Background: an optimization exercise with open tools, aiming at small area. Do not read the settings as production practice.
Only simulation tests tie the RTL to the original design; equivalence was not proved.
Some runs may be left out. An edit can pass the tests and still lose a function that they never use.
The clock port is modelled as an ideal driver; clocking choices that lean on that would not hold on a real chip.
Power and IR drop assume default switching activity.

run_1/cts_layout.png
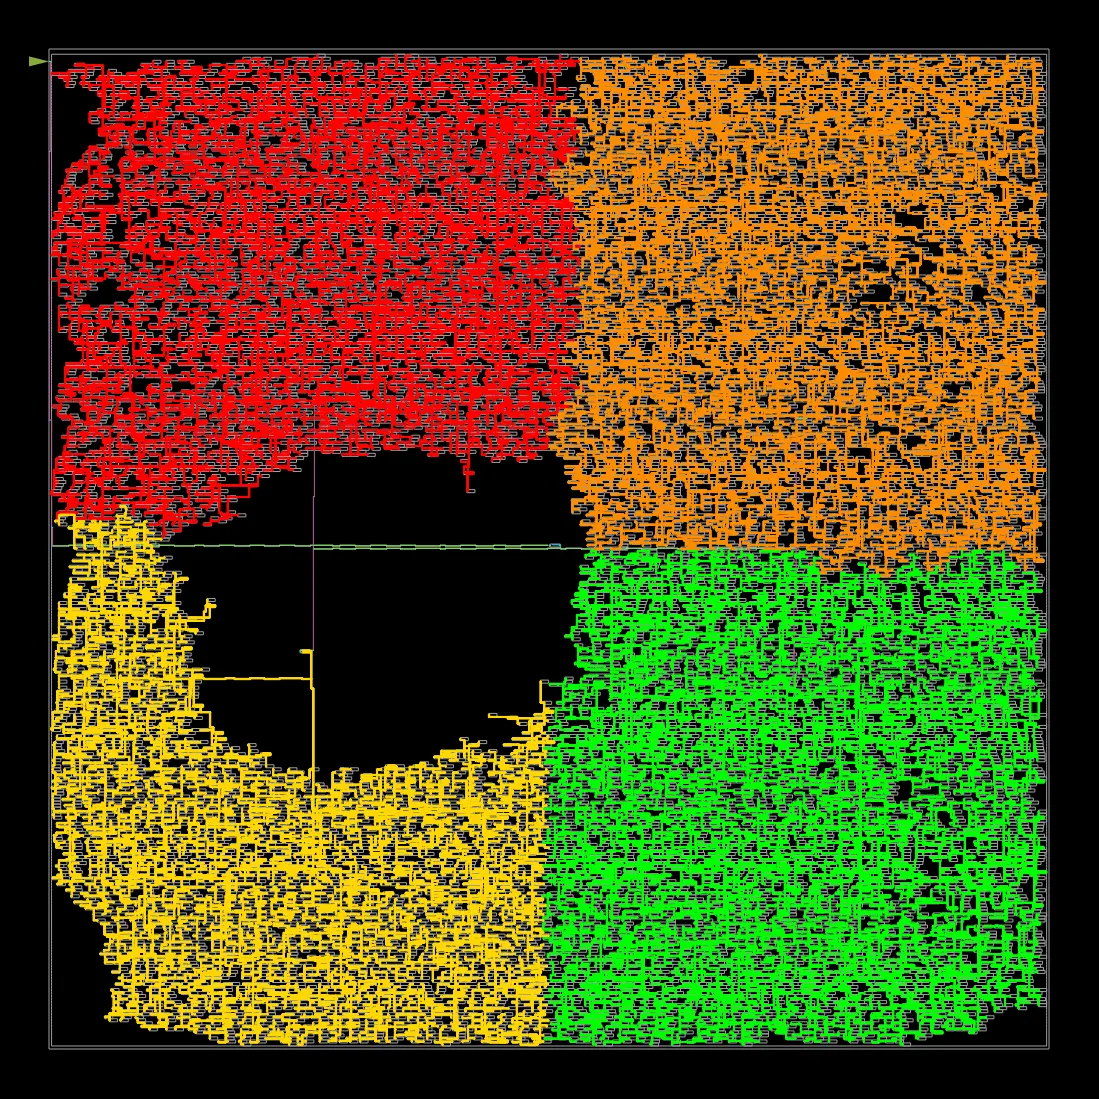
run_1/clock_map.png
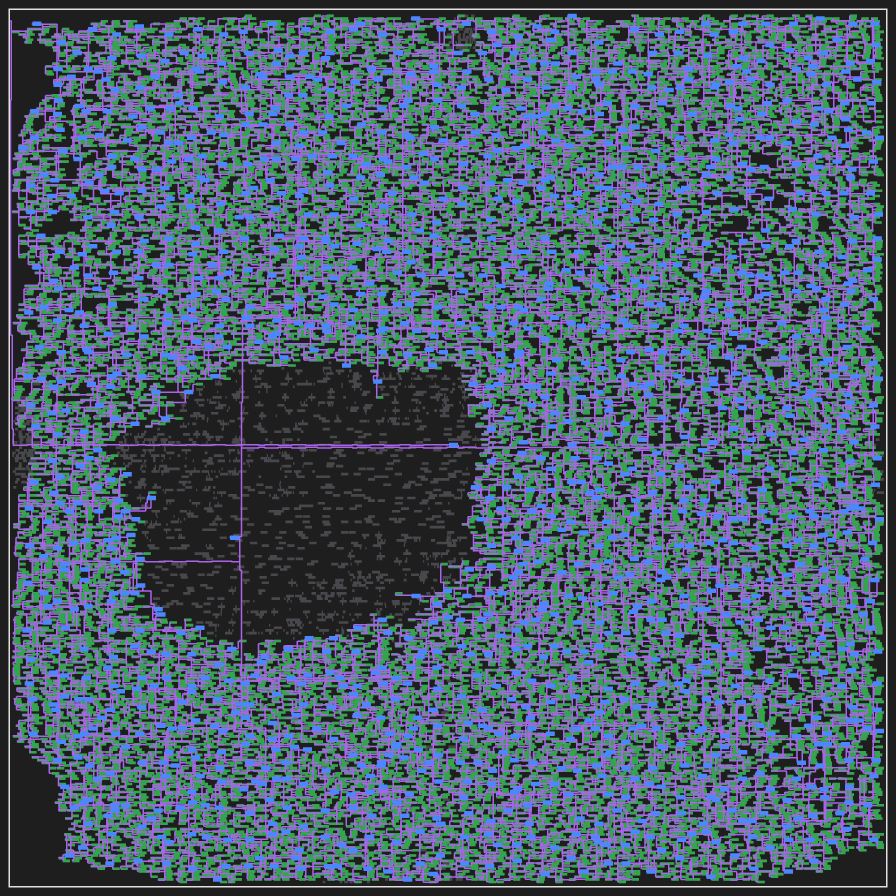
run_1/pins.png
Pins as bars across the die edge, other pins in gray.
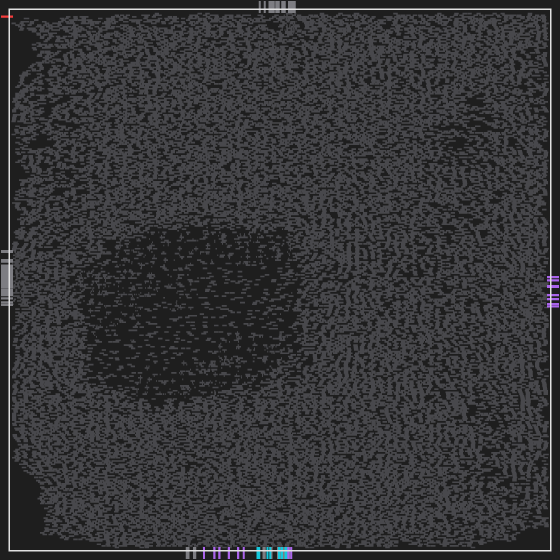
## flow/design.v in outline (module list and top-level ports)
// module fa_cell: 10 lines
// module conv_l1: 2905 lines
module conv_l1(
    	input clk,
    	input reset,
    	input [7:0] pxl_in,
		input [7:0] kernel_00, input [7:0] kernel_01, input [7:0] kernel_02,
		input [7:0] kernel_10, input [7:0] kernel_11, input [7:0] kernel_12,
		input [7:0] kernel_20, input [7:0] kernel_21, input [7:0] kernel_22,
    	output [15:0] pxl_out,
		output valid
    );
  // ...
==> flow/flow/run.sh <==
#!/bin/bash
# The standard layout (standard.sh), with clock tree synthesis told to use
# larger sink clusters of clkbuf_16 and no dummy loads.
set -euo pipefail
export CTS_ARGS="-sink_clustering_enable -repair_clock_nets -dont_use_dummy_load -sink_clustering_size ${CTS_SIZE:-40} -sink_clustering_max_diameter ${CTS_DIAM:-45} -buf_list sky130_fd_sc_hd__clkbuf_16"
bash standard.sh > standard.log 2>&1
==> flow/standard.sh <==
#!/bin/bash
# synth_recipe.tcl (not shown) runs the flow's synth.tcl, then flattens the netlist and writes it again
# the make line also repeats each setting of config.mk as NAME=value (left out here)
make -C /OpenROAD-flow-scripts/flow DESIGN_CONFIG=/design/flow/config.mk WORK_HOME=/design/flow/orfs CLKGATE_MAP_FILE= SYNTH_SCRIPT=/design/flow/synth_recipe.tcl "${@:-finish}"
==> flow/config.mk <==
export PLATFORM = sky130hd
export DESIGN_NAME = conv_l1
export DESIGN_NICKNAME = conv_l1
export VERILOG_FILES = /design/flow/design.v
export SDC_FILE = /design/flow/constraint.sdc
export NUM_CORES = 8
export LEC_CHECK = 0
export CAP_MARGIN = 20
export CORE_MARGIN = 2
export CORE_UTILIZATION = 50
export PLACE_DENSITY = 0.6
export SLEW_MARGIN = 20
export SYNTH_HIERARCHICAL = 1
==> flow/constraint.sdc <==
create_clock -name core_clock -period 12.0 [get_ports {clk}]
set_input_delay 2.4000 -clock core_clock [delete_from_list [all_inputs] [get_ports {clk}]]
set_output_delay 2.4000 -clock core_clock [all_outputs]
set_load 0.01 [all_outputs]
==> qor_table.md, run 1 <==
| Group | Item | This run |
|:---|:---|:---|
| outcome | Outcome | no timing/DRC/antenna violations |
| setup path | Data required time at the worst endpoint | 9.60 ns |
| sta | Final Hold Vio Count | 0 |
| setup path | Ordered list of cells on the worst path | clkdlybuf4s50_1 > buf_4 > buf_4 > nand2_1 > fa_1 > fa_1 > fa_1 > fa_1 > fa_1 > fa_2 > fa_1 > fa_1 > fa_1 > inv_1 > ha_1 > o21a_1 > o31ai_4 > buf_4 > a211o_1 > nand3_4 > buf_4 > buf_4 |
| global route | Remaining global-route overflow | 0 |
| global route | Global routing usage summed across all routing layers | 11.6% |
| synth | Post-synthesis sequential element count | 19,300 |
| setup path | Worst Setup Start Kind | input pin |
| cts | Largest buffer count on any clock path | 5 |
| power | Total leakage power | 178 nW |
| sta | Slew @ Worst Pin | 0.835 ns |
| setup path | Setup slack of the worst register-to-register path | 10.33 ns |
| synth | Library cell with the largest summed area after synthesis | sky130_fd_sc_hd__dfxtp_1 |
| drt | Final routed DRC violation total | 0 |
| setup path | Slowest cell on the critical path | sky130_fd_sc_hd__fa_2 |
| flow run | Maxcap violations | 0 |
| floorplan | Width of the die | 900 µm |
| setup path | Slowest Stage Delay on Critical Path | 0.59 ns |
| setup path | Cell family contributing the most delay on the critical path | adder cells |
| finish | Synth-to-Final Area Change | 12.9% |
| drt | DR pass1 iterations | 5 |
| synth | Synth async-reset ratio | 0% |
| setup path | Worst setup path class | in -> out |
| synth | Count of different cell masters after synthesis | 37 |
| synth | Sequential fraction of the synthesis area | 96.4% |
| power | Power per cell area | 251 nW/µm² |
| cts | Clock insertion delay at the later pin of the skew report | 1.21 ns |
| finish | Filler cell count in the final layout | 60,300 |
| setup path | Largest fanout of any net on the critical path | 7 |
| sta | Number of setup violations in the final report | 0 |
| placement | Post-placement worst setup slack | -1.51 ns |
| worst hold path | Number of cells on the worst hold path | 0 |
| finish | Number of nets in the layout | 22,900 |
| power | Post-layout power | 114 mW |
| setup path | Logic depth of the worst register-to-register path | 4 |
| drt | Avg Vias per Cell | 3.96 |
| global route | Number of global-route vias before repair | 132,000 |
| placement | Hpwl dp | 254 mm |
| power | Worst vdd rail ir drop | 0.000953 V |
| synth | Yosys synthesis warning count | 7 |
| placement | Final Wtd Congestion | 0.772 |
| synth | Top-count cell post-synth | sky130_fd_sc_hd__dfxtp_1 |
| sta | Worst Setup Slack, final | 0.241 ns |
| setup path | Buffers & Inverters on Critical Path | 7 |
| synth | Top cells by area, synth | sky130_fd_sc_hd__dfxtp_1, sky130_fd_sc_hd__fa_1, sky130_fd_sc_hd__nand2_1 |
| floorplan | Effective utilization at floorplan | 50.2% |
| sta | Highest achievable clock rate | 0.0850 GHz |
| synth | Mapped Cells | 20,700 |
| setup path | Setup crit end kind | output port |
| synth | Commonest register cell after synthesis | sky130_fd_sc_hd__dfxtp_1 |
| sta | Unrepaired setup endpoints after global routing | no |
| cts | Clock tree from TritonCTS | built |
## Picture notes: cts_layout.png
clock root buffer master: sky130_fd_sc_hd__clkbuf_16
H-tree Lvls: 7
number of sinks driven by the clock tree: 19,300
seq_cells: 19,300
number of CTS-inserted buffers: 1,412

## Picture notes: clock_map.png
[green] flip-flops | count: 19,309
[purple] clock wires | length: 167 mm
[blue] cells driving clock nets | count: 1,412
routed clock nets: 1,413
flops lie: widely spread

## Picture notes: pins.png
[purple] pxl_out | pins: 16 | direction: output | edge: 8 east, 8 south
[cyan] kernel_10 | pins: 8 | direction: input | edge: south
[red] clk | pins: 1 | direction: input | edge: west
all pins by edge: 40 west, 32 south, 19 north, 8 east

-- run 1: routing by layer --
layer / part of all wire (%) / global-route usage, % / up-vias
li1: - / - / 65500
met1: 55 / 18.3 / 61400
met2: 37 / 15.0 / 1893
met3: 4.4 / 2.94 / 1355
met4: 3.7 / 5.08 / 4
met5: 0.0050 / 0 / -
-- run 1: stage by stage --
step	utilization (%)	instance area [µm²]	TNS, ns
CTS	56.7	453000	0
floorplan	-	401000	0
finish	56.7	453000	0
global placement	52.2	417000	-7.06
global route	56.7	453000	0
detailed placement	52.2	417000	-6.72
-- run 1: timing repair --
action | in CTS | in global routing
endpoints found under the setup margin | 7 | 4
setup buffers | 8 | 1
pin swaps | 130 | 55
gates cloned | 0 | 0
resized for setup | 366 | 50
-- run 1: layout by cell type (no fill, tap or decap), types with 3 or more instances in the layout --
cell type / Yosys / final
sky130_fd_sc_hd__buf_4: 1 / 134
sky130_fd_sc_hd__conb_1: 1 / 7
sky130_fd_sc_hd__clkbuf_2: 1 / 7
sky130_fd_sc_hd__buf_6: 0 / 37
sky130_fd_sc_hd__diode_2: 0 / 15
sky130_fd_sc_hd__nand2_1: 581 / 569
sky130_fd_sc_hd__nand2_2: 0 / 12
sky130_fd_sc_hd__ha_1: 9 / 8
sky130_fd_sc_hd__xnor2_1: 8 / 6
sky130_fd_sc_hd__clkdlybuf4s15_2: 0 / 16
sky130_fd_sc_hd__dlygate4sd2_1: 0 / 32
sky130_fd_sc_hd__nor3_1: 4 / 4
sky130_fd_sc_hd__clkbuf_16: 0 / 1412
sky130_fd_sc_hd__buf_2: 0 / 10
sky130_fd_sc_hd__clkdlybuf4s50_1: 0 / 12
sky130_fd_sc_hd__fa_2: 0 / 164
sky130_fd_sc_hd__inv_2: 0 / 3
sky130_fd_sc_hd__clkdlybuf4s15_1: 0 / 4
sky130_fd_sc_hd__a21oi_1: 4 / 3
sky130_fd_sc_hd__nor2_1: 12 / 11
sky130_fd_sc_hd__dlymetal6s2s_1: 0 / 5
sky130_fd_sc_hd__inv_1: 31 / 28
sky130_fd_sc_hd__fa_1: 555 / 391
sky130_fd_sc_hd__dfxtp_1: 19300 / 19300
sky130_fd_sc_hd__nand3_1: 5 / 4
sky130_fd_sc_hd__buf_12: 0 / 46
-- run 1: power by group --
group          switching, mW  total, mW  internal (mW)
Clock                   18.8       39.5           20.7
Sequential            0.0311       64.2           64.1
Combinational           5.20       9.99           4.79
Total                   24.0        114           89.6
-- run 1: area by class of cell --
class | count | area (µm²) | share of cell area (%)
Clock buffer | 1412 | 35300 | 7.80
Inverter | 31 | 116 | 0.0257
Tap cell | 10600 | 13200 | 2.92
Sequential cell | 19300 | 387000 | 85.4
Timing Repair Buffer | 306 | 3150 | 0.696
Antenna cell | 15 | 37.5 | 0.00829
Multi-Input combinational cell | 1213 | 14400 | 3.17
-- run 1: kinds of logic after synthesis --
logic type	after synthesis	share of synthesized area, %
muxes	2	0.00499
xor gates and xnor gates	10	0.0218
other	1	0.000935
buffers and inverters	178	0.168
DFF	19300	96.4
and+or+nand+nor	614	0.592
AOI/OAI and AO/OA	16	0.0278
adders and majority gates	564	2.80
-- run 1: worst reg2reg max path, cell delays in order (launching register included) --
cell	delay (ns)
sky130_fd_sc_hd__dfxtp_1	0.37
sky130_fd_sc_hd__or4_4	0.57
sky130_fd_sc_hd__nor4_4	0.34
sky130_fd_sc_hd__nor2_1	0.07
sky130_fd_sc_hd__a211oi_1	0.22
run_1/wire_density.png
The die is cut into 22 by 22 equal tiles; white is low, dark blue is high, scaled to the fullest tile. Values are wire area over tile area, all layers added.
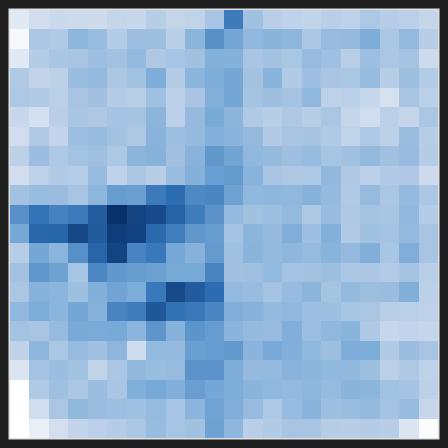

==> run 1 -> run 2 <==
==> flow/flow/run.sh (replaced) <==
#!/bin/bash
# The standard layout (standard.sh), with clock tree synthesis told to use
# larger sink clusters of clkbuf_16 and no dummy loads.
set -euo pipefail
export CTS_ARGS="-sink_clustering_enable -repair_clock_nets -dont_use_dummy_load -sink_clustering_size ${CTS_SIZE:-35} -sink_clustering_max_diameter ${CTS_DIAM:-60} -buf_list sky130_fd_sc_hd__buf_12"
bash standard.sh > standard.log 2>&1
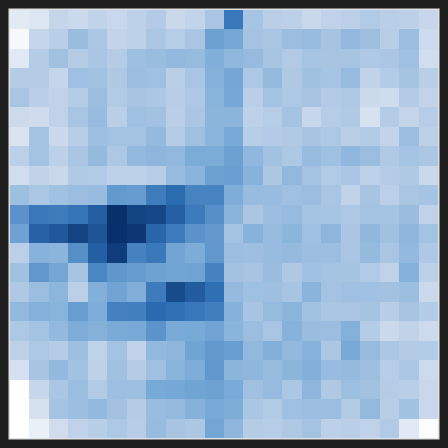
run_2/wire_density.png
The die is cut into 22 by 22 equal tiles; white is low, dark blue is high, scaled to the fullest tile. Values are wire area over tile area, all layers added.
nearly empty tiles: 0.60%
mean over tiles: 0.086
fullest tile: 0.22

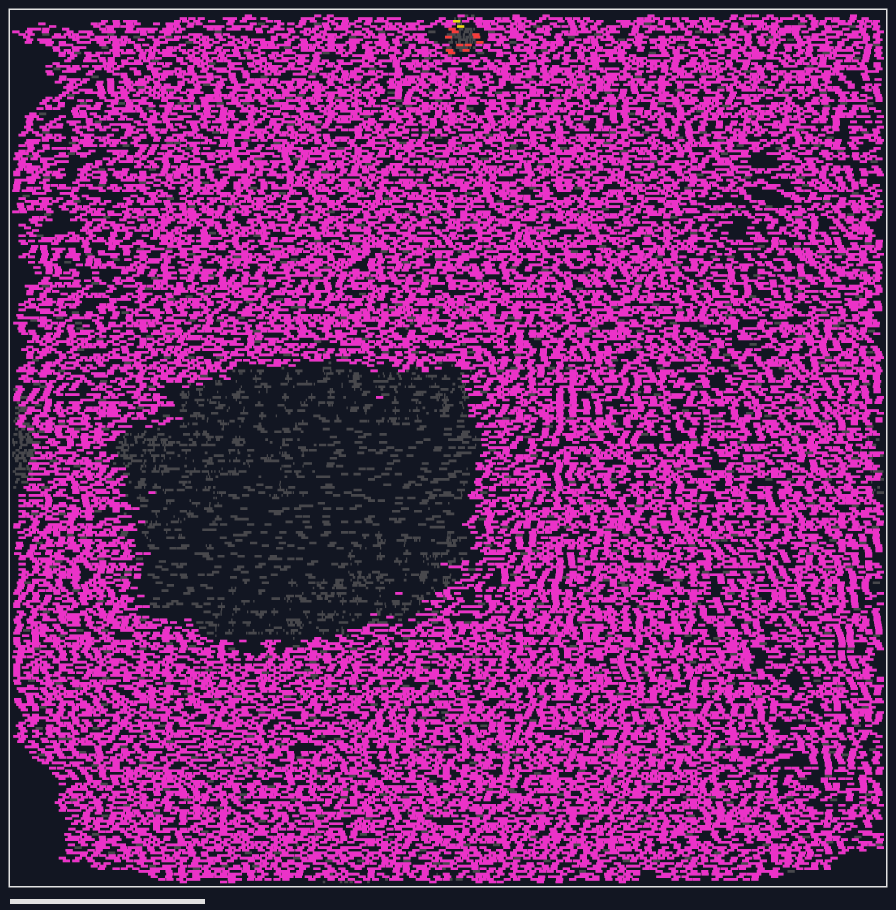
run_2/registers.png
Scale bar: 200 µm.
[yellow] counter2 | placed flops: 2
[red] counter1 | placed flops: 11 | where: north
[magenta] line | placed flops: 19,296 | where: widely spread

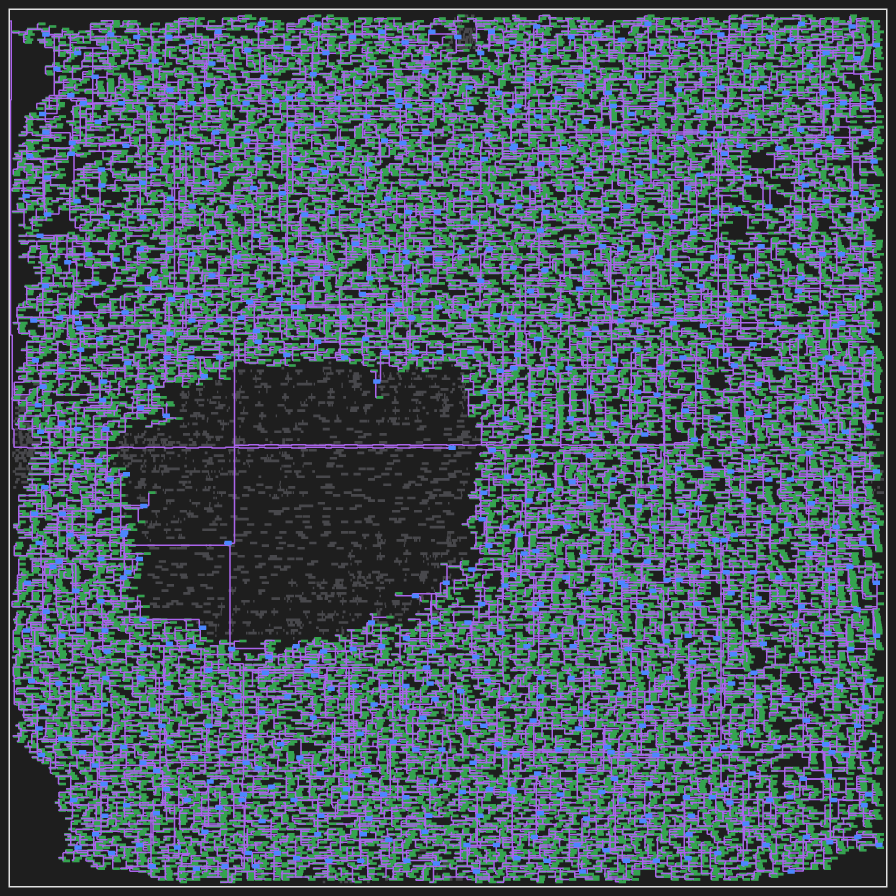
run_2/clock_map.png
[blue] cells driving clock nets | count: 742
[purple] clock wires | length: 154 mm
[green] flip-flops | count: 19,309
routed clock nets: 743

==> qor_table.md, run 2 <==
| Group | Item | This run |
|:---|:---|:---|
| synth | Commonest register cell after synthesis | sky130_fd_sc_hd__dfxtp_1 |
| sta | Final Hold Vio Count | 0 |
| synth | Sequential fraction of the synthesis area | 96.4% |
| finish | Utilization after layout | 54.1% |
| setup path | Data required time at the worst endpoint | 9.60 ns |
| setup path | Ordered list of cells on the worst path | clkdlybuf4s50_1 > buf_6 > nand2_1 > fa_2 > fa_2 > fa_2 > fa_1 > fa_2 > fa_1 > fa_1 > fa_1 > fa_1 > inv_1 > ha_1 > nor2b_2 > buf_4 > buf_4 > o31ai_4 > buf_4 > a21oi_2 > xnor2_2 > buf_6 > buf_4 |
| power | Total leakage power | 167 nW |
| synth | Top cells by area, synth | sky130_fd_sc_hd__dfxtp_1, sky130_fd_sc_hd__fa_1, sky130_fd_sc_hd__nand2_1 |
| cts | Number of sinks driven by the clock tree | 19,300 |
| outcome | Outcome | no timing/DRC/antenna violations |
| cts | Clock tree from TritonCTS | built |
| global route | Global routing usage summed across all routing layers | 10.9% |
| finish | Number of nets in the layout | 22,200 |
| setup path | Setup crit end kind | output port |
| finish | Filler cell count in the final layout | 62,200 |
| setup path | Slowest cell on the critical path | sky130_fd_sc_hd__fa_2 |
| setup path | Logic depth of the worst register-to-register path | 4 |
| sta | Number of setup violations in the final report | 0 |
| synth | Count of different cell masters after synthesis | 37 |
| placement | Final Wtd Congestion | 0.772 |
| finish | Synth-to-Final Area Change | 7.79% |
| setup path | Slowest Stage Delay on Critical Path | 0.63 ns |
| setup path | Worst setup path class | in -> out |
| sta | Unrepaired setup endpoints after global routing | no |
| setup path | Largest fanout of any net on the critical path | 7 |
| drt | DR pass1 iterations | 5 |
| sta | Worst Setup Slack, final | 0.233 ns |
| synth | Post-synthesis sequential element count | 19,300 |
| synth | Synth async-reset ratio | 0% |
| worst hold path | Number of cells on the worst hold path | 0 |
| power | Power per cell area | 234 nW/µm² |
| cts | H-tree Lvls | 6 |
| cts | Clock insertion delay at the later pin of the skew report | 1.05 ns |
| cts | Number of CTS-inserted buffers | 742 |
-- run 2: cell counts after synthesis --
Identical to the previous run, type by type.
-- run 2: kinds of logic after synthesis --
| logic type | share of synthesized area [%] |
|---|---|
| buffers and inverters | 0.168 |
| adder cells (fa/ha/maj) | 2.80 |
| XOR/XNOR | 0.0218 |
| AND/OR/NAND/NOR | 0.592 |
| AO/OA/AOI/OAI | 0.0278 |
| other | 0.000935 |
| multiplexers | 0.00499 |
| flip-flops | 96.4 |
-- run 2: worst max-delay path: cells and delay by family --
family | cells | cell delay [ns]
buf+inv | 8 | 1.46
simple gates | 2 | 0.25
compound gates | 2 | 0.26
xor+xnor | 1 | 0.27
fa+ha+maj | 10 | 4.69
-- run 2: power by group --
part	switching, mW	internal, mW
registers	0.0313	64.1
logic	5.24	4.79
clock network	17.1	9.63
-- run 2: what timing repair did --
item | 4_1_cts | 5_1_grt
buffers inserted | 8 | 1
hold endpoints to repair | 0 | 0
cloned | 0 | 0
resized for setup | 366 | 36
pin swaps | 128 | 44
endpoints found under the setup margin | 7 | 4
-- run 2: per-stage QoR --
step	std cells	instance area, µm²
CTS	32200	432000
global placement	31400	417000
global route	32200	432000
detailed placement	31400	417000
floorplan	20700	401000
finish	32200	432000
-- run 2: area by class of cell --
type,count,area (µm²),share of cell area (%)
sequential,19300,387000,89.4
timing repair buffer,306,3160,0.730
inverter,31,116,0.0269
antenna,16,40.0,0.00926
clock buffer,742,14900,3.44
multi-input combinational,1213,14300,3.32
tap,10600,13200,3.06
-- run 2: layer usage --
layer,global-route usage [%],wire length [µm]
met1,18.2,255000
met5,0,15
met3,1.94,16200
met4,3.13,13300
met2,14.4,163000
run_2/cts_layout.png
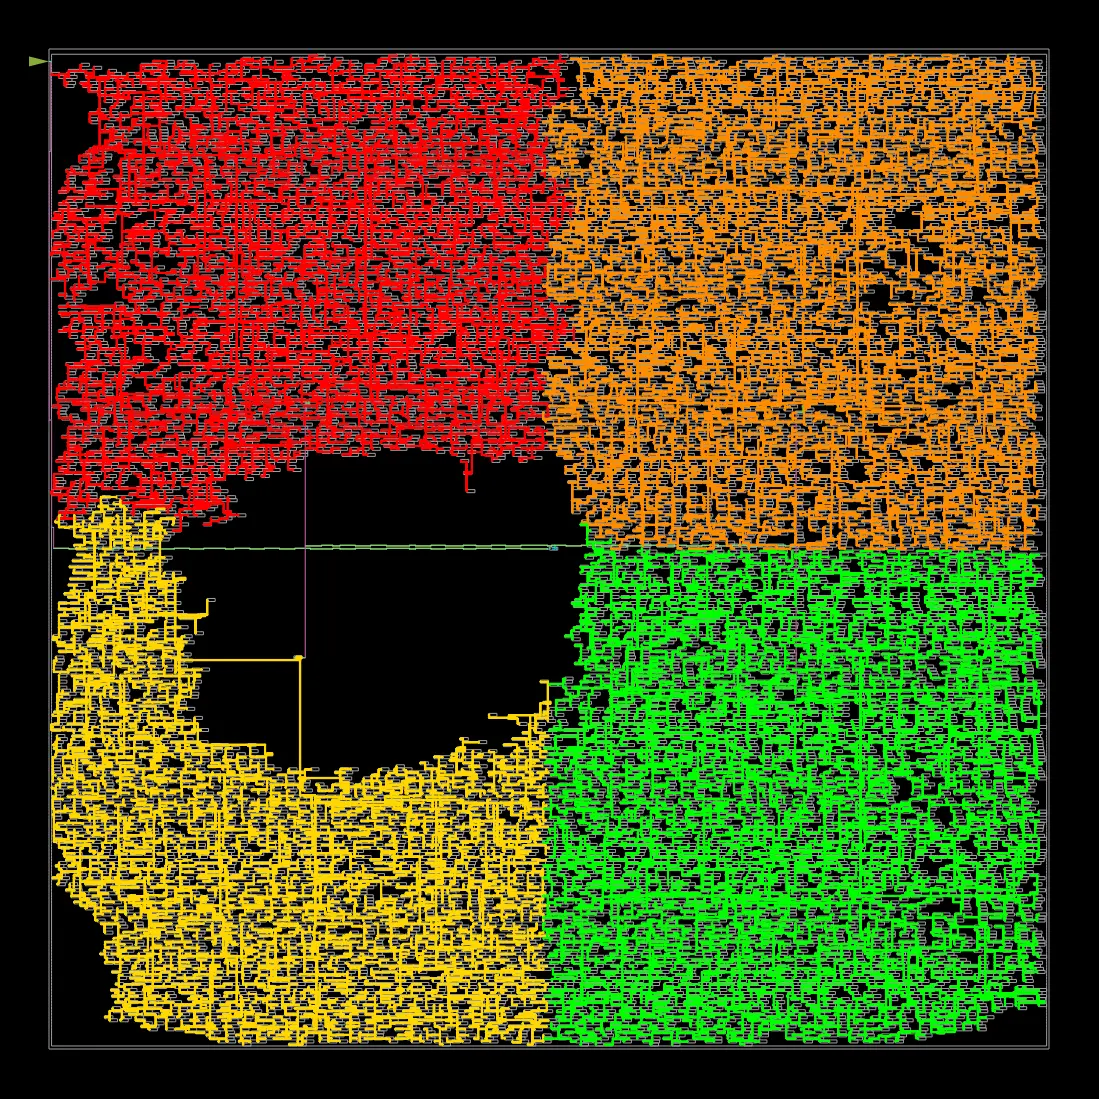

==> run 2 -> run 3 <==
--- a/flow/config.mk
+++ b/flow/config.mk
@@ -7,7 +7,7 @@
 export LEC_CHECK = 0
 export CAP_MARGIN = 20
 export CORE_MARGIN = 2
-export CORE_UTILIZATION = 50
-export PLACE_DENSITY = 0.6
+export CORE_UTILIZATION = 60
+export PLACE_DENSITY = 0.75
 export SLEW_MARGIN = 20
 export SYNTH_HIERARCHICAL = 1
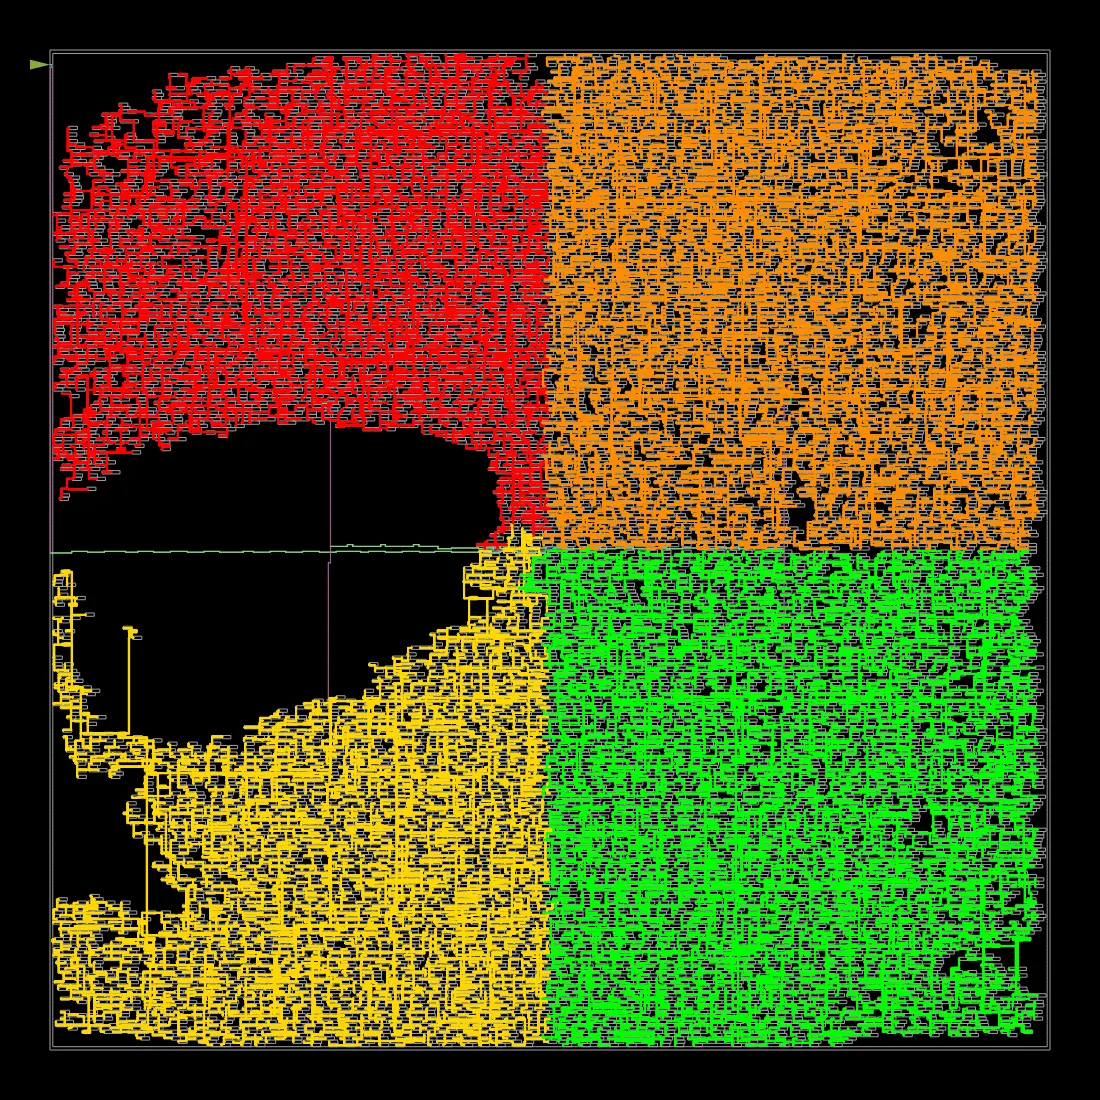
run_3/cts_layout.png
number of CTS-inserted buffers: 697
H-tree Lvls: 6
clock root buffer master: sky130_fd_sc_hd__buf_12

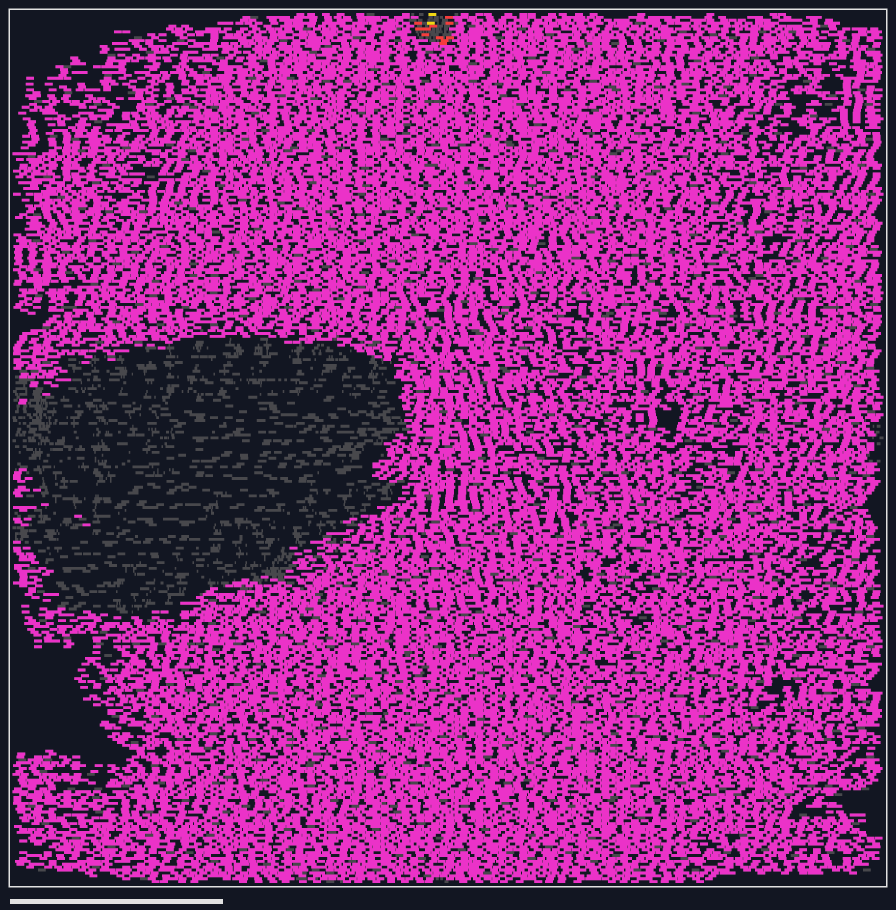
run_3/registers.png
Scale bar: 200 µm.
[yellow] counter2 | placed flops: 2
[red] counter1 | placed flops: 11 | where: north
[magenta] line | placed flops: 19,296 | where: widely spread

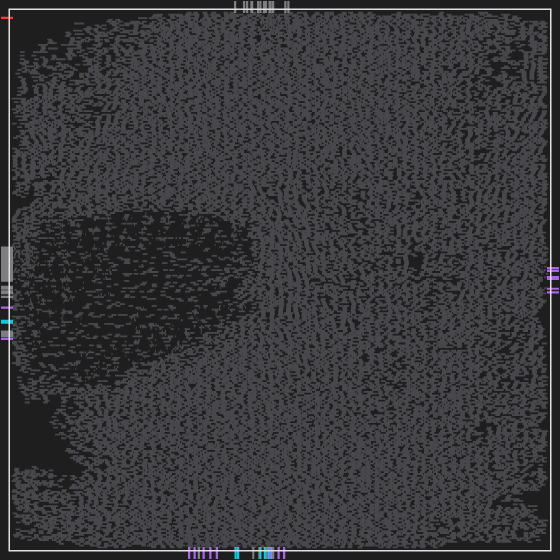
run_3/pins.png
Pins as bars across the die edge, other pins in gray.
[cyan] kernel_10 | pins: 8 | direction: input | edge: 6 south, 2 west
[purple] pxl_out | pins: 16 | direction: output | edge: 8 south, 6 east, 2 west
[red] clk | pins: 1 | direction: input | edge: west

==> qor_table.md, run 3 <==
| Group | Item | This run |
|:---|:---|:---|
| outcome | Outcome | no timing/DRC/antenna violations |
| placement | Hpwl dp | 258 mm |
| setup path | Largest fanout of any net on the critical path | 8 |
| power | Worst vdd rail ir drop | 0.000959 V |
| finish | Final instance area | 429,000 µm² |
| synth | Top cells by area, synth | sky130_fd_sc_hd__dfxtp_1, sky130_fd_sc_hd__fa_1, sky130_fd_sc_hd__nand2_1 |
| finish | Most used cells in the layout excluding fill and tap cells | sky130_fd_sc_hd__dfxtp_1, sky130_fd_sc_hd__buf_12, sky130_fd_sc_hd__nand2_1 |
| sta | Unrepaired setup endpoints after global routing | no |
| synth | Count of different cell masters after synthesis | 37 |
| sta | Final Hold Vio Count | 0 |
| setup path | Worst setup path class | in -> out |
| sta | Number of setup violations in the final report | 0 |
| placement | Final Wtd Congestion | 0.794 |
| cts | Clock insertion delay at the later pin of the skew report | 0.99 ns |
| power | Power per cell area | 234 nW/µm² |
| cts | Clock tree from TritonCTS | built |
| setup path | Slowest cell on the critical path | sky130_fd_sc_hd__fa_2 |
| floorplan | Width of the die | 822 µm |
| setup path | Buffers & Inverters on Critical Path | 7 |
| setup path | Logic depth of the worst register-to-register path | 4 |
| synth | Yosys synthesis warning count | 7 |
| finish | Area occupied by multi-input gates | 14,300 µm² |
| setup path | Worst Setup Start Kind | input pin |
| synth | Sequential fraction of the synthesis area | 96.4% |
| finish | Most common cell after layout, fill and taps aside | sky130_fd_sc_hd__dfxtp_1 |
| setup path | Data required time at the worst endpoint | 9.60 ns |
| setup path | Slowest Stage Delay on Critical Path | 0.67 ns |
| power | Total leakage power | 167 nW |
| finish | Synth-to-Final Area Change | 7.01% |
| synth | Post-synthesis sequential element count | 19,300 |
| setup path | Ordered list of cells on the worst path | clkdlybuf4s50_1 > buf_4 > nand2_1 > fa_1 > fa_2 > fa_2 > fa_1 > fa_1 > fa_1 > fa_1 > fa_1 > inv_2 > ha_4 > inv_2 > fa_2 > nor2b_2 > o21a_1 > nor2_1 > fa_2 > inv_2 > buf_12 > buf_2 |
| sta | Worst Setup Slack, final | 0.208 ns |
| setup path | Total stage count of the critical path | 22 |
| sta | Highest achievable clock rate | 0.0848 GHz |
[run 3: cell count changes in the layout (fill, tap and decap cells not counted), sizes merged]
cell | previous run | this run
buf | 970 | 929
clkbuf | 7 | 6
clkdlybuf4s50 | 13 | 21
diode | 16 | 8
dlygate4sd2 | 33 | 25
dlymetal6s2s | 5 | 1
[run 3: logic make-up after synthesis]
| logic type | synth area share [%] |
|---|---|
| AO/OA/AOI/OAI | 0.0278 |
| XOR/XNOR | 0.0218 |
| adder cells (fa/ha/maj) | 2.80 |
| buffers and inverters | 0.168 |
| flip-flops | 96.4 |
| multiplexers | 0.00499 |
| other | 0.000935 |
| AND/OR/NAND/NOR | 0.592 |
[run 3: metal layers]
| layer | vias up | global-route usage, % | routed length, µm |
|---|---|---|---|
| met5 | - | 0 | 26 |
| met4 | 4 | 3.43 | 11800 |
| met3 | 786 | 2.17 | 15600 |
| met2 | 1136 | 18.3 | 173000 |
| met1 | 59300 | 21.8 | 253000 |
| li1 | 64100 | - | - |
[run 3: what timing repair did]
item / CTS / global route
endpoints found under the hold margin: 0 / 0
pin swaps: 102 / 51
setup endpoints to repair: 6 / 6
resized for setup: 343 / 27
setup buffers: 8 / 0
cloned: 0 / 0
[run 3: layout make-up]
cell class	count	area share (%)
antenna	8	0.00466
clock buffer	697	3.25
inverter	31	0.0271
multi-input combinational	1213	3.33
sequential	19300	90.1
tap	8909	2.60
timing repair buffer	305	0.716
[run 3: report_power, final]
| group | switching, mW | internal, mW |
|---|---|---|
| Combinational | 5.35 | 4.95 |
| Clock | 17.0 | 9.08 |
| Sequential | 0.0304 | 64.1 |
| Total | 22.3 | 78.1 |
[run 3: per-stage QoR]
stage	instances	setup TNS [ns]	utilization [%]	total power, mW
2_1_floorplan	20700	0	-	68.2
3_3_place_gp	29800	-8.05	62.2	75.4
3_5_place_dp	29800	-8.03	62.2	75.2
4_1_cts	30500	0	64.4	102
5_1_grt	30500	0	64.4	104
6_report	30500	0	64.4	100
[run 3: worst reg2reg max path, delay by kind of cell (launching register included)]
family | cells | cell delay, ns
DFF | 1 | 0.39
AOI/OAI and AO/OA | 1 | 0.20
and+or+nand+nor | 3 | 1.00
run_3/clock_map.png
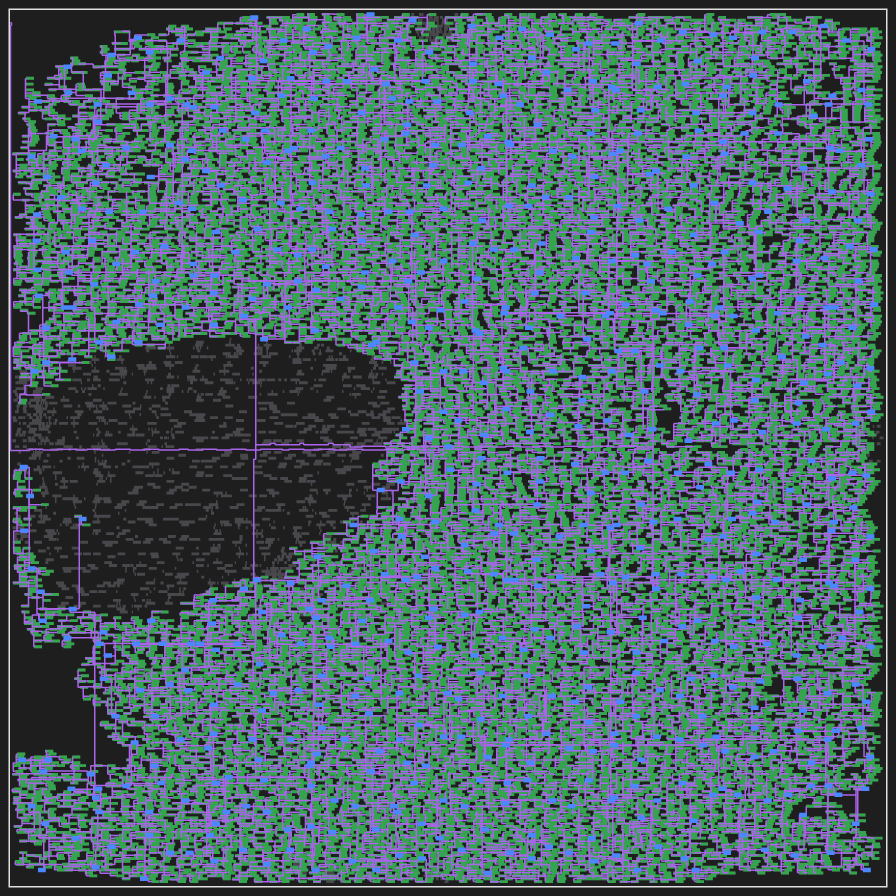

==> run 3 -> run 4 <==
==> flow/run.sh (new file) <==
#!/bin/bash
# synth_recipe.tcl (not shown) runs the flow's synth.tcl, then flattens the netlist and writes it again
# the make line also repeats each setting of config.mk as NAME=value (left out here)
make -C /OpenROAD-flow-scripts/flow DESIGN_CONFIG=/design/flow/config.mk WORK_HOME=/design/flow/orfs CLKGATE_MAP_FILE= SYNTH_SCRIPT=/design/flow/synth_recipe.tcl finish
--- a/flow/config.mk
+++ b/flow/config.mk
@@ -7,7 +7,7 @@
 export LEC_CHECK = 0
 export CAP_MARGIN = 20
 export CORE_MARGIN = 2
-export CORE_UTILIZATION = 60
-export PLACE_DENSITY = 0.75
+export CORE_UTILIZATION = 50
+export PLACE_DENSITY = 0.6
 export SLEW_MARGIN = 20
 export SYNTH_HIERARCHICAL = 1
removed: flow/flow/run.sh
removed: flow/standard.sh
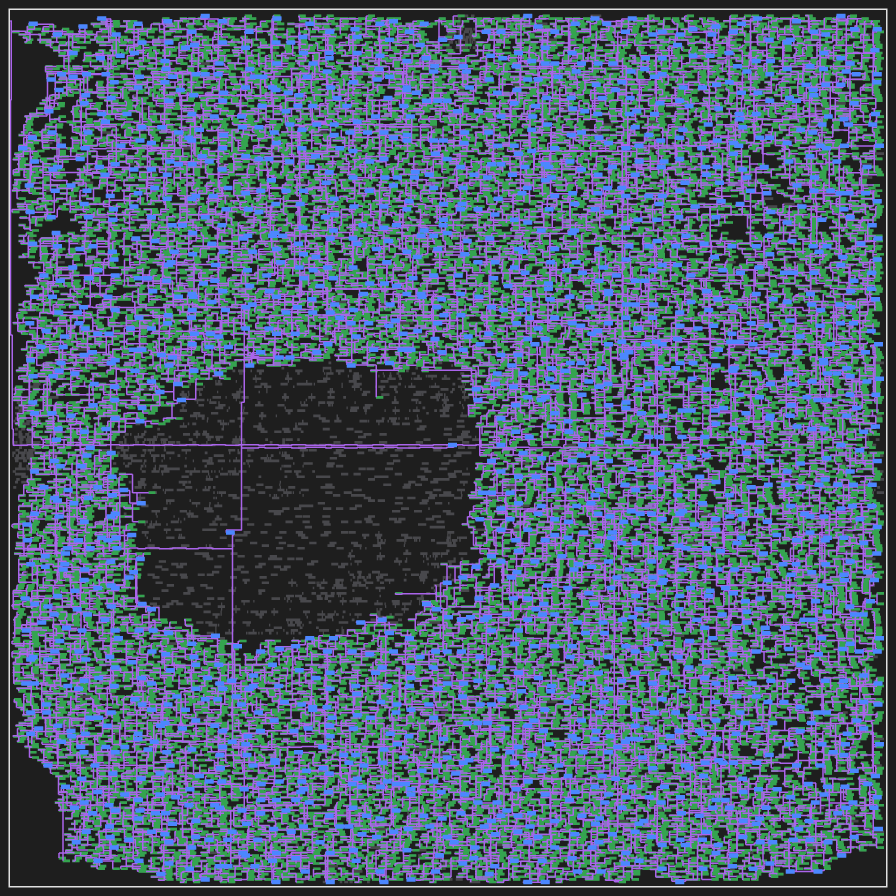
run_4/clock_map.png
clock insertion delay at the later pin of the skew report: 1.23 ns
final clock skew: 0.119 ns
clock-net power: 55.3 mW
portion of total power attributed to the clock network: 42.7%

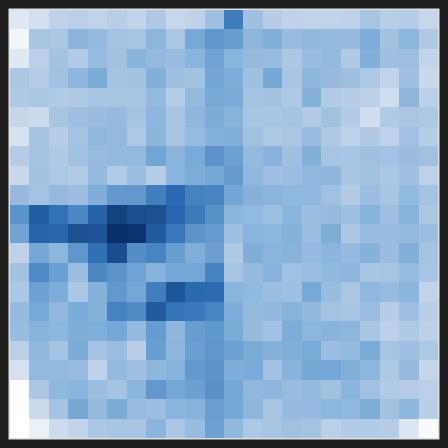
run_4/wire_density.png
The die is cut into 22 by 22 equal tiles; white is low, dark blue is high, scaled to the fullest tile. Values are wire area over tile area, all layers added.
global routing usage summed across all routing layers: 11.9%
drt total wl: 477 mm
final routed wire length divided by cell count: 13.8 µm
via count of the routed design: 135,000

==> qor_table.md, run 4 <==
| Group | Item | This run |
|:---|:---|:---|
| setup path | Data required time at the worst endpoint | 9.60 ns |
| setup path | Setup slack of the worst register-to-register path | 10.35 ns |
| setup path | Slowest cell on the critical path | sky130_fd_sc_hd__fa_1 |
| cts | Number of sinks driven by the clock tree | 19,300 |
| synth | Count of different cell masters after synthesis | 37 |
| global route | Remaining global-route overflow | 0 |
| placement | Final Wtd Congestion | 0.772 |
| power | Total leakage power | 189 nW |
| power | Worst vdd rail ir drop | 0.000954 V |
| sta | Number of setup violations in the final report | 0 |
| sta | Highest achievable clock rate | 0.0850 GHz |
| sta | Final Hold Vio Count | 0 |
| drt | Avg Vias per Cell | 3.90 |
| worst hold path | Number of cells on the worst hold path | 0 |
| synth | Library cell with the largest summed area after synthesis | sky130_fd_sc_hd__dfxtp_1 |
| cts | Largest buffer count on any clock path | 5 |
| setup path | Total stage count of the critical path | 23 |
| setup path | Cell family contributing the most delay on the critical path | adder cells |
| outcome | Outcome | no timing/DRC/antenna violations |
| setup path | Logic depth of the worst register-to-register path | 4 |
| synth | Yosys synthesis warning count | 7 |
| sta | Worst Setup Slack, final | 0.238 ns |
| synth | Commonest register cell after synthesis | sky130_fd_sc_hd__dfxtp_1 |
| global route | Met3 Usage GRT | 2.98% |
| placement | Hpwl dp | 254 mm |
| placement | Post-placement cell count | 31,400 |
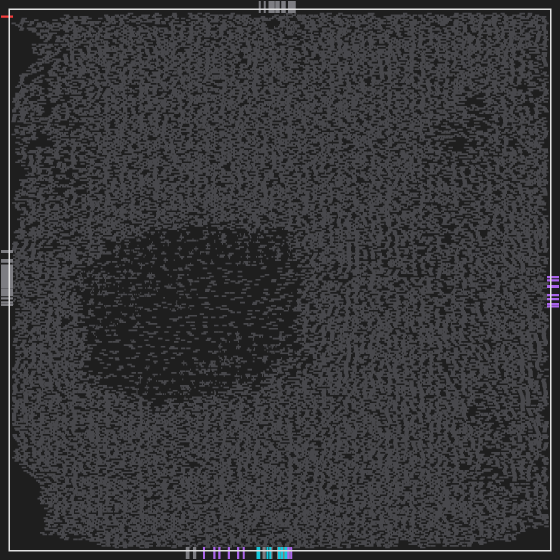
run_4/pins.png
Pins as bars across the die edge, other pins in gray.
[purple] pxl_out | pins: 16 | direction: output | edge: 8 east, 8 south
[red] clk | pins: 1 | direction: input | edge: west
[cyan] kernel_10 | pins: 8 | direction: input | edge: south

-- run 4: cell counts after synthesis --
Identical to the previous run, type by type.
-- run 4: routing by layer --
layer | wire length, µm | up-vias
met4 | 16200 | 2
met5 | 13 | -
met3 | 19200 | 1404
met1 | 262000 | 63600
li1 | - | 67600
met2 | 179000 | 2056
-- run 4: area by class of cell --
cell class                      count  area (µm²)  area share [%]
Multi-Input combinational cell   1213       14400            3.01
Tap cell                        10600       13200            2.77
Clock inverter                    594        8060            1.69
Timing Repair Buffer              306        3160           0.662
Clock buffer                     2509       51200            10.7
Sequential cell                 19300      387000            81.1
Inverter                           31         116          0.0244
Antenna cell                       11        27.5         0.00577
-- run 4: timing repair --
| item | 4_1_cts | 5_1_grt |
|---|---|---|
| gates resized for setup | 366 | 47 |
| pin swaps | 130 | 61 |
| endpoints found under the setup margin | 7 | 4 |
| buffers inserted | 8 | 1 |
-- run 4: cell families (layout without fill, tap and decap cells) --
logic type / Yosys count / after routing / share of synthesized area, %
other cells: 1 / 18 / 0.000935
compound gates: 16 / 16 / 0.0278
mux: 2 / 2 / 0.00499
flops: 19300 / 19300 / 96.4
xor+xnor: 10 / 10 / 0.0218
buf+inv: 178 / 3440 / 0.168
fa+ha+maj: 564 / 564 / 2.80
simple gates: 614 / 614 / 0.592
-- run 4: stage by stage --
stage,instance area [µm²],total power [mW],TNS [ns],util [%]
3_3_place_gp,417000,75.5,-7.06,52.2
3_5_place_dp,417000,75.4,-6.72,52.2
5_1_grt,477000,135,-0.000574,59.7
2_1_floorplan,401000,68.2,0,-
4_1_cts,477000,132,0,59.7
6_report,477000,129,0,59.7
-- run 4: power breakdown --
group / switching [mW] / internal, mW / leakage, nW
Combinational: 5.21 / 4.79 / 4.56
Clock: 21.8 / 33.5 / 29.3
Sequential: 0.0314 / 64.2 / 156
run_4/registers.png
Scale bar: 200 µm.
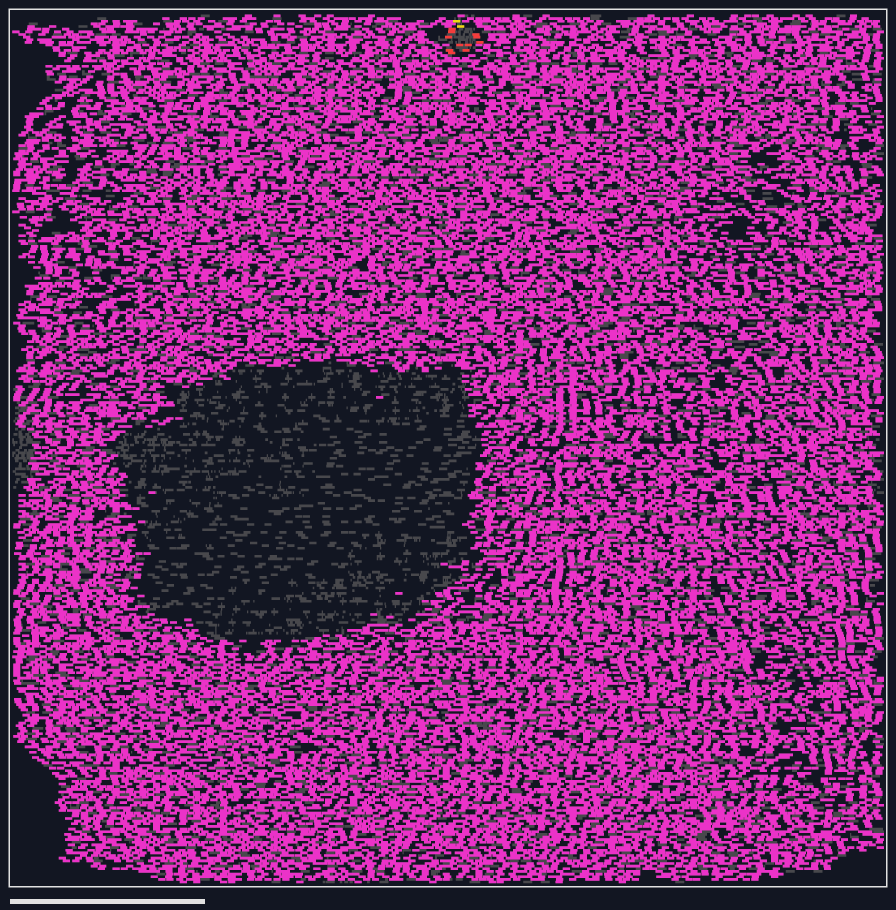

==> run 4 -> run 5 <==
==> flow/flow/run.sh (new file) <==
#!/bin/bash
# The standard layout (standard.sh), with clock tree synthesis told to use
# larger sink clusters of clkbuf_16 and no dummy loads.
set -euo pipefail
export CTS_ARGS="-sink_clustering_enable -repair_clock_nets -dont_use_dummy_load -sink_clustering_size ${CTS_SIZE:-35} -sink_clustering_max_diameter ${CTS_DIAM:-60} -buf_list sky130_fd_sc_hd__clkbuf_16"
bash standard.sh > standard.log 2>&1
==> flow/standard.sh (new file) <==
#!/bin/bash
# synth_recipe.tcl (not shown) runs the flow's synth.tcl, then flattens the netlist and writes it again
# the make line also repeats each setting of config.mk as NAME=value (left out here)
make -C /OpenROAD-flow-scripts/flow DESIGN_CONFIG=/design/flow/config.mk WORK_HOME=/design/flow/orfs CLKGATE_MAP_FILE= SYNTH_SCRIPT=/design/flow/synth_recipe.tcl "${@:-finish}"
removed: flow/run.sh
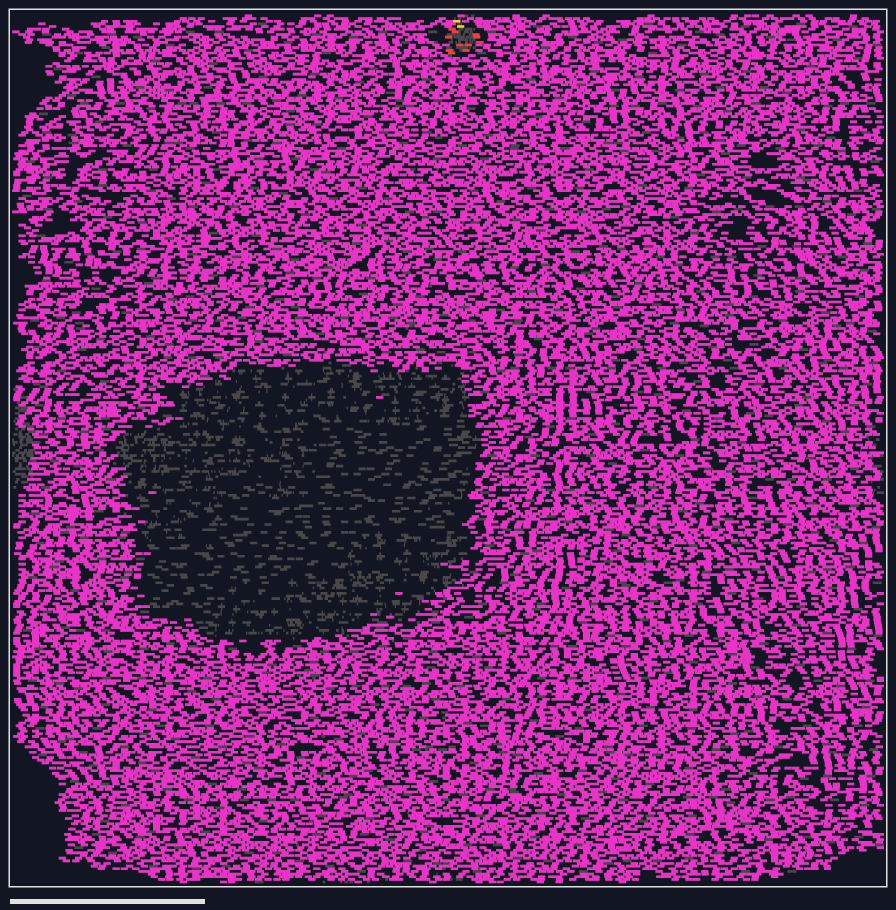
run_5/registers.png
Scale bar: 200 µm.
[yellow] counter2 | placed flops: 2
[magenta] line | placed flops: 19,296 | where: widely spread
[red] counter1 | placed flops: 11 | where: north

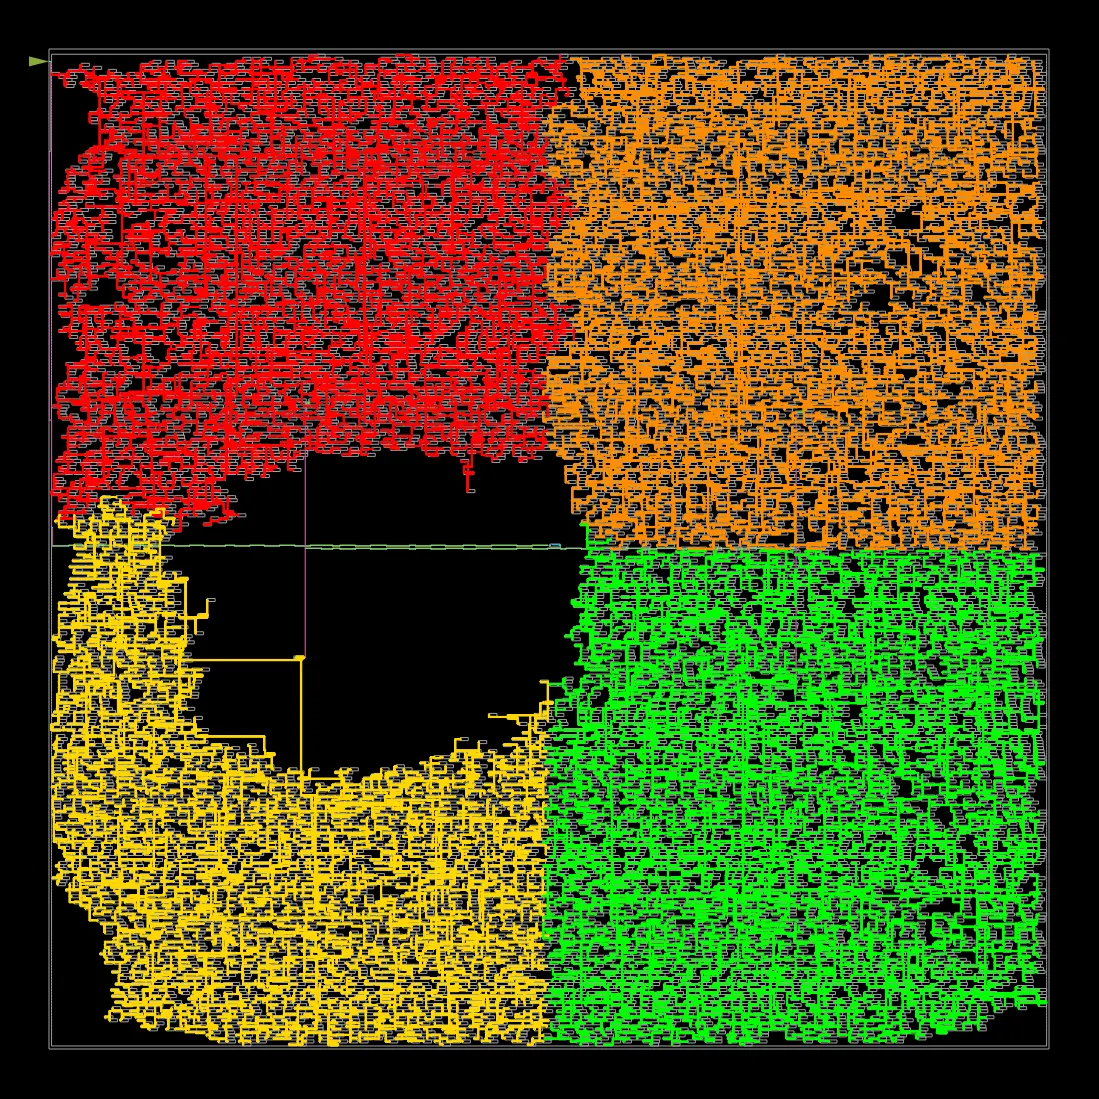
run_5/cts_layout.png
number of CTS-inserted buffers: 742
clock root buffer master: sky130_fd_sc_hd__clkbuf_16

==> qor_table.md, run 5 <==
| Group | Item | This run |
|:---|:---|:---|
| placement | Post-DP Area | 417,000 µm² |
| cts | Clock insertion delay at the later pin of the skew report | 1.11 ns |
| setup path | Setup crit end kind | output port |
| synth | Synth async-reset ratio | 0% |
| global route | Remaining global-route overflow | 0 |
| synth | Top cells by area, synth | sky130_fd_sc_hd__dfxtp_1, sky130_fd_sc_hd__fa_1, sky130_fd_sc_hd__nand2_1 |
| sta | Number of setup violations in the final report | 0 |
| finish | Filler cell count in the final layout | 61,700 |
| outcome | Outcome | no timing/DRC/antenna violations |
| power | Power per cell area | 234 nW/µm² |
| sta | Final clock skew | 0.130 ns |
| finish | Synth-to-Final Area Change | 8.71% |
| sta | TNS Setup | 0 ns |
| setup path | Logic depth of the worst register-to-register path | 4 |
| synth | Mapped Cells | 20,700 |
| power | Part of the total power dissipated in sequential elements | 62.8% |
| worst hold path | Number of cells on the worst hold path | 0 |
| finish | Most common cell after layout, fill and taps aside | sky130_fd_sc_hd__dfxtp_1 |
| placement | Post-placement worst setup slack | -1.51 ns |
| power | Worst vdd rail ir drop | 0.000953 V |
| cts | Largest buffer count on any clock path | 4 |
| drt | Drt total wl | 448 mm |
| power | Combinational power share | 9.8% |
| placement | Hpwl dp | 254 mm |
| power | Power spent charging and discharging nets | 22.1 mW |
| power | Portion of total power attributed to the clock network | 27.4% |
| setup path | Data required time at the worst endpoint | 9.60 ns |
| setup path | Worst setup path class | in -> out |
| cts | H-tree Lvls | 6 |
| cts | Clock tree from TritonCTS | built |
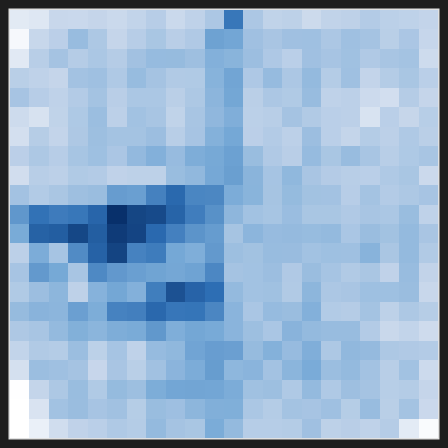
run_5/wire_density.png
The die is cut into 22 by 22 equal tiles; white is low, dark blue is high, scaled to the fullest tile. Values are wire area over tile area, all layers added.
nearly empty tiles: 0.60%
mean over tiles: 0.086
fullest tile: 0.22
tiles over half the peak: 15%

-- run 5: changes by cell type in the layout (fill, tap and decap cells not counted), moves of 8 or more --
cell	before	now
sky130_fd_sc_hd__clkinvlp_4	47	0
sky130_fd_sc_hd__clkbuf_8	435	0
sky130_fd_sc_hd__inv_6	19	0
sky130_fd_sc_hd__clkinv_2	319	0
sky130_fd_sc_hd__clkbuf_1	314	0
sky130_fd_sc_hd__clkinv_4	8	0
sky130_fd_sc_hd__clkinv_8	8	0
sky130_fd_sc_hd__clkbuf_16	1760	742
sky130_fd_sc_hd__bufinv_16	186	0
-- run 5: metrics by stage --
| stage | power (mW) | cells |
|---|---|---|
| floorplan | 68.2 | 20700 |
| global placement | 75.5 | 31400 |
| detailed placement | 75.4 | 31400 |
| CTS | 104 | 32200 |
| global route | 106 | 32200 |
| finish | 102 | 32200 |
-- run 5: worst max-delay path, stage by stage --
cell and delay [ns]:
sky130_fd_sc_hd__clkdlybuf4s15_2 0.20, sky130_fd_sc_hd__buf_12 0.13, sky130_fd_sc_hd__buf_4 0.15, sky130_fd_sc_hd__nand2_1 0.08, sky130_fd_sc_hd__fa_1 0.54, sky130_fd_sc_hd__fa_2 0.65, sky130_fd_sc_hd__fa_2 0.49, sky130_fd_sc_hd__fa_1 0.57
sky130_fd_sc_hd__fa_2 0.49, sky130_fd_sc_hd__fa_2 0.55, sky130_fd_sc_hd__fa_2 0.45, sky130_fd_sc_hd__fa_2 0.41, sky130_fd_sc_hd__fa_2 0.36, sky130_fd_sc_hd__inv_2 0.08, sky130_fd_sc_hd__ha_4 0.12, sky130_fd_sc_hd__inv_2 0.03
sky130_fd_sc_hd__fa_2 0.40, sky130_fd_sc_hd__nor2b_2 0.15, sky130_fd_sc_hd__o21a_1 0.14, sky130_fd_sc_hd__nor2_2 0.05, sky130_fd_sc_hd__fa_2 0.38, sky130_fd_sc_hd__xnor2_4 0.27, sky130_fd_sc_hd__buf_6 0.15, sky130_fd_sc_hd__buf_6 0.09
-- run 5: cell families after synthesis --
| kind of cell | count (synthesis) | share of synthesized area, % |
|---|---|---|
| flops | 19300 | 96.4 |
| other cells | 1 | 0.000935 |
| buf+inv | 178 | 0.168 |
| compound gates | 16 | 0.0278 |
| xor+xnor | 10 | 0.0218 |
| simple gates | 614 | 0.592 |
| mux | 2 | 0.00499 |
| fa+ha+maj | 564 | 2.80 |
-- run 5: layout make-up --
type / instances / area [µm²] / share of cell area (%)
diodes: 14 / 35.0 / 0.00804
clock buffers: 742 / 18600 / 4.26
inverters: 31 / 116 / 0.0267
multi-input cells: 1213 / 14300 / 3.29
flip-flops and latches: 19300 / 387000 / 88.7
well taps: 10600 / 13200 / 3.03
repair buffers: 306 / 3160 / 0.724
-- run 5: metal layers --
layer  vias to the layer above  track usage, %  part of all wire (%)
li1                      64100               -                     -
met1                     59800            18.2                    57
met2                      1150            14.4                    36
met3                       900            1.94                   3.6
met4                         2            3.12                   3.1
met5                         -               0                0.0033
-- run 5: power groups by stage --
stage / clock network (mW) / registers, mW / logic (mW)
2_1_floorplan: 0 / 65.6 / 2.62
3_3_place_gp: 0 / 65.6 / 9.89
3_5_place_dp: 0 / 65.6 / 9.82
4_1_cts: 29.2 / 64.1 / 10.8
5_1_grt: 31.4 / 64.2 / 10.9
6_report: 27.9 / 64.1 / 10.0
-- run 5: repair_timing --
action                                  CTS  global route
endpoints found under the setup margin    7             4
resized for setup                       366            36
pin swaps                               128            44
hold endpoints to repair                  0             0
buffers inserted                          8             1
run_5/clock_map.png
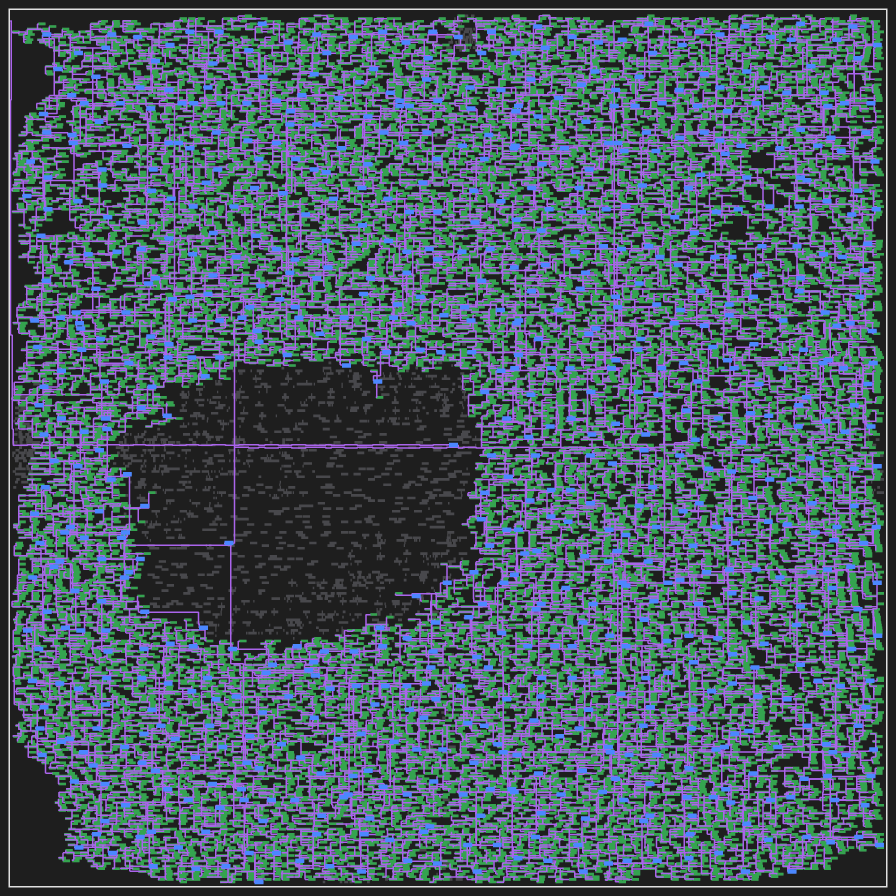

==> run 5 -> run 6 <==
==> flow/flow/run.sh (replaced) <==
#!/bin/bash
# The standard layout (standard.sh) with a leaner clock tree: clock tree
# synthesis builds sink clusters of buf_12 without dummy loads, then
# post_cts.tcl resizes each leaf buffer to the smallest that keeps the
# flip-flop clock-pin slew under LEAF_SLEW_PS.
set -euo pipefail
here=$(cd "$(dirname "$0")" && pwd)
export CTS_ARGS="-sink_clustering_enable -repair_clock_nets -dont_use_dummy_load -sink_clustering_size 35 -sink_clustering_max_diameter 60 -buf_list sky130_fd_sc_hd__buf_12"
export POST_CTS_TCL="$here/post_cts.tcl"
export LEAF_SLEW_PS=120
bash standard.sh > standard.log 2>&1
==> flow/flow/leafsize.tcl (new file) <==
# Resize each clock-tree leaf buffer (one that drives only flip-flop clock
# pins) to the smallest of the candidate buffers (listed by rising area) that
# keeps the slew at its flip-flops' clock pins at most target_ps; if none
# does, to the candidate with the lowest slew.
proc leaf_worst_slew {sinks} {
  set w 0
  foreach pin $sinks {
    foreach q {slew_max_rise slew_max_fall} {
      set s [get_property $pin $q]
      if {$s > $w} { set w $s }
    }
  }
  return $w
}

proc leaf_resize {target_ps cands} {
  set target [expr {$target_ps / 1000.0}]
  set block [ord::get_db_block]
  set n 0
  set before 0.0
  set after 0.0
  foreach inst [$block getInsts] {
    if {![string match "clkbuf_*" [$inst getName]]} continue
    set out ""
    foreach it [$inst getITerms] { if {[$it isOutputSignal]} { set out [$it getNet] } }
    if {$out eq "" || $out eq "NULL"} continue
    set leaf 1
    foreach it [$out getITerms] {
      if {[$it isOutputSignal]} continue
      if {![string match "*__df*" [[[$it getInst] getMaster] getName]]} { set leaf 0; break }
    }
    if {!$leaf} continue
    set sinks [get_pins -of_objects [get_nets [$out getName]] -filter "direction==input"]
    if {[llength $sinks] == 0} continue
    set m [$inst getMaster]
    set before [expr {$before + [$m getWidth] * [$m getHeight] / 1e6}]
    set iname [$inst getName]
    set chosen ""
    set best ""
    set bestw 1e9
    foreach c $cands {
      replace_cell [get_cells $iname] $c
      set w [leaf_worst_slew $sinks]
      if {$w <= $target} { set chosen $c; break }
      if {$w < $bestw} { set bestw $w; set best $c }
    }
    if {$chosen eq ""} { set chosen $best; replace_cell [get_cells $iname] $chosen }
    set m [$inst getMaster]
    set after [expr {$after + [$m getWidth] * [$m getHeight] / 1e6}]
    incr n
  }
  puts [format "leaf_resize: %d leaf buffers, area %.1f -> %.1f um2" $n $before $after]
}
==> flow/flow/post_cts.tcl (new file) <==
# Runs at the end of ORFS's CTS step (POST_CTS_TCL): resize the clock-tree
# leaf buffers to the smallest that keeps the flip-flop clock-pin slew low.
source [file join [file dirname [info script]] leafsize.tcl]
set_propagated_clock [all_clocks]
estimate_parasitics -placement
leaf_resize $::env(LEAF_SLEW_PS) {sky130_fd_sc_hd__buf_2 sky130_fd_sc_hd__buf_4 sky130_fd_sc_hd__buf_6 sky130_fd_sc_hd__buf_8 sky130_fd_sc_hd__buf_12 sky130_fd_sc_hd__clkbuf_16 sky130_fd_sc_hd__buf_16}
detailed_placement
check_placement -verbose
--- a/flow/config.mk
+++ b/flow/config.mk
@@ -7,7 +7,7 @@
 export LEC_CHECK = 0
 export CAP_MARGIN = 20
 export CORE_MARGIN = 2
-export CORE_UTILIZATION = 50
-export PLACE_DENSITY = 0.6
+export CORE_UTILIZATION = 60
+export PLACE_DENSITY = 0.75
 export SLEW_MARGIN = 20
 export SYNTH_HIERARCHICAL = 1
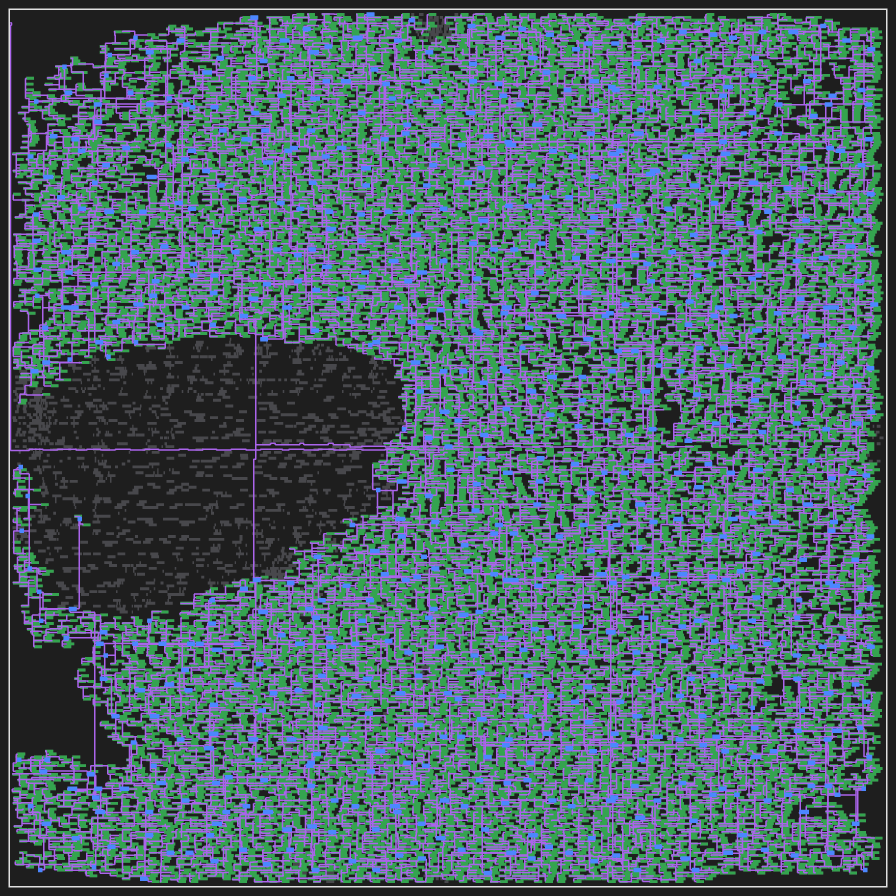
run_6/clock_map.png
[green] flip-flops | count: 19,309
[blue] cells driving clock nets | count: 697
[purple] clock wires | length: 148 mm
flops lie: widely spread

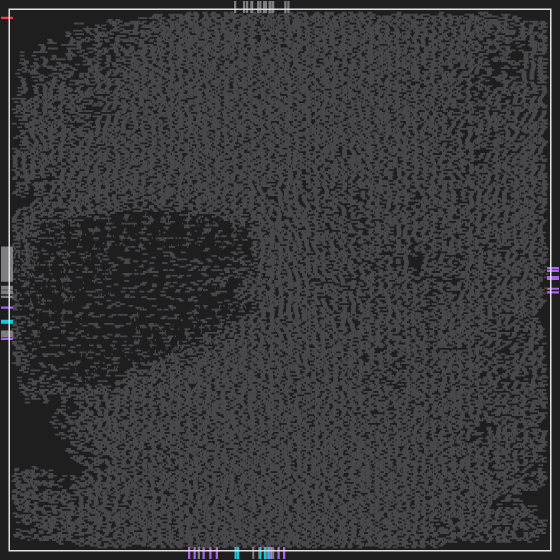
run_6/pins.png
Pins as bars across the die edge, other pins in gray.
[red] clk | pins: 1 | direction: input | edge: west
[purple] pxl_out | pins: 16 | direction: output | edge: 8 south, 6 east, 2 west
[cyan] kernel_10 | pins: 8 | direction: input | edge: 6 south, 2 west
all pins by edge: 54 west, 24 south, 15 north, 6 east

==> qor_table.md, run 6 <==
| Group | Item | This run |
|:---|:---|:---|
| synth | Top cells by area, synth | sky130_fd_sc_hd__dfxtp_1, sky130_fd_sc_hd__fa_1, sky130_fd_sc_hd__nand2_1 |
| setup path | Ordered list of cells on the worst path | clkdlybuf4s50_1 > buf_4 > nand2_1 > fa_1 > fa_2 > fa_2 > fa_1 > fa_1 > fa_1 > fa_1 > fa_1 > inv_2 > ha_4 > inv_2 > fa_2 > nor2b_2 > o21a_1 > nor2_1 > fa_2 > inv_2 > buf_12 > buf_2 |
| global route | Global routing usage summed across all routing layers | 13.3% |
| finish | Most used cells in the layout excluding fill and tap cells | sky130_fd_sc_hd__dfxtp_1, sky130_fd_sc_hd__nand2_1, sky130_fd_sc_hd__buf_12 |
| synth | Synth async-reset ratio | 0% |
| finish | Filler cell count in the final layout | 44,900 |
| global route | Number of global-route vias before repair | 126,000 |
| setup path | Buffers & Inverters on Critical Path | 7 |
| setup path | Setup crit end kind | output port |
| power | Worst vdd rail ir drop | 0.000965 V |
| setup path | Total stage count of the critical path | 22 |
| drt | Via count of the routed design | 125,000 |
| sta | TNS Setup | 0 ns |
| outcome | Outcome | no timing/DRC/antenna violations |
| sta | Highest achievable clock rate | 0.0849 GHz |
| setup path | Largest fanout of any net on the critical path | 8 |
| setup path | Critical path's most frequent cell | sky130_fd_sc_hd__fa_1 |
| sta | Unrepaired setup endpoints after global routing | no |
| finish | Most common cell after layout, fill and taps aside | sky130_fd_sc_hd__dfxtp_1 |
| setup path | Slowest Stage Delay on Critical Path | 0.68 ns |
| setup path | Cell family contributing the most delay on the critical path | adder cells |
| drt | Final routed DRC violation total | 0 |
| sta | Worst Setup Slack, final | 0.221 ns |
| finish | Count of non-filler cells in the finished layout | 30,500 |
| floorplan | Width of the die | 822 µm |
| synth | Top-count cell post-synth | sky130_fd_sc_hd__dfxtp_1 |
| sta | Number of setup violations in the final report | 0 |
| power | Post-layout power | 100 mW |
| setup path | Worst Setup Start Kind | input pin |
| setup path | Data required time at the worst endpoint | 9.60 ns |
| cts | Clock tree from TritonCTS | built |
| sta | Final Hold Vio Count | 0 |
| setup path | Setup slack of the worst register-to-register path | 10.30 ns |
| floorplan | Effective utilization at floorplan | 60.2% |
| finish | Area occupied by multi-input gates | 14,300 µm² |
| synth | Library cell with the largest summed area after synthesis | sky130_fd_sc_hd__dfxtp_1 |
| placement | Post-placement cell count | 29,800 |
| cts | Clock insertion delay at the later pin of the skew report | 1.09 ns |
| synth | Sequential fraction of the synthesis area | 96.4% |
| synth | Yosys synthesis warning count | 7 |
| synth | Count of different cell masters after synthesis | 37 |
| placement | Hpwl dp | 258 mm |
| cts | Number of sinks driven by the clock tree | 19,300 |
| synth | Post-synthesis sequential element count | 19,300 |
| synth | Mapped Cells | 20,700 |
| placement | Post-placement worst setup slack | -1.64 ns |
| power | Total leakage power | 167 nW |
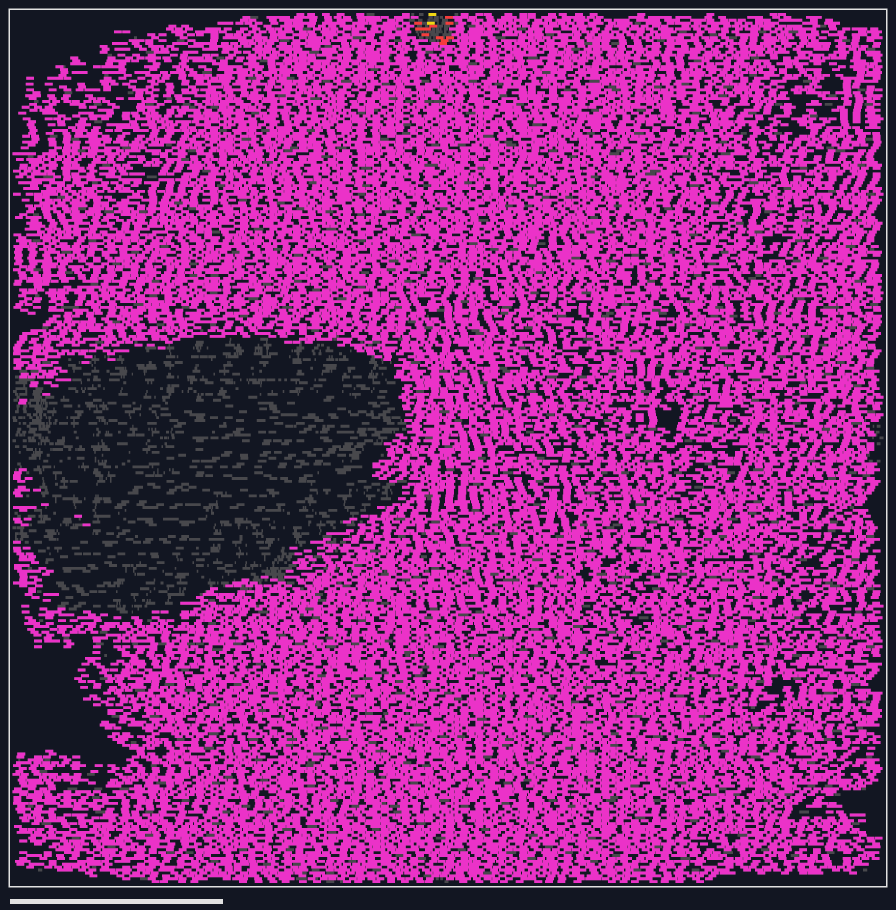
run_6/registers.png
Scale bar: 200 µm.
Storage cell area: 387,000 µm²
register share of the cell area: 90.0%
utilization after layout: 64.4%

## run 6: changes by cell type in the layout (fill, tap and decap cells not counted), moves of 5 or more
| cell | change |
|---|---|
| sky130_fd_sc_hd__diode_2 | -5 |
| sky130_fd_sc_hd__fa_1 | +26 |
| sky130_fd_sc_hd__clkdlybuf4s50_1 | +8 |
| sky130_fd_sc_hd__dlygate4sd2_1 | -8 |
| sky130_fd_sc_hd__buf_2 | +6 |
| sky130_fd_sc_hd__clkbuf_16 | -615 |
| sky130_fd_sc_hd__buf_8 | +39 |
| sky130_fd_sc_hd__buf_12 | +502 |
| sky130_fd_sc_hd__fa_2 | -26 |
| sky130_fd_sc_hd__buf_4 | +28 |
## run 6: report_power, final
group          leakage, nW  switching [mW]  internal [mW]
registers              156          0.0304           64.1
clock network         6.73            16.8           8.98
logic                 4.48            5.35           4.95
## run 6: kinds of logic (layout without fill, tap and decap cells)
kind of cell,after synthesis,count (layout),synth area share (%)
flip-flops,19300,19300,96.4
AND/OR/NAND/NOR,614,614,0.592
adder cells (fa/ha/maj),564,564,2.80
buffers and inverters,178,1033,0.168
AO/OA/AOI/OAI,16,16,0.0278
XOR/XNOR,10,10,0.0218
multiplexers,2,2,0.00499
other,1,16,0.000935
## run 6: cell type report
class                      count  share of cell area [%]
clock buffer                 697                    3.28
tap                         8909                    2.60
timing repair buffer         305                   0.716
inverter                      31                  0.0271
sequential                 19300                    90.0
antenna                        9                 0.00525
multi-input combinational   1213                    3.33
## run 6: through the flow
stage / instance area (µm²) / util [%]
final: 429000 / 64.4
after floorplan: 401000 / -
after global placement: 415000 / 62.2
after global routing: 429000 / 64.4
after detailed placement: 415000 / 62.2
## run 6: layer usage
layer  global-route usage (%)  share of wire [%]  up-vias
li1                         -                  -    64100
met1                     21.8                 56    59300
met2                     18.3                 38     1132
met3                     2.18                3.5      780
met4                     3.42                2.6        4
met5                        0             0.0057        -
## run 6: worst reg2reg max path, cell delays in order (launching register included)
cell	delay, ns
sky130_fd_sc_hd__dfxtp_1	0.39
sky130_fd_sc_hd__or4_4	0.58
sky130_fd_sc_hd__nor4_4	0.34
sky130_fd_sc_hd__nor2_1	0.08
sky130_fd_sc_hd__a211oi_1	0.20
==> run 6 -> run 7 <==
--- a/flow/flow/run.sh
+++ b/flow/flow/run.sh
@@ -8,4 +8,5 @@
 export CTS_ARGS="-sink_clustering_enable -repair_clock_nets -dont_use_dummy_load -sink_clustering_size 35 -sink_clustering_max_diameter 60 -buf_list sky130_fd_sc_hd__buf_12"
 export POST_CTS_TCL="$here/post_cts.tcl"
 export LEAF_SLEW_PS=120
+export IO_CONSTRAINTS="$here/io.tcl"
 bash standard.sh > standard.log 2>&1
==> flow/flow/io.tcl (new file) <==
# All ports on one stretch of the left edge, next to each other, so the
# adder tree and the pixel taps gather there instead of spreading over the die.
set die [[ord::get_db_block] getDieArea]
set h [expr {[$die dy] / 1000.0}]
set lo [expr {int($h / 2 - 60)}]
set hi [expr {int($h / 2 + 60)}]
set_io_pin_constraint -pin_names [get_ports *] -region left:$lo-$hi
==> qor_table.md, run 7 <==
| Group | Item | This run |
|:---|:---|:---|
| floorplan | Width of the die | 822 µm |
| synth | Post-synthesis sequential element count | 19,300 |
| outcome | Last stage | I/O pin placement (3_2_place_iop) |
| floorplan | Effective utilization at floorplan | 60.2% |
| synth | Synthesized area per cell | 19.4 µm² |
| synth | Top cells by count, synth | sky130_fd_sc_hd__dfxtp_1, sky130_fd_sc_hd__nand2_1, sky130_fd_sc_hd__fa_1 |
| synth | Synthesized cell area | 401,000 µm² |
| synth | Synth async-reset ratio | 0% |
| outcome | Halt Reason | [ERROR PPL-0111] 1 constraint(s) does not have available slots for the pins. |
| synth | Fraction of synthesized cell area taken by the top area cell type | 96.4% |
| synth | Commonest register cell after synthesis | sky130_fd_sc_hd__dfxtp_1 |
| synth | Count of flip-flops with a built-in enable after synthesis | 0 |
| synth | Library cell with the largest summed area after synthesis | sky130_fd_sc_hd__dfxtp_1 |
| floorplan | Row cnt | 300 |
| synth | Top cells by area, synth | sky130_fd_sc_hd__dfxtp_1, sky130_fd_sc_hd__fa_1, sky130_fd_sc_hd__nand2_1 |
| synth | Sequential fraction of the synthesis area | 96.4% |
| synth | Yosys synthesis warning count | 7 |
| synth | Count of different cell masters after synthesis | 37 |
| synth | Mapped Cells | 20,700 |
| floorplan | Die Span Y | 822 µm |
| outcome | Outcome | did not finish |
| synth | Top-count cell post-synth | sky130_fd_sc_hd__dfxtp_1 |
run 7: cell counts after synthesis:
No cell type changed its count.
run 7: cell families after synthesis:
logic type | Yosys count | share of synthesized area (%)
flip-flops | 19300 | 96.4
buffers and inverters | 178 | 0.168
AND/OR/NAND/NOR | 614 | 0.592
adder cells (fa/ha/maj) | 564 | 2.80
multiplexers | 2 | 0.00499
AO/OA/AOI/OAI | 16 | 0.0278
other | 1 | 0.000935
XOR/XNOR | 10 | 0.0218
==> run 7 -> run 8 <==
==> flow/flow/io.tcl (replaced) <==
# All ports on one stretch of the left edge, next to each other, so the
# adder tree and the pixel taps gather there instead of spreading over the die.
set die [[ord::get_db_block] getDieArea]
set h [expr {[$die dy] / 1000.0}]
set lo [expr {int($h / 2 - 85)}]
set hi [expr {int($h / 2 + 85)}]
set_io_pin_constraint -pin_names [get_ports *] -region left:$lo-$hi
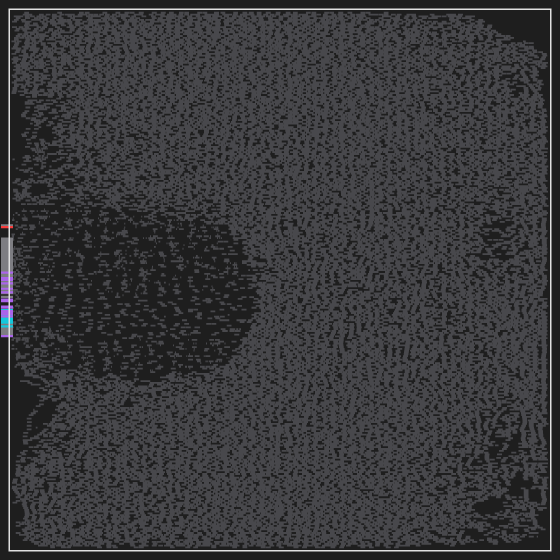
run_8/pins.png
Pins as bars across the die edge, other pins in gray.
Buffers on Ports: 98
width of the die: 822 µm

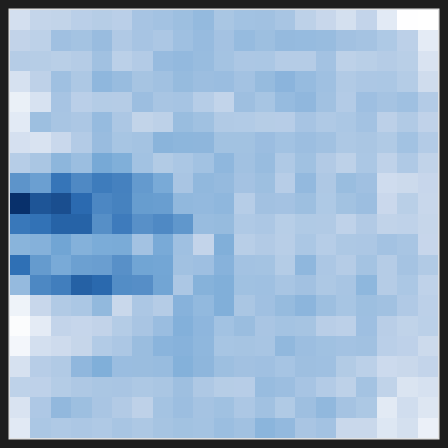
run_8/wire_density.png
The die is cut into 21 by 21 equal tiles; white is low, dark blue is high, scaled to the fullest tile. Values are wire area over tile area, all layers added.
via count of the routed design: 125,000
global routing usage summed across all routing layers: 12.8%
final routed wire length divided by cell count: 14.4 µm
drt total wl: 440 mm

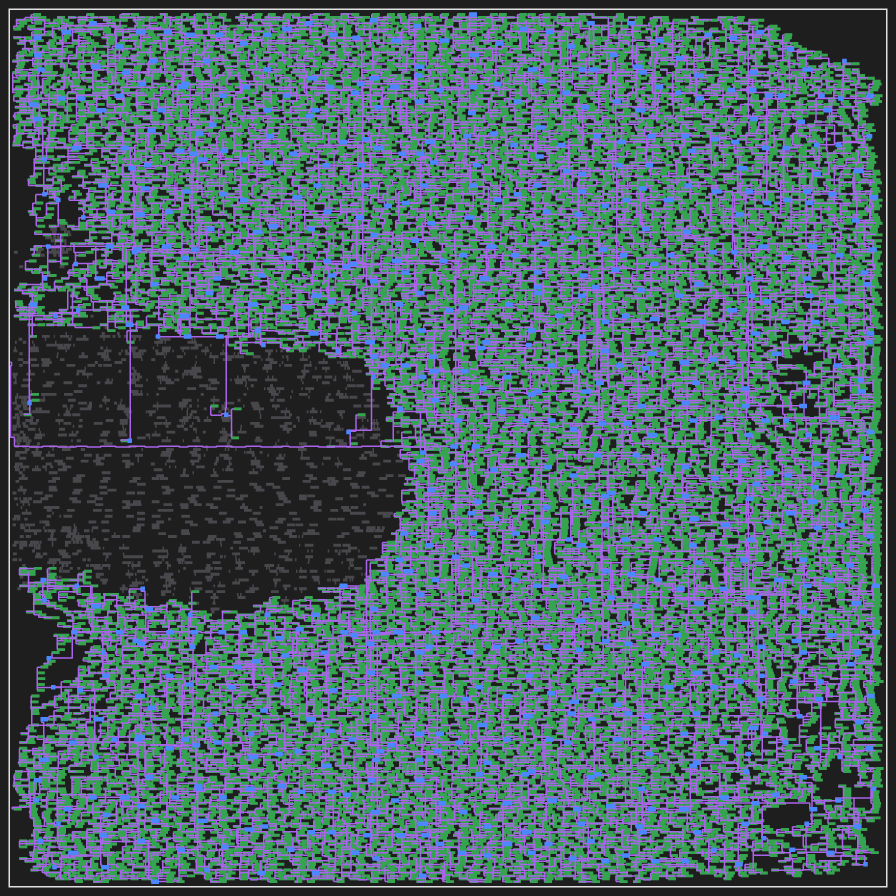
run_8/clock_map.png
final clock skew: 0.130 ns
portion of total power attributed to the clock network: 26.8%
clock insertion delay at the later pin of the skew report: 1.08 ns

==> qor_table.md, run 8 <==
| Group | Item | This run |
|:---|:---|:---|
| outcome | Outcome | no timing/DRC/antenna violations |
| synth | Synth async-reset ratio | 0% |
| worst hold path | Number of cells on the worst hold path | 0 |
| cts | Number of sinks driven by the clock tree | 19,300 |
| global route | Remaining global-route overflow | 0 |
| global route | Met2 Track Usage GR | 17.0% |
| setup path | Cell family contributing the most delay on the critical path | adder cells |
| cts | Clock tree from TritonCTS | built |
| floorplan | Row cnt | 300 |
| global route | Met3 Usage GRT | 2.22% |
| placement | Hpwl dp | 248 mm |
| finish | Most used cells in the layout excluding fill and tap cells | sky130_fd_sc_hd__dfxtp_1, sky130_fd_sc_hd__nand2_1, sky130_fd_sc_hd__buf_12 |
| power | Total leakage power | 167 nW |
| synth | Yosys synthesis warning count | 7 |
| power | Combinational power share | 6.5% |
| finish | Count of non-filler cells in the finished layout | 30,500 |
| global route | Busiest metal layer after global routing | met1 |
| synth | Sequential fraction of the synthesis area | 96.4% |
| synth | Count of flip-flops with a built-in enable after synthesis | 0 |
| placement | Final Wtd Congestion | 0.779 |
| finish | Most common cell after layout, fill and taps aside | sky130_fd_sc_hd__dfxtp_1 |
| synth | Top cells by count, synth | sky130_fd_sc_hd__dfxtp_1, sky130_fd_sc_hd__nand2_1, sky130_fd_sc_hd__fa_1 |
| power | Part of the total power dissipated in sequential elements | 66.7% |
| synth | Mapped Cells | 20,700 |
| synth | Top cells by area, synth | sky130_fd_sc_hd__dfxtp_1, sky130_fd_sc_hd__fa_1, sky130_fd_sc_hd__nand2_1 |
| setup path | Largest fanout of any net on the critical path | 4 |
| setup path | Worst Setup Start Kind | input pin |
| sta | Slew @ Worst Pin | 1.18 ns |
| placement | Post-placement cell count | 29,700 |
| synth | Top-count cell post-synth | sky130_fd_sc_hd__dfxtp_1 |
| setup path | Ordered list of cells on the worst path | clkdlybuf4s50_1 > buf_4 > buf_6 > buf_4 > nand2_1 > fa_1 > fa_2 > fa_1 > fa_1 > fa_1 > fa_2 > fa_1 > fa_2 > buf_12 > fa_2 > inv_1 > ha_1 > o21a_1 > o31ai_2 > a21oi_2 > xnor2_2 > buf_2 |
| sta | TNS Setup | 0 ns |
| setup path | Slowest cell on the critical path | sky130_fd_sc_hd__fa_2 |
| setup path | Slowest Stage Delay on Critical Path | 0.62 ns |
| flow run | Maxcap violations | 0 |
| drt | Final routed DRC violation total | 0 |
| power | Switching Fraction | 20.8% |
| sta | Final Hold Vio Count | 0 |
| power | Cell internal pwr | 76.2 mW |
| synth | Post-synthesis sequential element count | 19,300 |
| setup path | Total stage count of the critical path | 22 |
| drt | DR pass1 iterations | 5 |
| sta | Number of setup violations in the final report | 0 |
| floorplan | Effective utilization at floorplan | 60.2% |
| setup path | Data required time at the worst endpoint | 9.60 ns |
| power | Worst vdd rail ir drop | 0.00179 V |
run 8: cell counts after synthesis:
No cell type changed its count.
run 8: metal layers:
metal | vias up | wire length (µm) | part of all wire (%)
li1 | 64000 | - | -
met1 | 58900 | 253000 | 57
met2 | 1101 | 160000 | 36
met3 | 757 | 15900 | 3.6
met4 | 16 | 10800 | 2.5
met5 | - | 108 | 0.025
run 8: area by class of cell:
class | count | area, µm²
antenna | 21 | 52.6
clock buffer | 700 | 14000
fill | 45100 | 238000
tap | 8909 | 11100
multi-input combinational | 1213 | 14200
sequential | 19300 | 387000
timing repair buffer | 293 | 2870
inverter | 31 | 116
run 8: worst register-to-register path: stages (launching register included):
cell and delay (ns):
sky130_fd_sc_hd__dfxtp_1 0.38, sky130_fd_sc_hd__or4_4 0.57, sky130_fd_sc_hd__nor4_4 0.33, sky130_fd_sc_hd__nor2_1 0.07, sky130_fd_sc_hd__a211oi_1 0.21
run 8: logic make-up after synthesis:
group | synth area share, %
and+or+nand+nor | 0.592
xor gates and xnor gates | 0.0218
buffers and inverters | 0.168
adders and majority gates | 2.80
AOI/OAI and AO/OA | 0.0278
other | 0.000935
DFF | 96.4
muxes | 0.00499
run 8: stage by stage:
| stage | hold slack [ns] | utilization (%) | worst slack (ns) | instance area, µm² |
|---|---|---|---|---|
| global route | 0.224 | 64.4 | -0.0290 | 429000 |
| floorplan | 0.310 | - | 0.550 | 401000 |
| finish | 0.221 | 64.4 | 0.147 | 429000 |
| global placement | 0.309 | 62.1 | -1.18 | 414000 |
| detailed placement | 0.312 | 62.1 | -1.18 | 414000 |
run 8: power groups by stage:
stage | sequential [mW] | clock [mW] | combinational [mW]
floorplan | 65.6 | 0 | 2.62
detailed placement | 65.6 | 0 | 5.92
finish | 64.1 | 25.8 | 6.24
global placement | 65.6 | 0 | 6.10
global route | 64.2 | 28.8 | 6.83
run_8/registers.png
Scale bar: 200 µm.
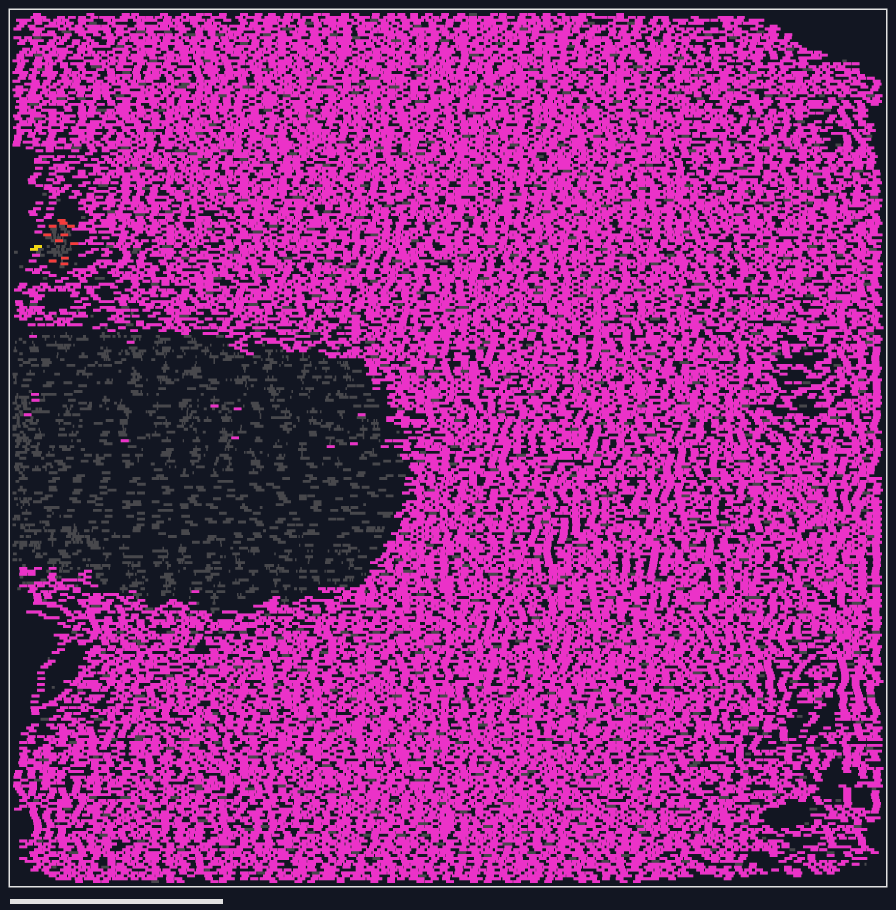

==> run 8 -> run 9 <==
--- a/flow/flow/run.sh
+++ b/flow/flow/run.sh
@@ -9,4 +9,5 @@
 export POST_CTS_TCL="$here/post_cts.tcl"
 export LEAF_SLEW_PS=120
 export IO_CONSTRAINTS="$here/io.tcl"
+export BUFFER_PORTS_ARGS="-buffer_cell sky130_fd_sc_hd__buf_2"
 bash standard.sh > standard.log 2>&1
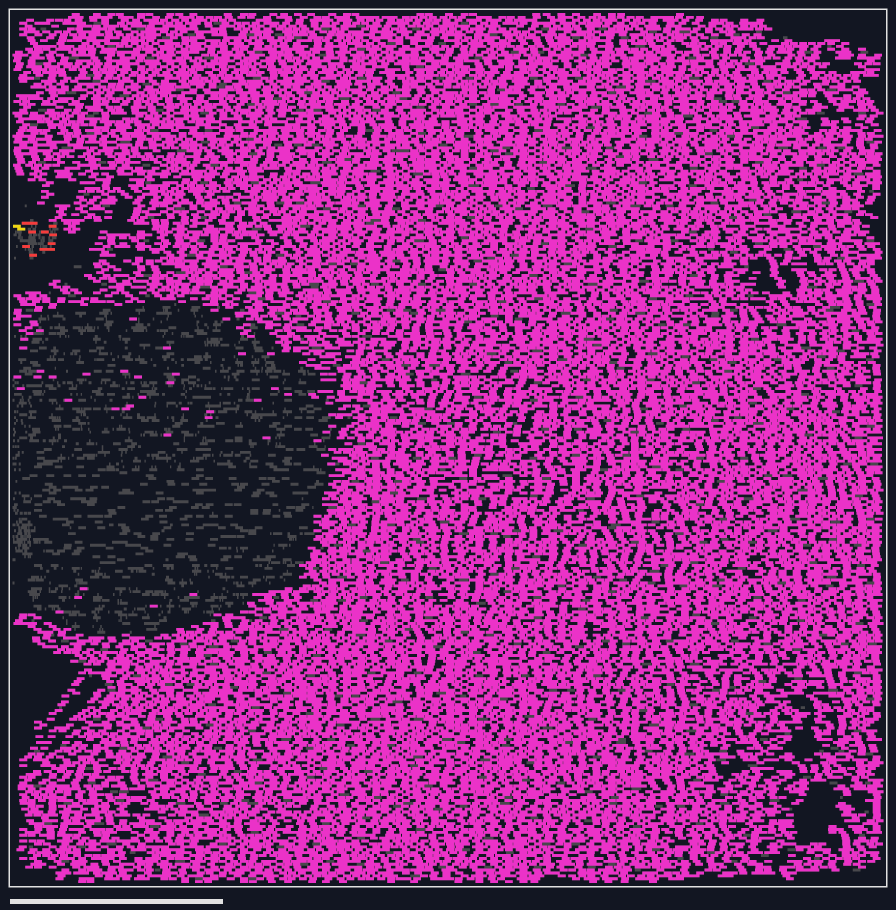
run_9/registers.png
Scale bar: 200 µm.
[red] counter1 | placed flops: 11 | where: north-west
[magenta] line | placed flops: 19,296 | where: widely spread
[yellow] counter2 | placed flops: 2

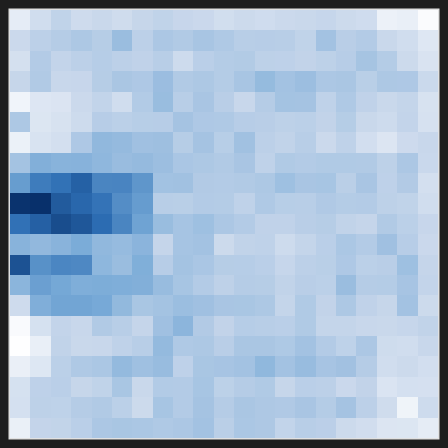
run_9/wire_density.png
The die is cut into 21 by 21 equal tiles; white is low, dark blue is high, scaled to the fullest tile. Values are wire area over tile area, all layers added.
nearly empty tiles: 0.20%
fullest tile: 0.32
tiles over half the peak: 6.8%
mean over tiles: 0.10
densest ninth of the die: west

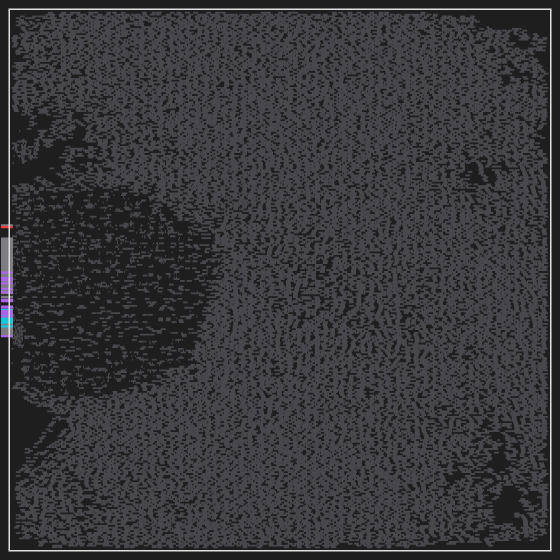
run_9/pins.png
Pins as bars across the die edge, other pins in gray.
[cyan] kernel_10 | pins: 8 | direction: input | edge: west
[red] clk | pins: 1 | direction: input | edge: west
[purple] pxl_out | pins: 16 | direction: output | edge: west

==> qor_table.md, run 9 <==
| Group | Item | This run |
|:---|:---|:---|
| finish | Filler cell count in the final layout | 45,200 |
| sta | Final clock skew | 0.127 ns |
| drt | Final routed wire length divided by cell count | 14.6 µm |
| synth | Synthesized area per cell | 19.4 µm² |
| drt | Drt total wl | 445 mm |
| setup path | Logic depth of the worst register-to-register path | 4 |
| finish | Most used cells in the layout excluding fill and tap cells | sky130_fd_sc_hd__dfxtp_1, sky130_fd_sc_hd__nand2_1, sky130_fd_sc_hd__fa_1 |
| placement | Hpwl dp | 251 mm |
| drt | Met2 wirelength from detailed routing | 167 mm |
| drt | Via count of the routed design | 125,000 |
| sta | Final Hold Vio Count | 0 |
| worst hold path | Number of cells on the worst hold path | 0 |
| synth | Synth async-reset ratio | 0% |
| synth | Synthesized cell area | 401,000 µm² |
| global route | Number of global-route vias before repair | 125,000 |
| synth | Mapped Cells | 20,700 |
| drt | Routed wire length on met3 | 16.5 mm |
| synth | Top cells by area, synth | sky130_fd_sc_hd__dfxtp_1, sky130_fd_sc_hd__fa_1, sky130_fd_sc_hd__nand2_1 |
| outcome | Outcome | no timing/DRC/antenna violations |
| finish | Final instance area | 428,000 µm² |
| synth | Count of flip-flops with a built-in enable after synthesis | 0 |
| setup path | Setup crit end kind | output port |
| sta | TNS Setup | 0 ns |
| sta | Slew @ Worst Pin | 1.02 ns |
| floorplan | Row cnt | 300 |
| power | Combinational power share | 5.9% |
| power | Switching Fraction | 21.2% |
| setup path | Largest fanout of any net on the critical path | 4 |
| power | Total leakage power | 166 nW |
| synth | Sequential fraction of the synthesis area | 96.4% |
[run 9: power groups by stage]
| stage | clock network [mW] | registers [mW] | logic (mW) |
|---|---|---|---|
| 2_1_floorplan | 0 | 65.6 | 2.62 |
| 3_3_place_gp | 0 | 65.6 | 5.51 |
| 3_5_place_dp | 0 | 65.6 | 5.40 |
| 5_1_grt | 28.9 | 64.2 | 6.15 |
| 6_report | 25.9 | 64.1 | 5.69 |
[run 9: logic make-up after synthesis]
logic type	after synthesis	share of synthesized area, %
DFF	19300	96.4
and+or+nand+nor	614	0.592
adders and majority gates	564	2.80
buffers and inverters	178	0.168
AOI/OAI and AO/OA	16	0.0278
xor gates and xnor gates	10	0.0218
muxes	2	0.00499
other	1	0.000935
[run 9: final cells by class]
class | instances | area [µm²] | area share (%)
sequential | 19300 | 387000 | 90.4
clock buffer | 709 | 14100 | 3.31
multi-input combinational | 1213 | 13900 | 3.26
tap | 8909 | 11100 | 2.61
timing repair buffer | 230 | 1630 | 0.382
inverter | 31 | 116 | 0.0272
antenna | 17 | 42.5 | 0.00995
[run 9: critical path: stages]
cell and delay (ns):
sky130_fd_sc_hd__buf_2 0.13, sky130_fd_sc_hd__buf_4 0.16, sky130_fd_sc_hd__nand2_1 0.08, sky130_fd_sc_hd__fa_1 0.54
sky130_fd_sc_hd__fa_2 0.65, sky130_fd_sc_hd__fa_1 0.45, sky130_fd_sc_hd__fa_1 0.52, sky130_fd_sc_hd__fa_1 0.44
sky130_fd_sc_hd__fa_1 0.42, sky130_fd_sc_hd__fa_2 0.39, sky130_fd_sc_hd__fa_1 0.42, sky130_fd_sc_hd__fa_1 0.50
sky130_fd_sc_hd__fa_1 0.42, sky130_fd_sc_hd__inv_1 0.08, sky130_fd_sc_hd__ha_2 0.20, sky130_fd_sc_hd__inv_1 0.06
sky130_fd_sc_hd__fa_2 0.44, sky130_fd_sc_hd__nor2b_2 0.17, sky130_fd_sc_hd__o21a_1 0.14, sky130_fd_sc_hd__nor2_1 0.05
sky130_fd_sc_hd__fa_2 0.35, sky130_fd_sc_hd__xnor2_2 0.20, sky130_fd_sc_hd__buf_2 0.16
[run 9: metal layers]
metal / global-route usage [%] / vias up
li1: - / 64000
met1: 21.8 / 59000
met2: 17.6 / 1111
met3: 2.17 / 797
met4: 3.09 / 16
met5: 0 / -
[run 9: through the flow]
stage,hold WS (ns),cells
3_3_place_gp,0.309,29700
3_5_place_dp,0.312,29700
2_1_floorplan,0.310,20700
6_report,0.211,30400
5_1_grt,0.197,30400
run_9/clock_map.png
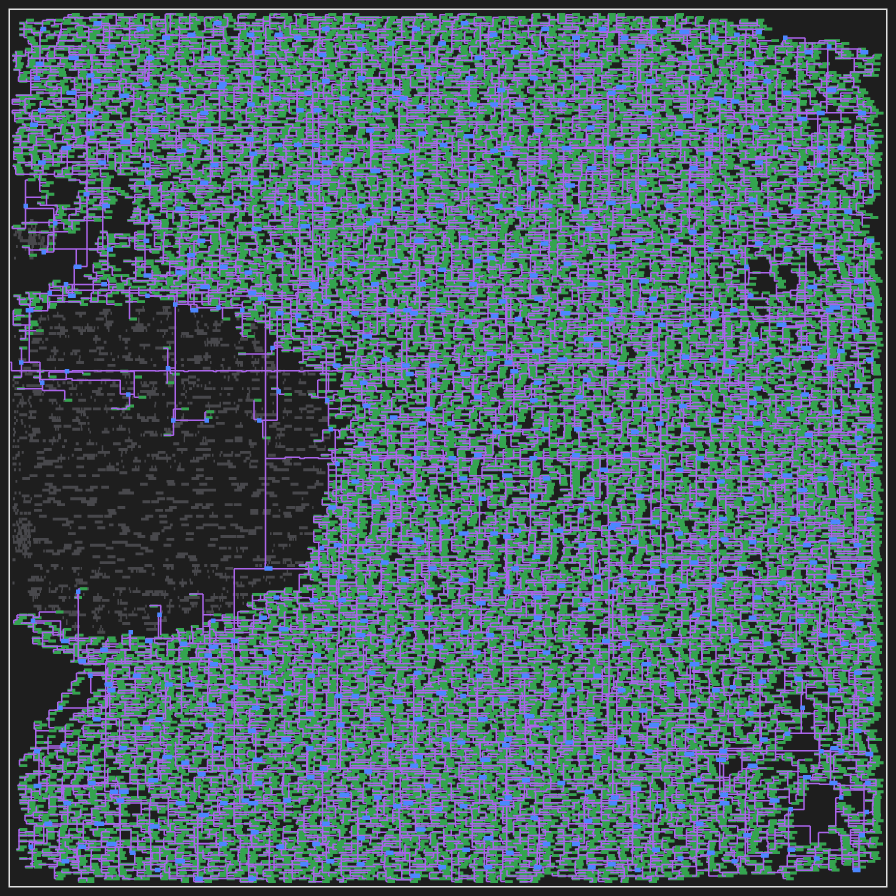

==> run 9 -> run 10 <==
--- a/flow/config.mk
+++ b/flow/config.mk
@@ -8,6 +8,7 @@
 export CAP_MARGIN = 20
 export CORE_MARGIN = 2
 export CORE_UTILIZATION = 60
+export GPL_TIMING_DRIVEN = 0
 export PLACE_DENSITY = 0.75
 export SLEW_MARGIN = 20
 export SYNTH_HIERARCHICAL = 1
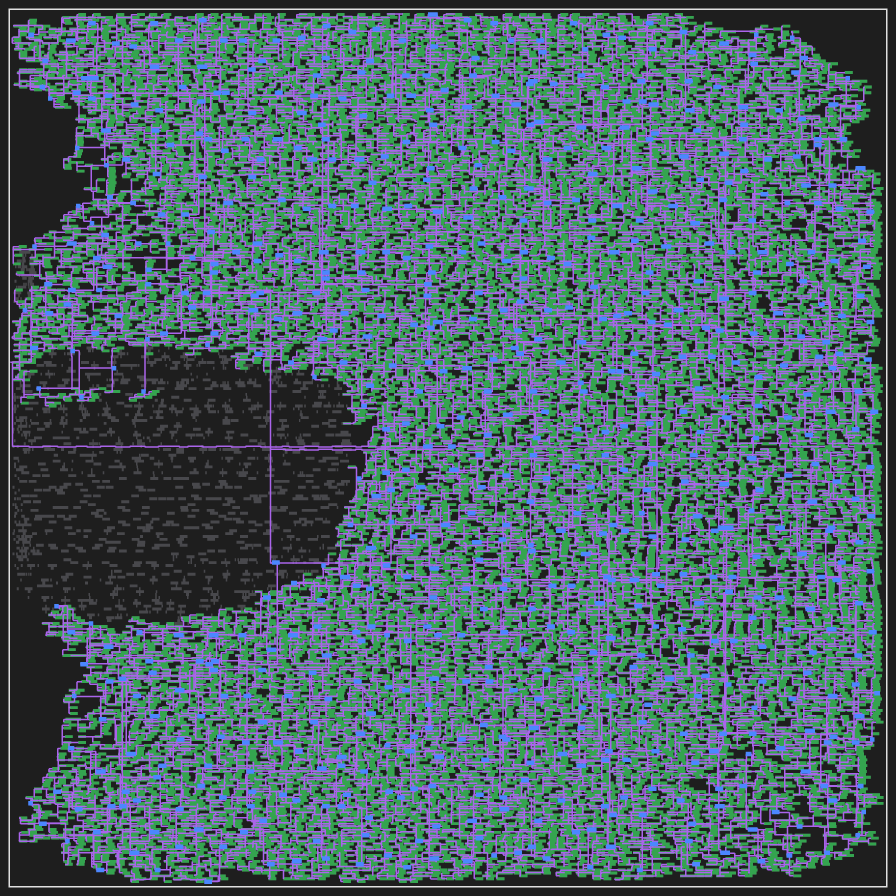
run_10/clock_map.png
[green] flip-flops | count: 19,309
[purple] clock wires | length: 148 mm
[blue] cells driving clock nets | count: 698
flops lie: widely spread
routed clock nets: 699

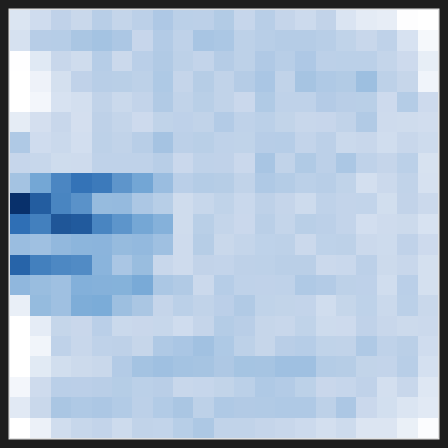
run_10/wire_density.png
The die is cut into 21 by 21 equal tiles; white is low, dark blue is high, scaled to the fullest tile. Values are wire area over tile area, all layers added.
final routed wire length divided by cell count: 14.2 µm
drt total wl: 432 mm
via count of the routed design: 124,000
global routing usage summed across all routing layers: 12.6%

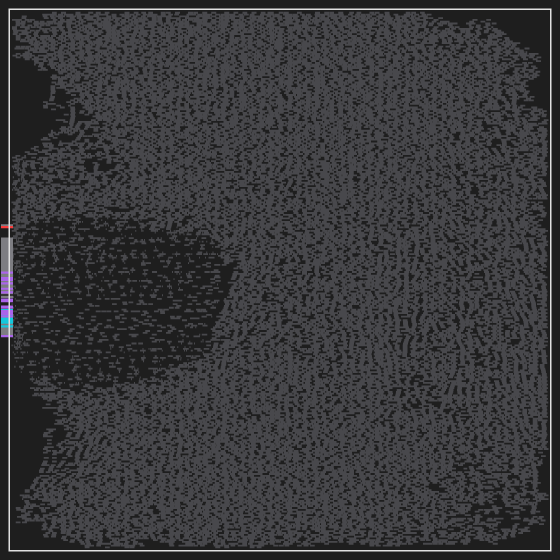
run_10/pins.png
Pins as bars across the die edge, other pins in gray.
[purple] pxl_out | pins: 16 | direction: output | edge: west
[cyan] kernel_10 | pins: 8 | direction: input | edge: west
[red] clk | pins: 1 | direction: input | edge: west

==> qor_table.md, run 10 <==
| Group | Item | This run |
|:---|:---|:---|
| outcome | Outcome | no timing/DRC/antenna violations |
| synth | Synthesized area per cell | 19.4 µm² |
| setup path | Logic depth of the worst register-to-register path | 4 |
| finish | Most used cells in the layout excluding fill and tap cells | sky130_fd_sc_hd__dfxtp_1, sky130_fd_sc_hd__nand2_1, sky130_fd_sc_hd__fa_1 |
| finish | Filler cell count in the final layout | 45,200 |
| placement | Post-DP Area | 412,000 µm² |
| finish | Most common cell after layout, fill and taps aside | sky130_fd_sc_hd__dfxtp_1 |
| setup path | Worst Setup Start Kind | input pin |
| cts | Number of sinks driven by the clock tree | 19,300 |
| drt | DR pass1 iterations | 5 |
| finish | Count of non-filler cells in the finished layout | 30,300 |
| finish | Area occupied by multi-input gates | 13,900 µm² |
| sta | Unrepaired setup endpoints after global routing | no |
| synth | Synth async-reset ratio | 0% |
| setup path | Worst setup path class | in -> out |
| power | Total leakage power | 166 nW |
| synth | Sequential fraction of the synthesis area | 96.4% |
| synth | Mapped Cells | 20,700 |
| setup path | Setup crit end kind | output port |
| sta | Slew @ Worst Pin | 1.17 ns |
| floorplan | Row cnt | 300 |
| synth | Top cells by area, synth | sky130_fd_sc_hd__dfxtp_1, sky130_fd_sc_hd__fa_1, sky130_fd_sc_hd__nand2_1 |
| sta | Final clock skew | 0.115 ns |
| setup path | Largest fanout of any net on the critical path | 8 |
| synth | Top cells by count, synth | sky130_fd_sc_hd__dfxtp_1, sky130_fd_sc_hd__nand2_1, sky130_fd_sc_hd__fa_1 |
| placement | Final Wtd Congestion | 0.791 |
| synth | Synthesized cell area | 401,000 µm² |
| drt | Final routed DRC violation total | 0 |
| synth | Fraction of synthesized cell area taken by the top area cell type | 96.4% |
| setup path | Setup slack of the worst register-to-register path | 10.37 ns |
| finish | Final instance area | 427,000 µm² |
| setup path | Data required time at the worst endpoint | 9.60 ns |
| synth | Top-count cell post-synth | sky130_fd_sc_hd__dfxtp_1 |
| drt | Avg Vias per Cell | 4.10 |
| cts | Clock tree from TritonCTS | built |
-- run 10: cell counts after synthesis --
No cell type changed its count.
-- run 10: routing by layer --
layer	global-route usage [%]	up-vias	share of wire [%]
met1	20.8	58700	56
met3	2.49	810	4.2
li1	-	63800	-
met2	17.0	1130	37
met4	3.14	28	2.6
met5	0	-	0.039
-- run 10: metrics by stage --
stage	hold slack (ns)	worst slack [ns]	power [mW]
3_5_place_dp	0.312	-0.763	71.0
5_1_grt	0.233	0.00683	99.2
6_report	0.222	0.218	95.7
3_3_place_gp	0.310	-0.709	71.0
2_1_floorplan	0.310	0.550	68.2
-- run 10: layout make-up --
type	instances	share of cell area [%]
multi-input combinational	1213	3.26
antenna	17	0.00997
timing repair buffer	27	0.0346
tap	8909	2.61
sequential	19300	90.6
buffer	140	0.172
clock buffer	698	3.30
inverter	31	0.0273
-- run 10: cells by family (layout without fill, tap and decap cells) --
group / Yosys count / after routing / share of synthesized area [%]
XOR/XNOR: 10 / 10 / 0.0218
adder cells (fa/ha/maj): 564 / 564 / 2.80
AND/OR/NAND/NOR: 614 / 614 / 0.592
buffers and inverters: 178 / 896 / 0.168
multiplexers: 2 / 2 / 0.00499
flip-flops: 19300 / 19300 / 96.4
AO/OA/AOI/OAI: 16 / 16 / 0.0278
other: 1 / 24 / 0.000935
-- run 10: power breakdown --
part	total (mW)	internal, mW	switching (mW)
Sequential	64.1	64.1	0.0201
Combinational	5.77	2.27	3.49
Clock	25.8	8.98	16.8
Total	95.7	75.4	20.4
-- run 10: critical path, cell delays in order --
cell                       delay (ns)
sky130_fd_sc_hd__clkbuf_1        0.73
sky130_fd_sc_hd__nand2_1         0.17
sky130_fd_sc_hd__fa_1            0.54
sky130_fd_sc_hd__fa_1            0.62
sky130_fd_sc_hd__fa_1            0.44
sky130_fd_sc_hd__fa_1            0.53
sky130_fd_sc_hd__fa_1            0.54
sky130_fd_sc_hd__fa_1            0.56
sky130_fd_sc_hd__fa_1            0.48
sky130_fd_sc_hd__fa_1            0.53
sky130_fd_sc_hd__inv_1           0.04
sky130_fd_sc_hd__ha_1            0.17
sky130_fd_sc_hd__inv_1           0.15
sky130_fd_sc_hd__fa_2            0.39
sky130_fd_sc_hd__nor2b_4         0.07
sky130_fd_sc_hd__buf_4           0.13
sky130_fd_sc_hd__o31ai_1         0.34
sky130_fd_sc_hd__a21oi_1         0.18
sky130_fd_sc_hd__xnor2_1         0.18
sky130_fd_sc_hd__buf_2           0.16

what the ideal ports hide:
Ports are ideal in the flow. The routed layouts listed here were re-timed in OpenROAD.
Step 1 sets driving cells, clkbuf_16 on the clock port and buf_2 on the other inputs (assumed; they add their load-dependent delay and slew).
Step 2 also shifts input and output timing later by t, the mid clock arrival at the registers, as if the neighbouring blocks saw the same clock.
Three values: no drivers, after step 1, after step 2; two values: the first two.
run | t (ns) | setup WS [ns] | worst setup path at the end | slew at the worst register clock pin (ns) | cell pins on the clock port's net
run 1 | 1.301 | 0.241 / 0.058 / 0.058 | input to output | 0.10 / 0.10 | 1
run 2 | 1.137 | 0.233 / 0.005 / 0.005 | input to output | 0.12 / 0.12 | 1
run 3 | 1.111 | 0.208 / 0.032 / 0.032 | input to output | 0.13 / 0.13 | 1
run 4 | 1.315 | 0.238 / 0.017 / 0.017 | input to output | 0.07 / 0.07 | 1
run 5 | 1.200 | 0.234 / -0.026 / -0.026 | input to output | 0.12 / 0.12 | 1
run 6 | 1.127 | 0.221 / 0.034 / 0.034 | input to output | 0.12 / 0.12 | 1
run 8 | 1.116 | 0.147 / 0.043 / 0.043 | input to output | 0.12 / 0.12 | 1
run 9 | 1.085 | 0.179 / -0.053 / -0.053 | input to output | 0.13 / 0.13 | 1
run 10 | 1.103 | 0.218 / 0.151 / 0.151 | input to output | 0.12 / 0.12 | 1
Met with ideal ports but missed after step 2: setup timing in run 5 and run 9. For run 5, which loses most, drivers alone change the setup slack by -0.260 ns; drivers and shift together by -0.260 ns.
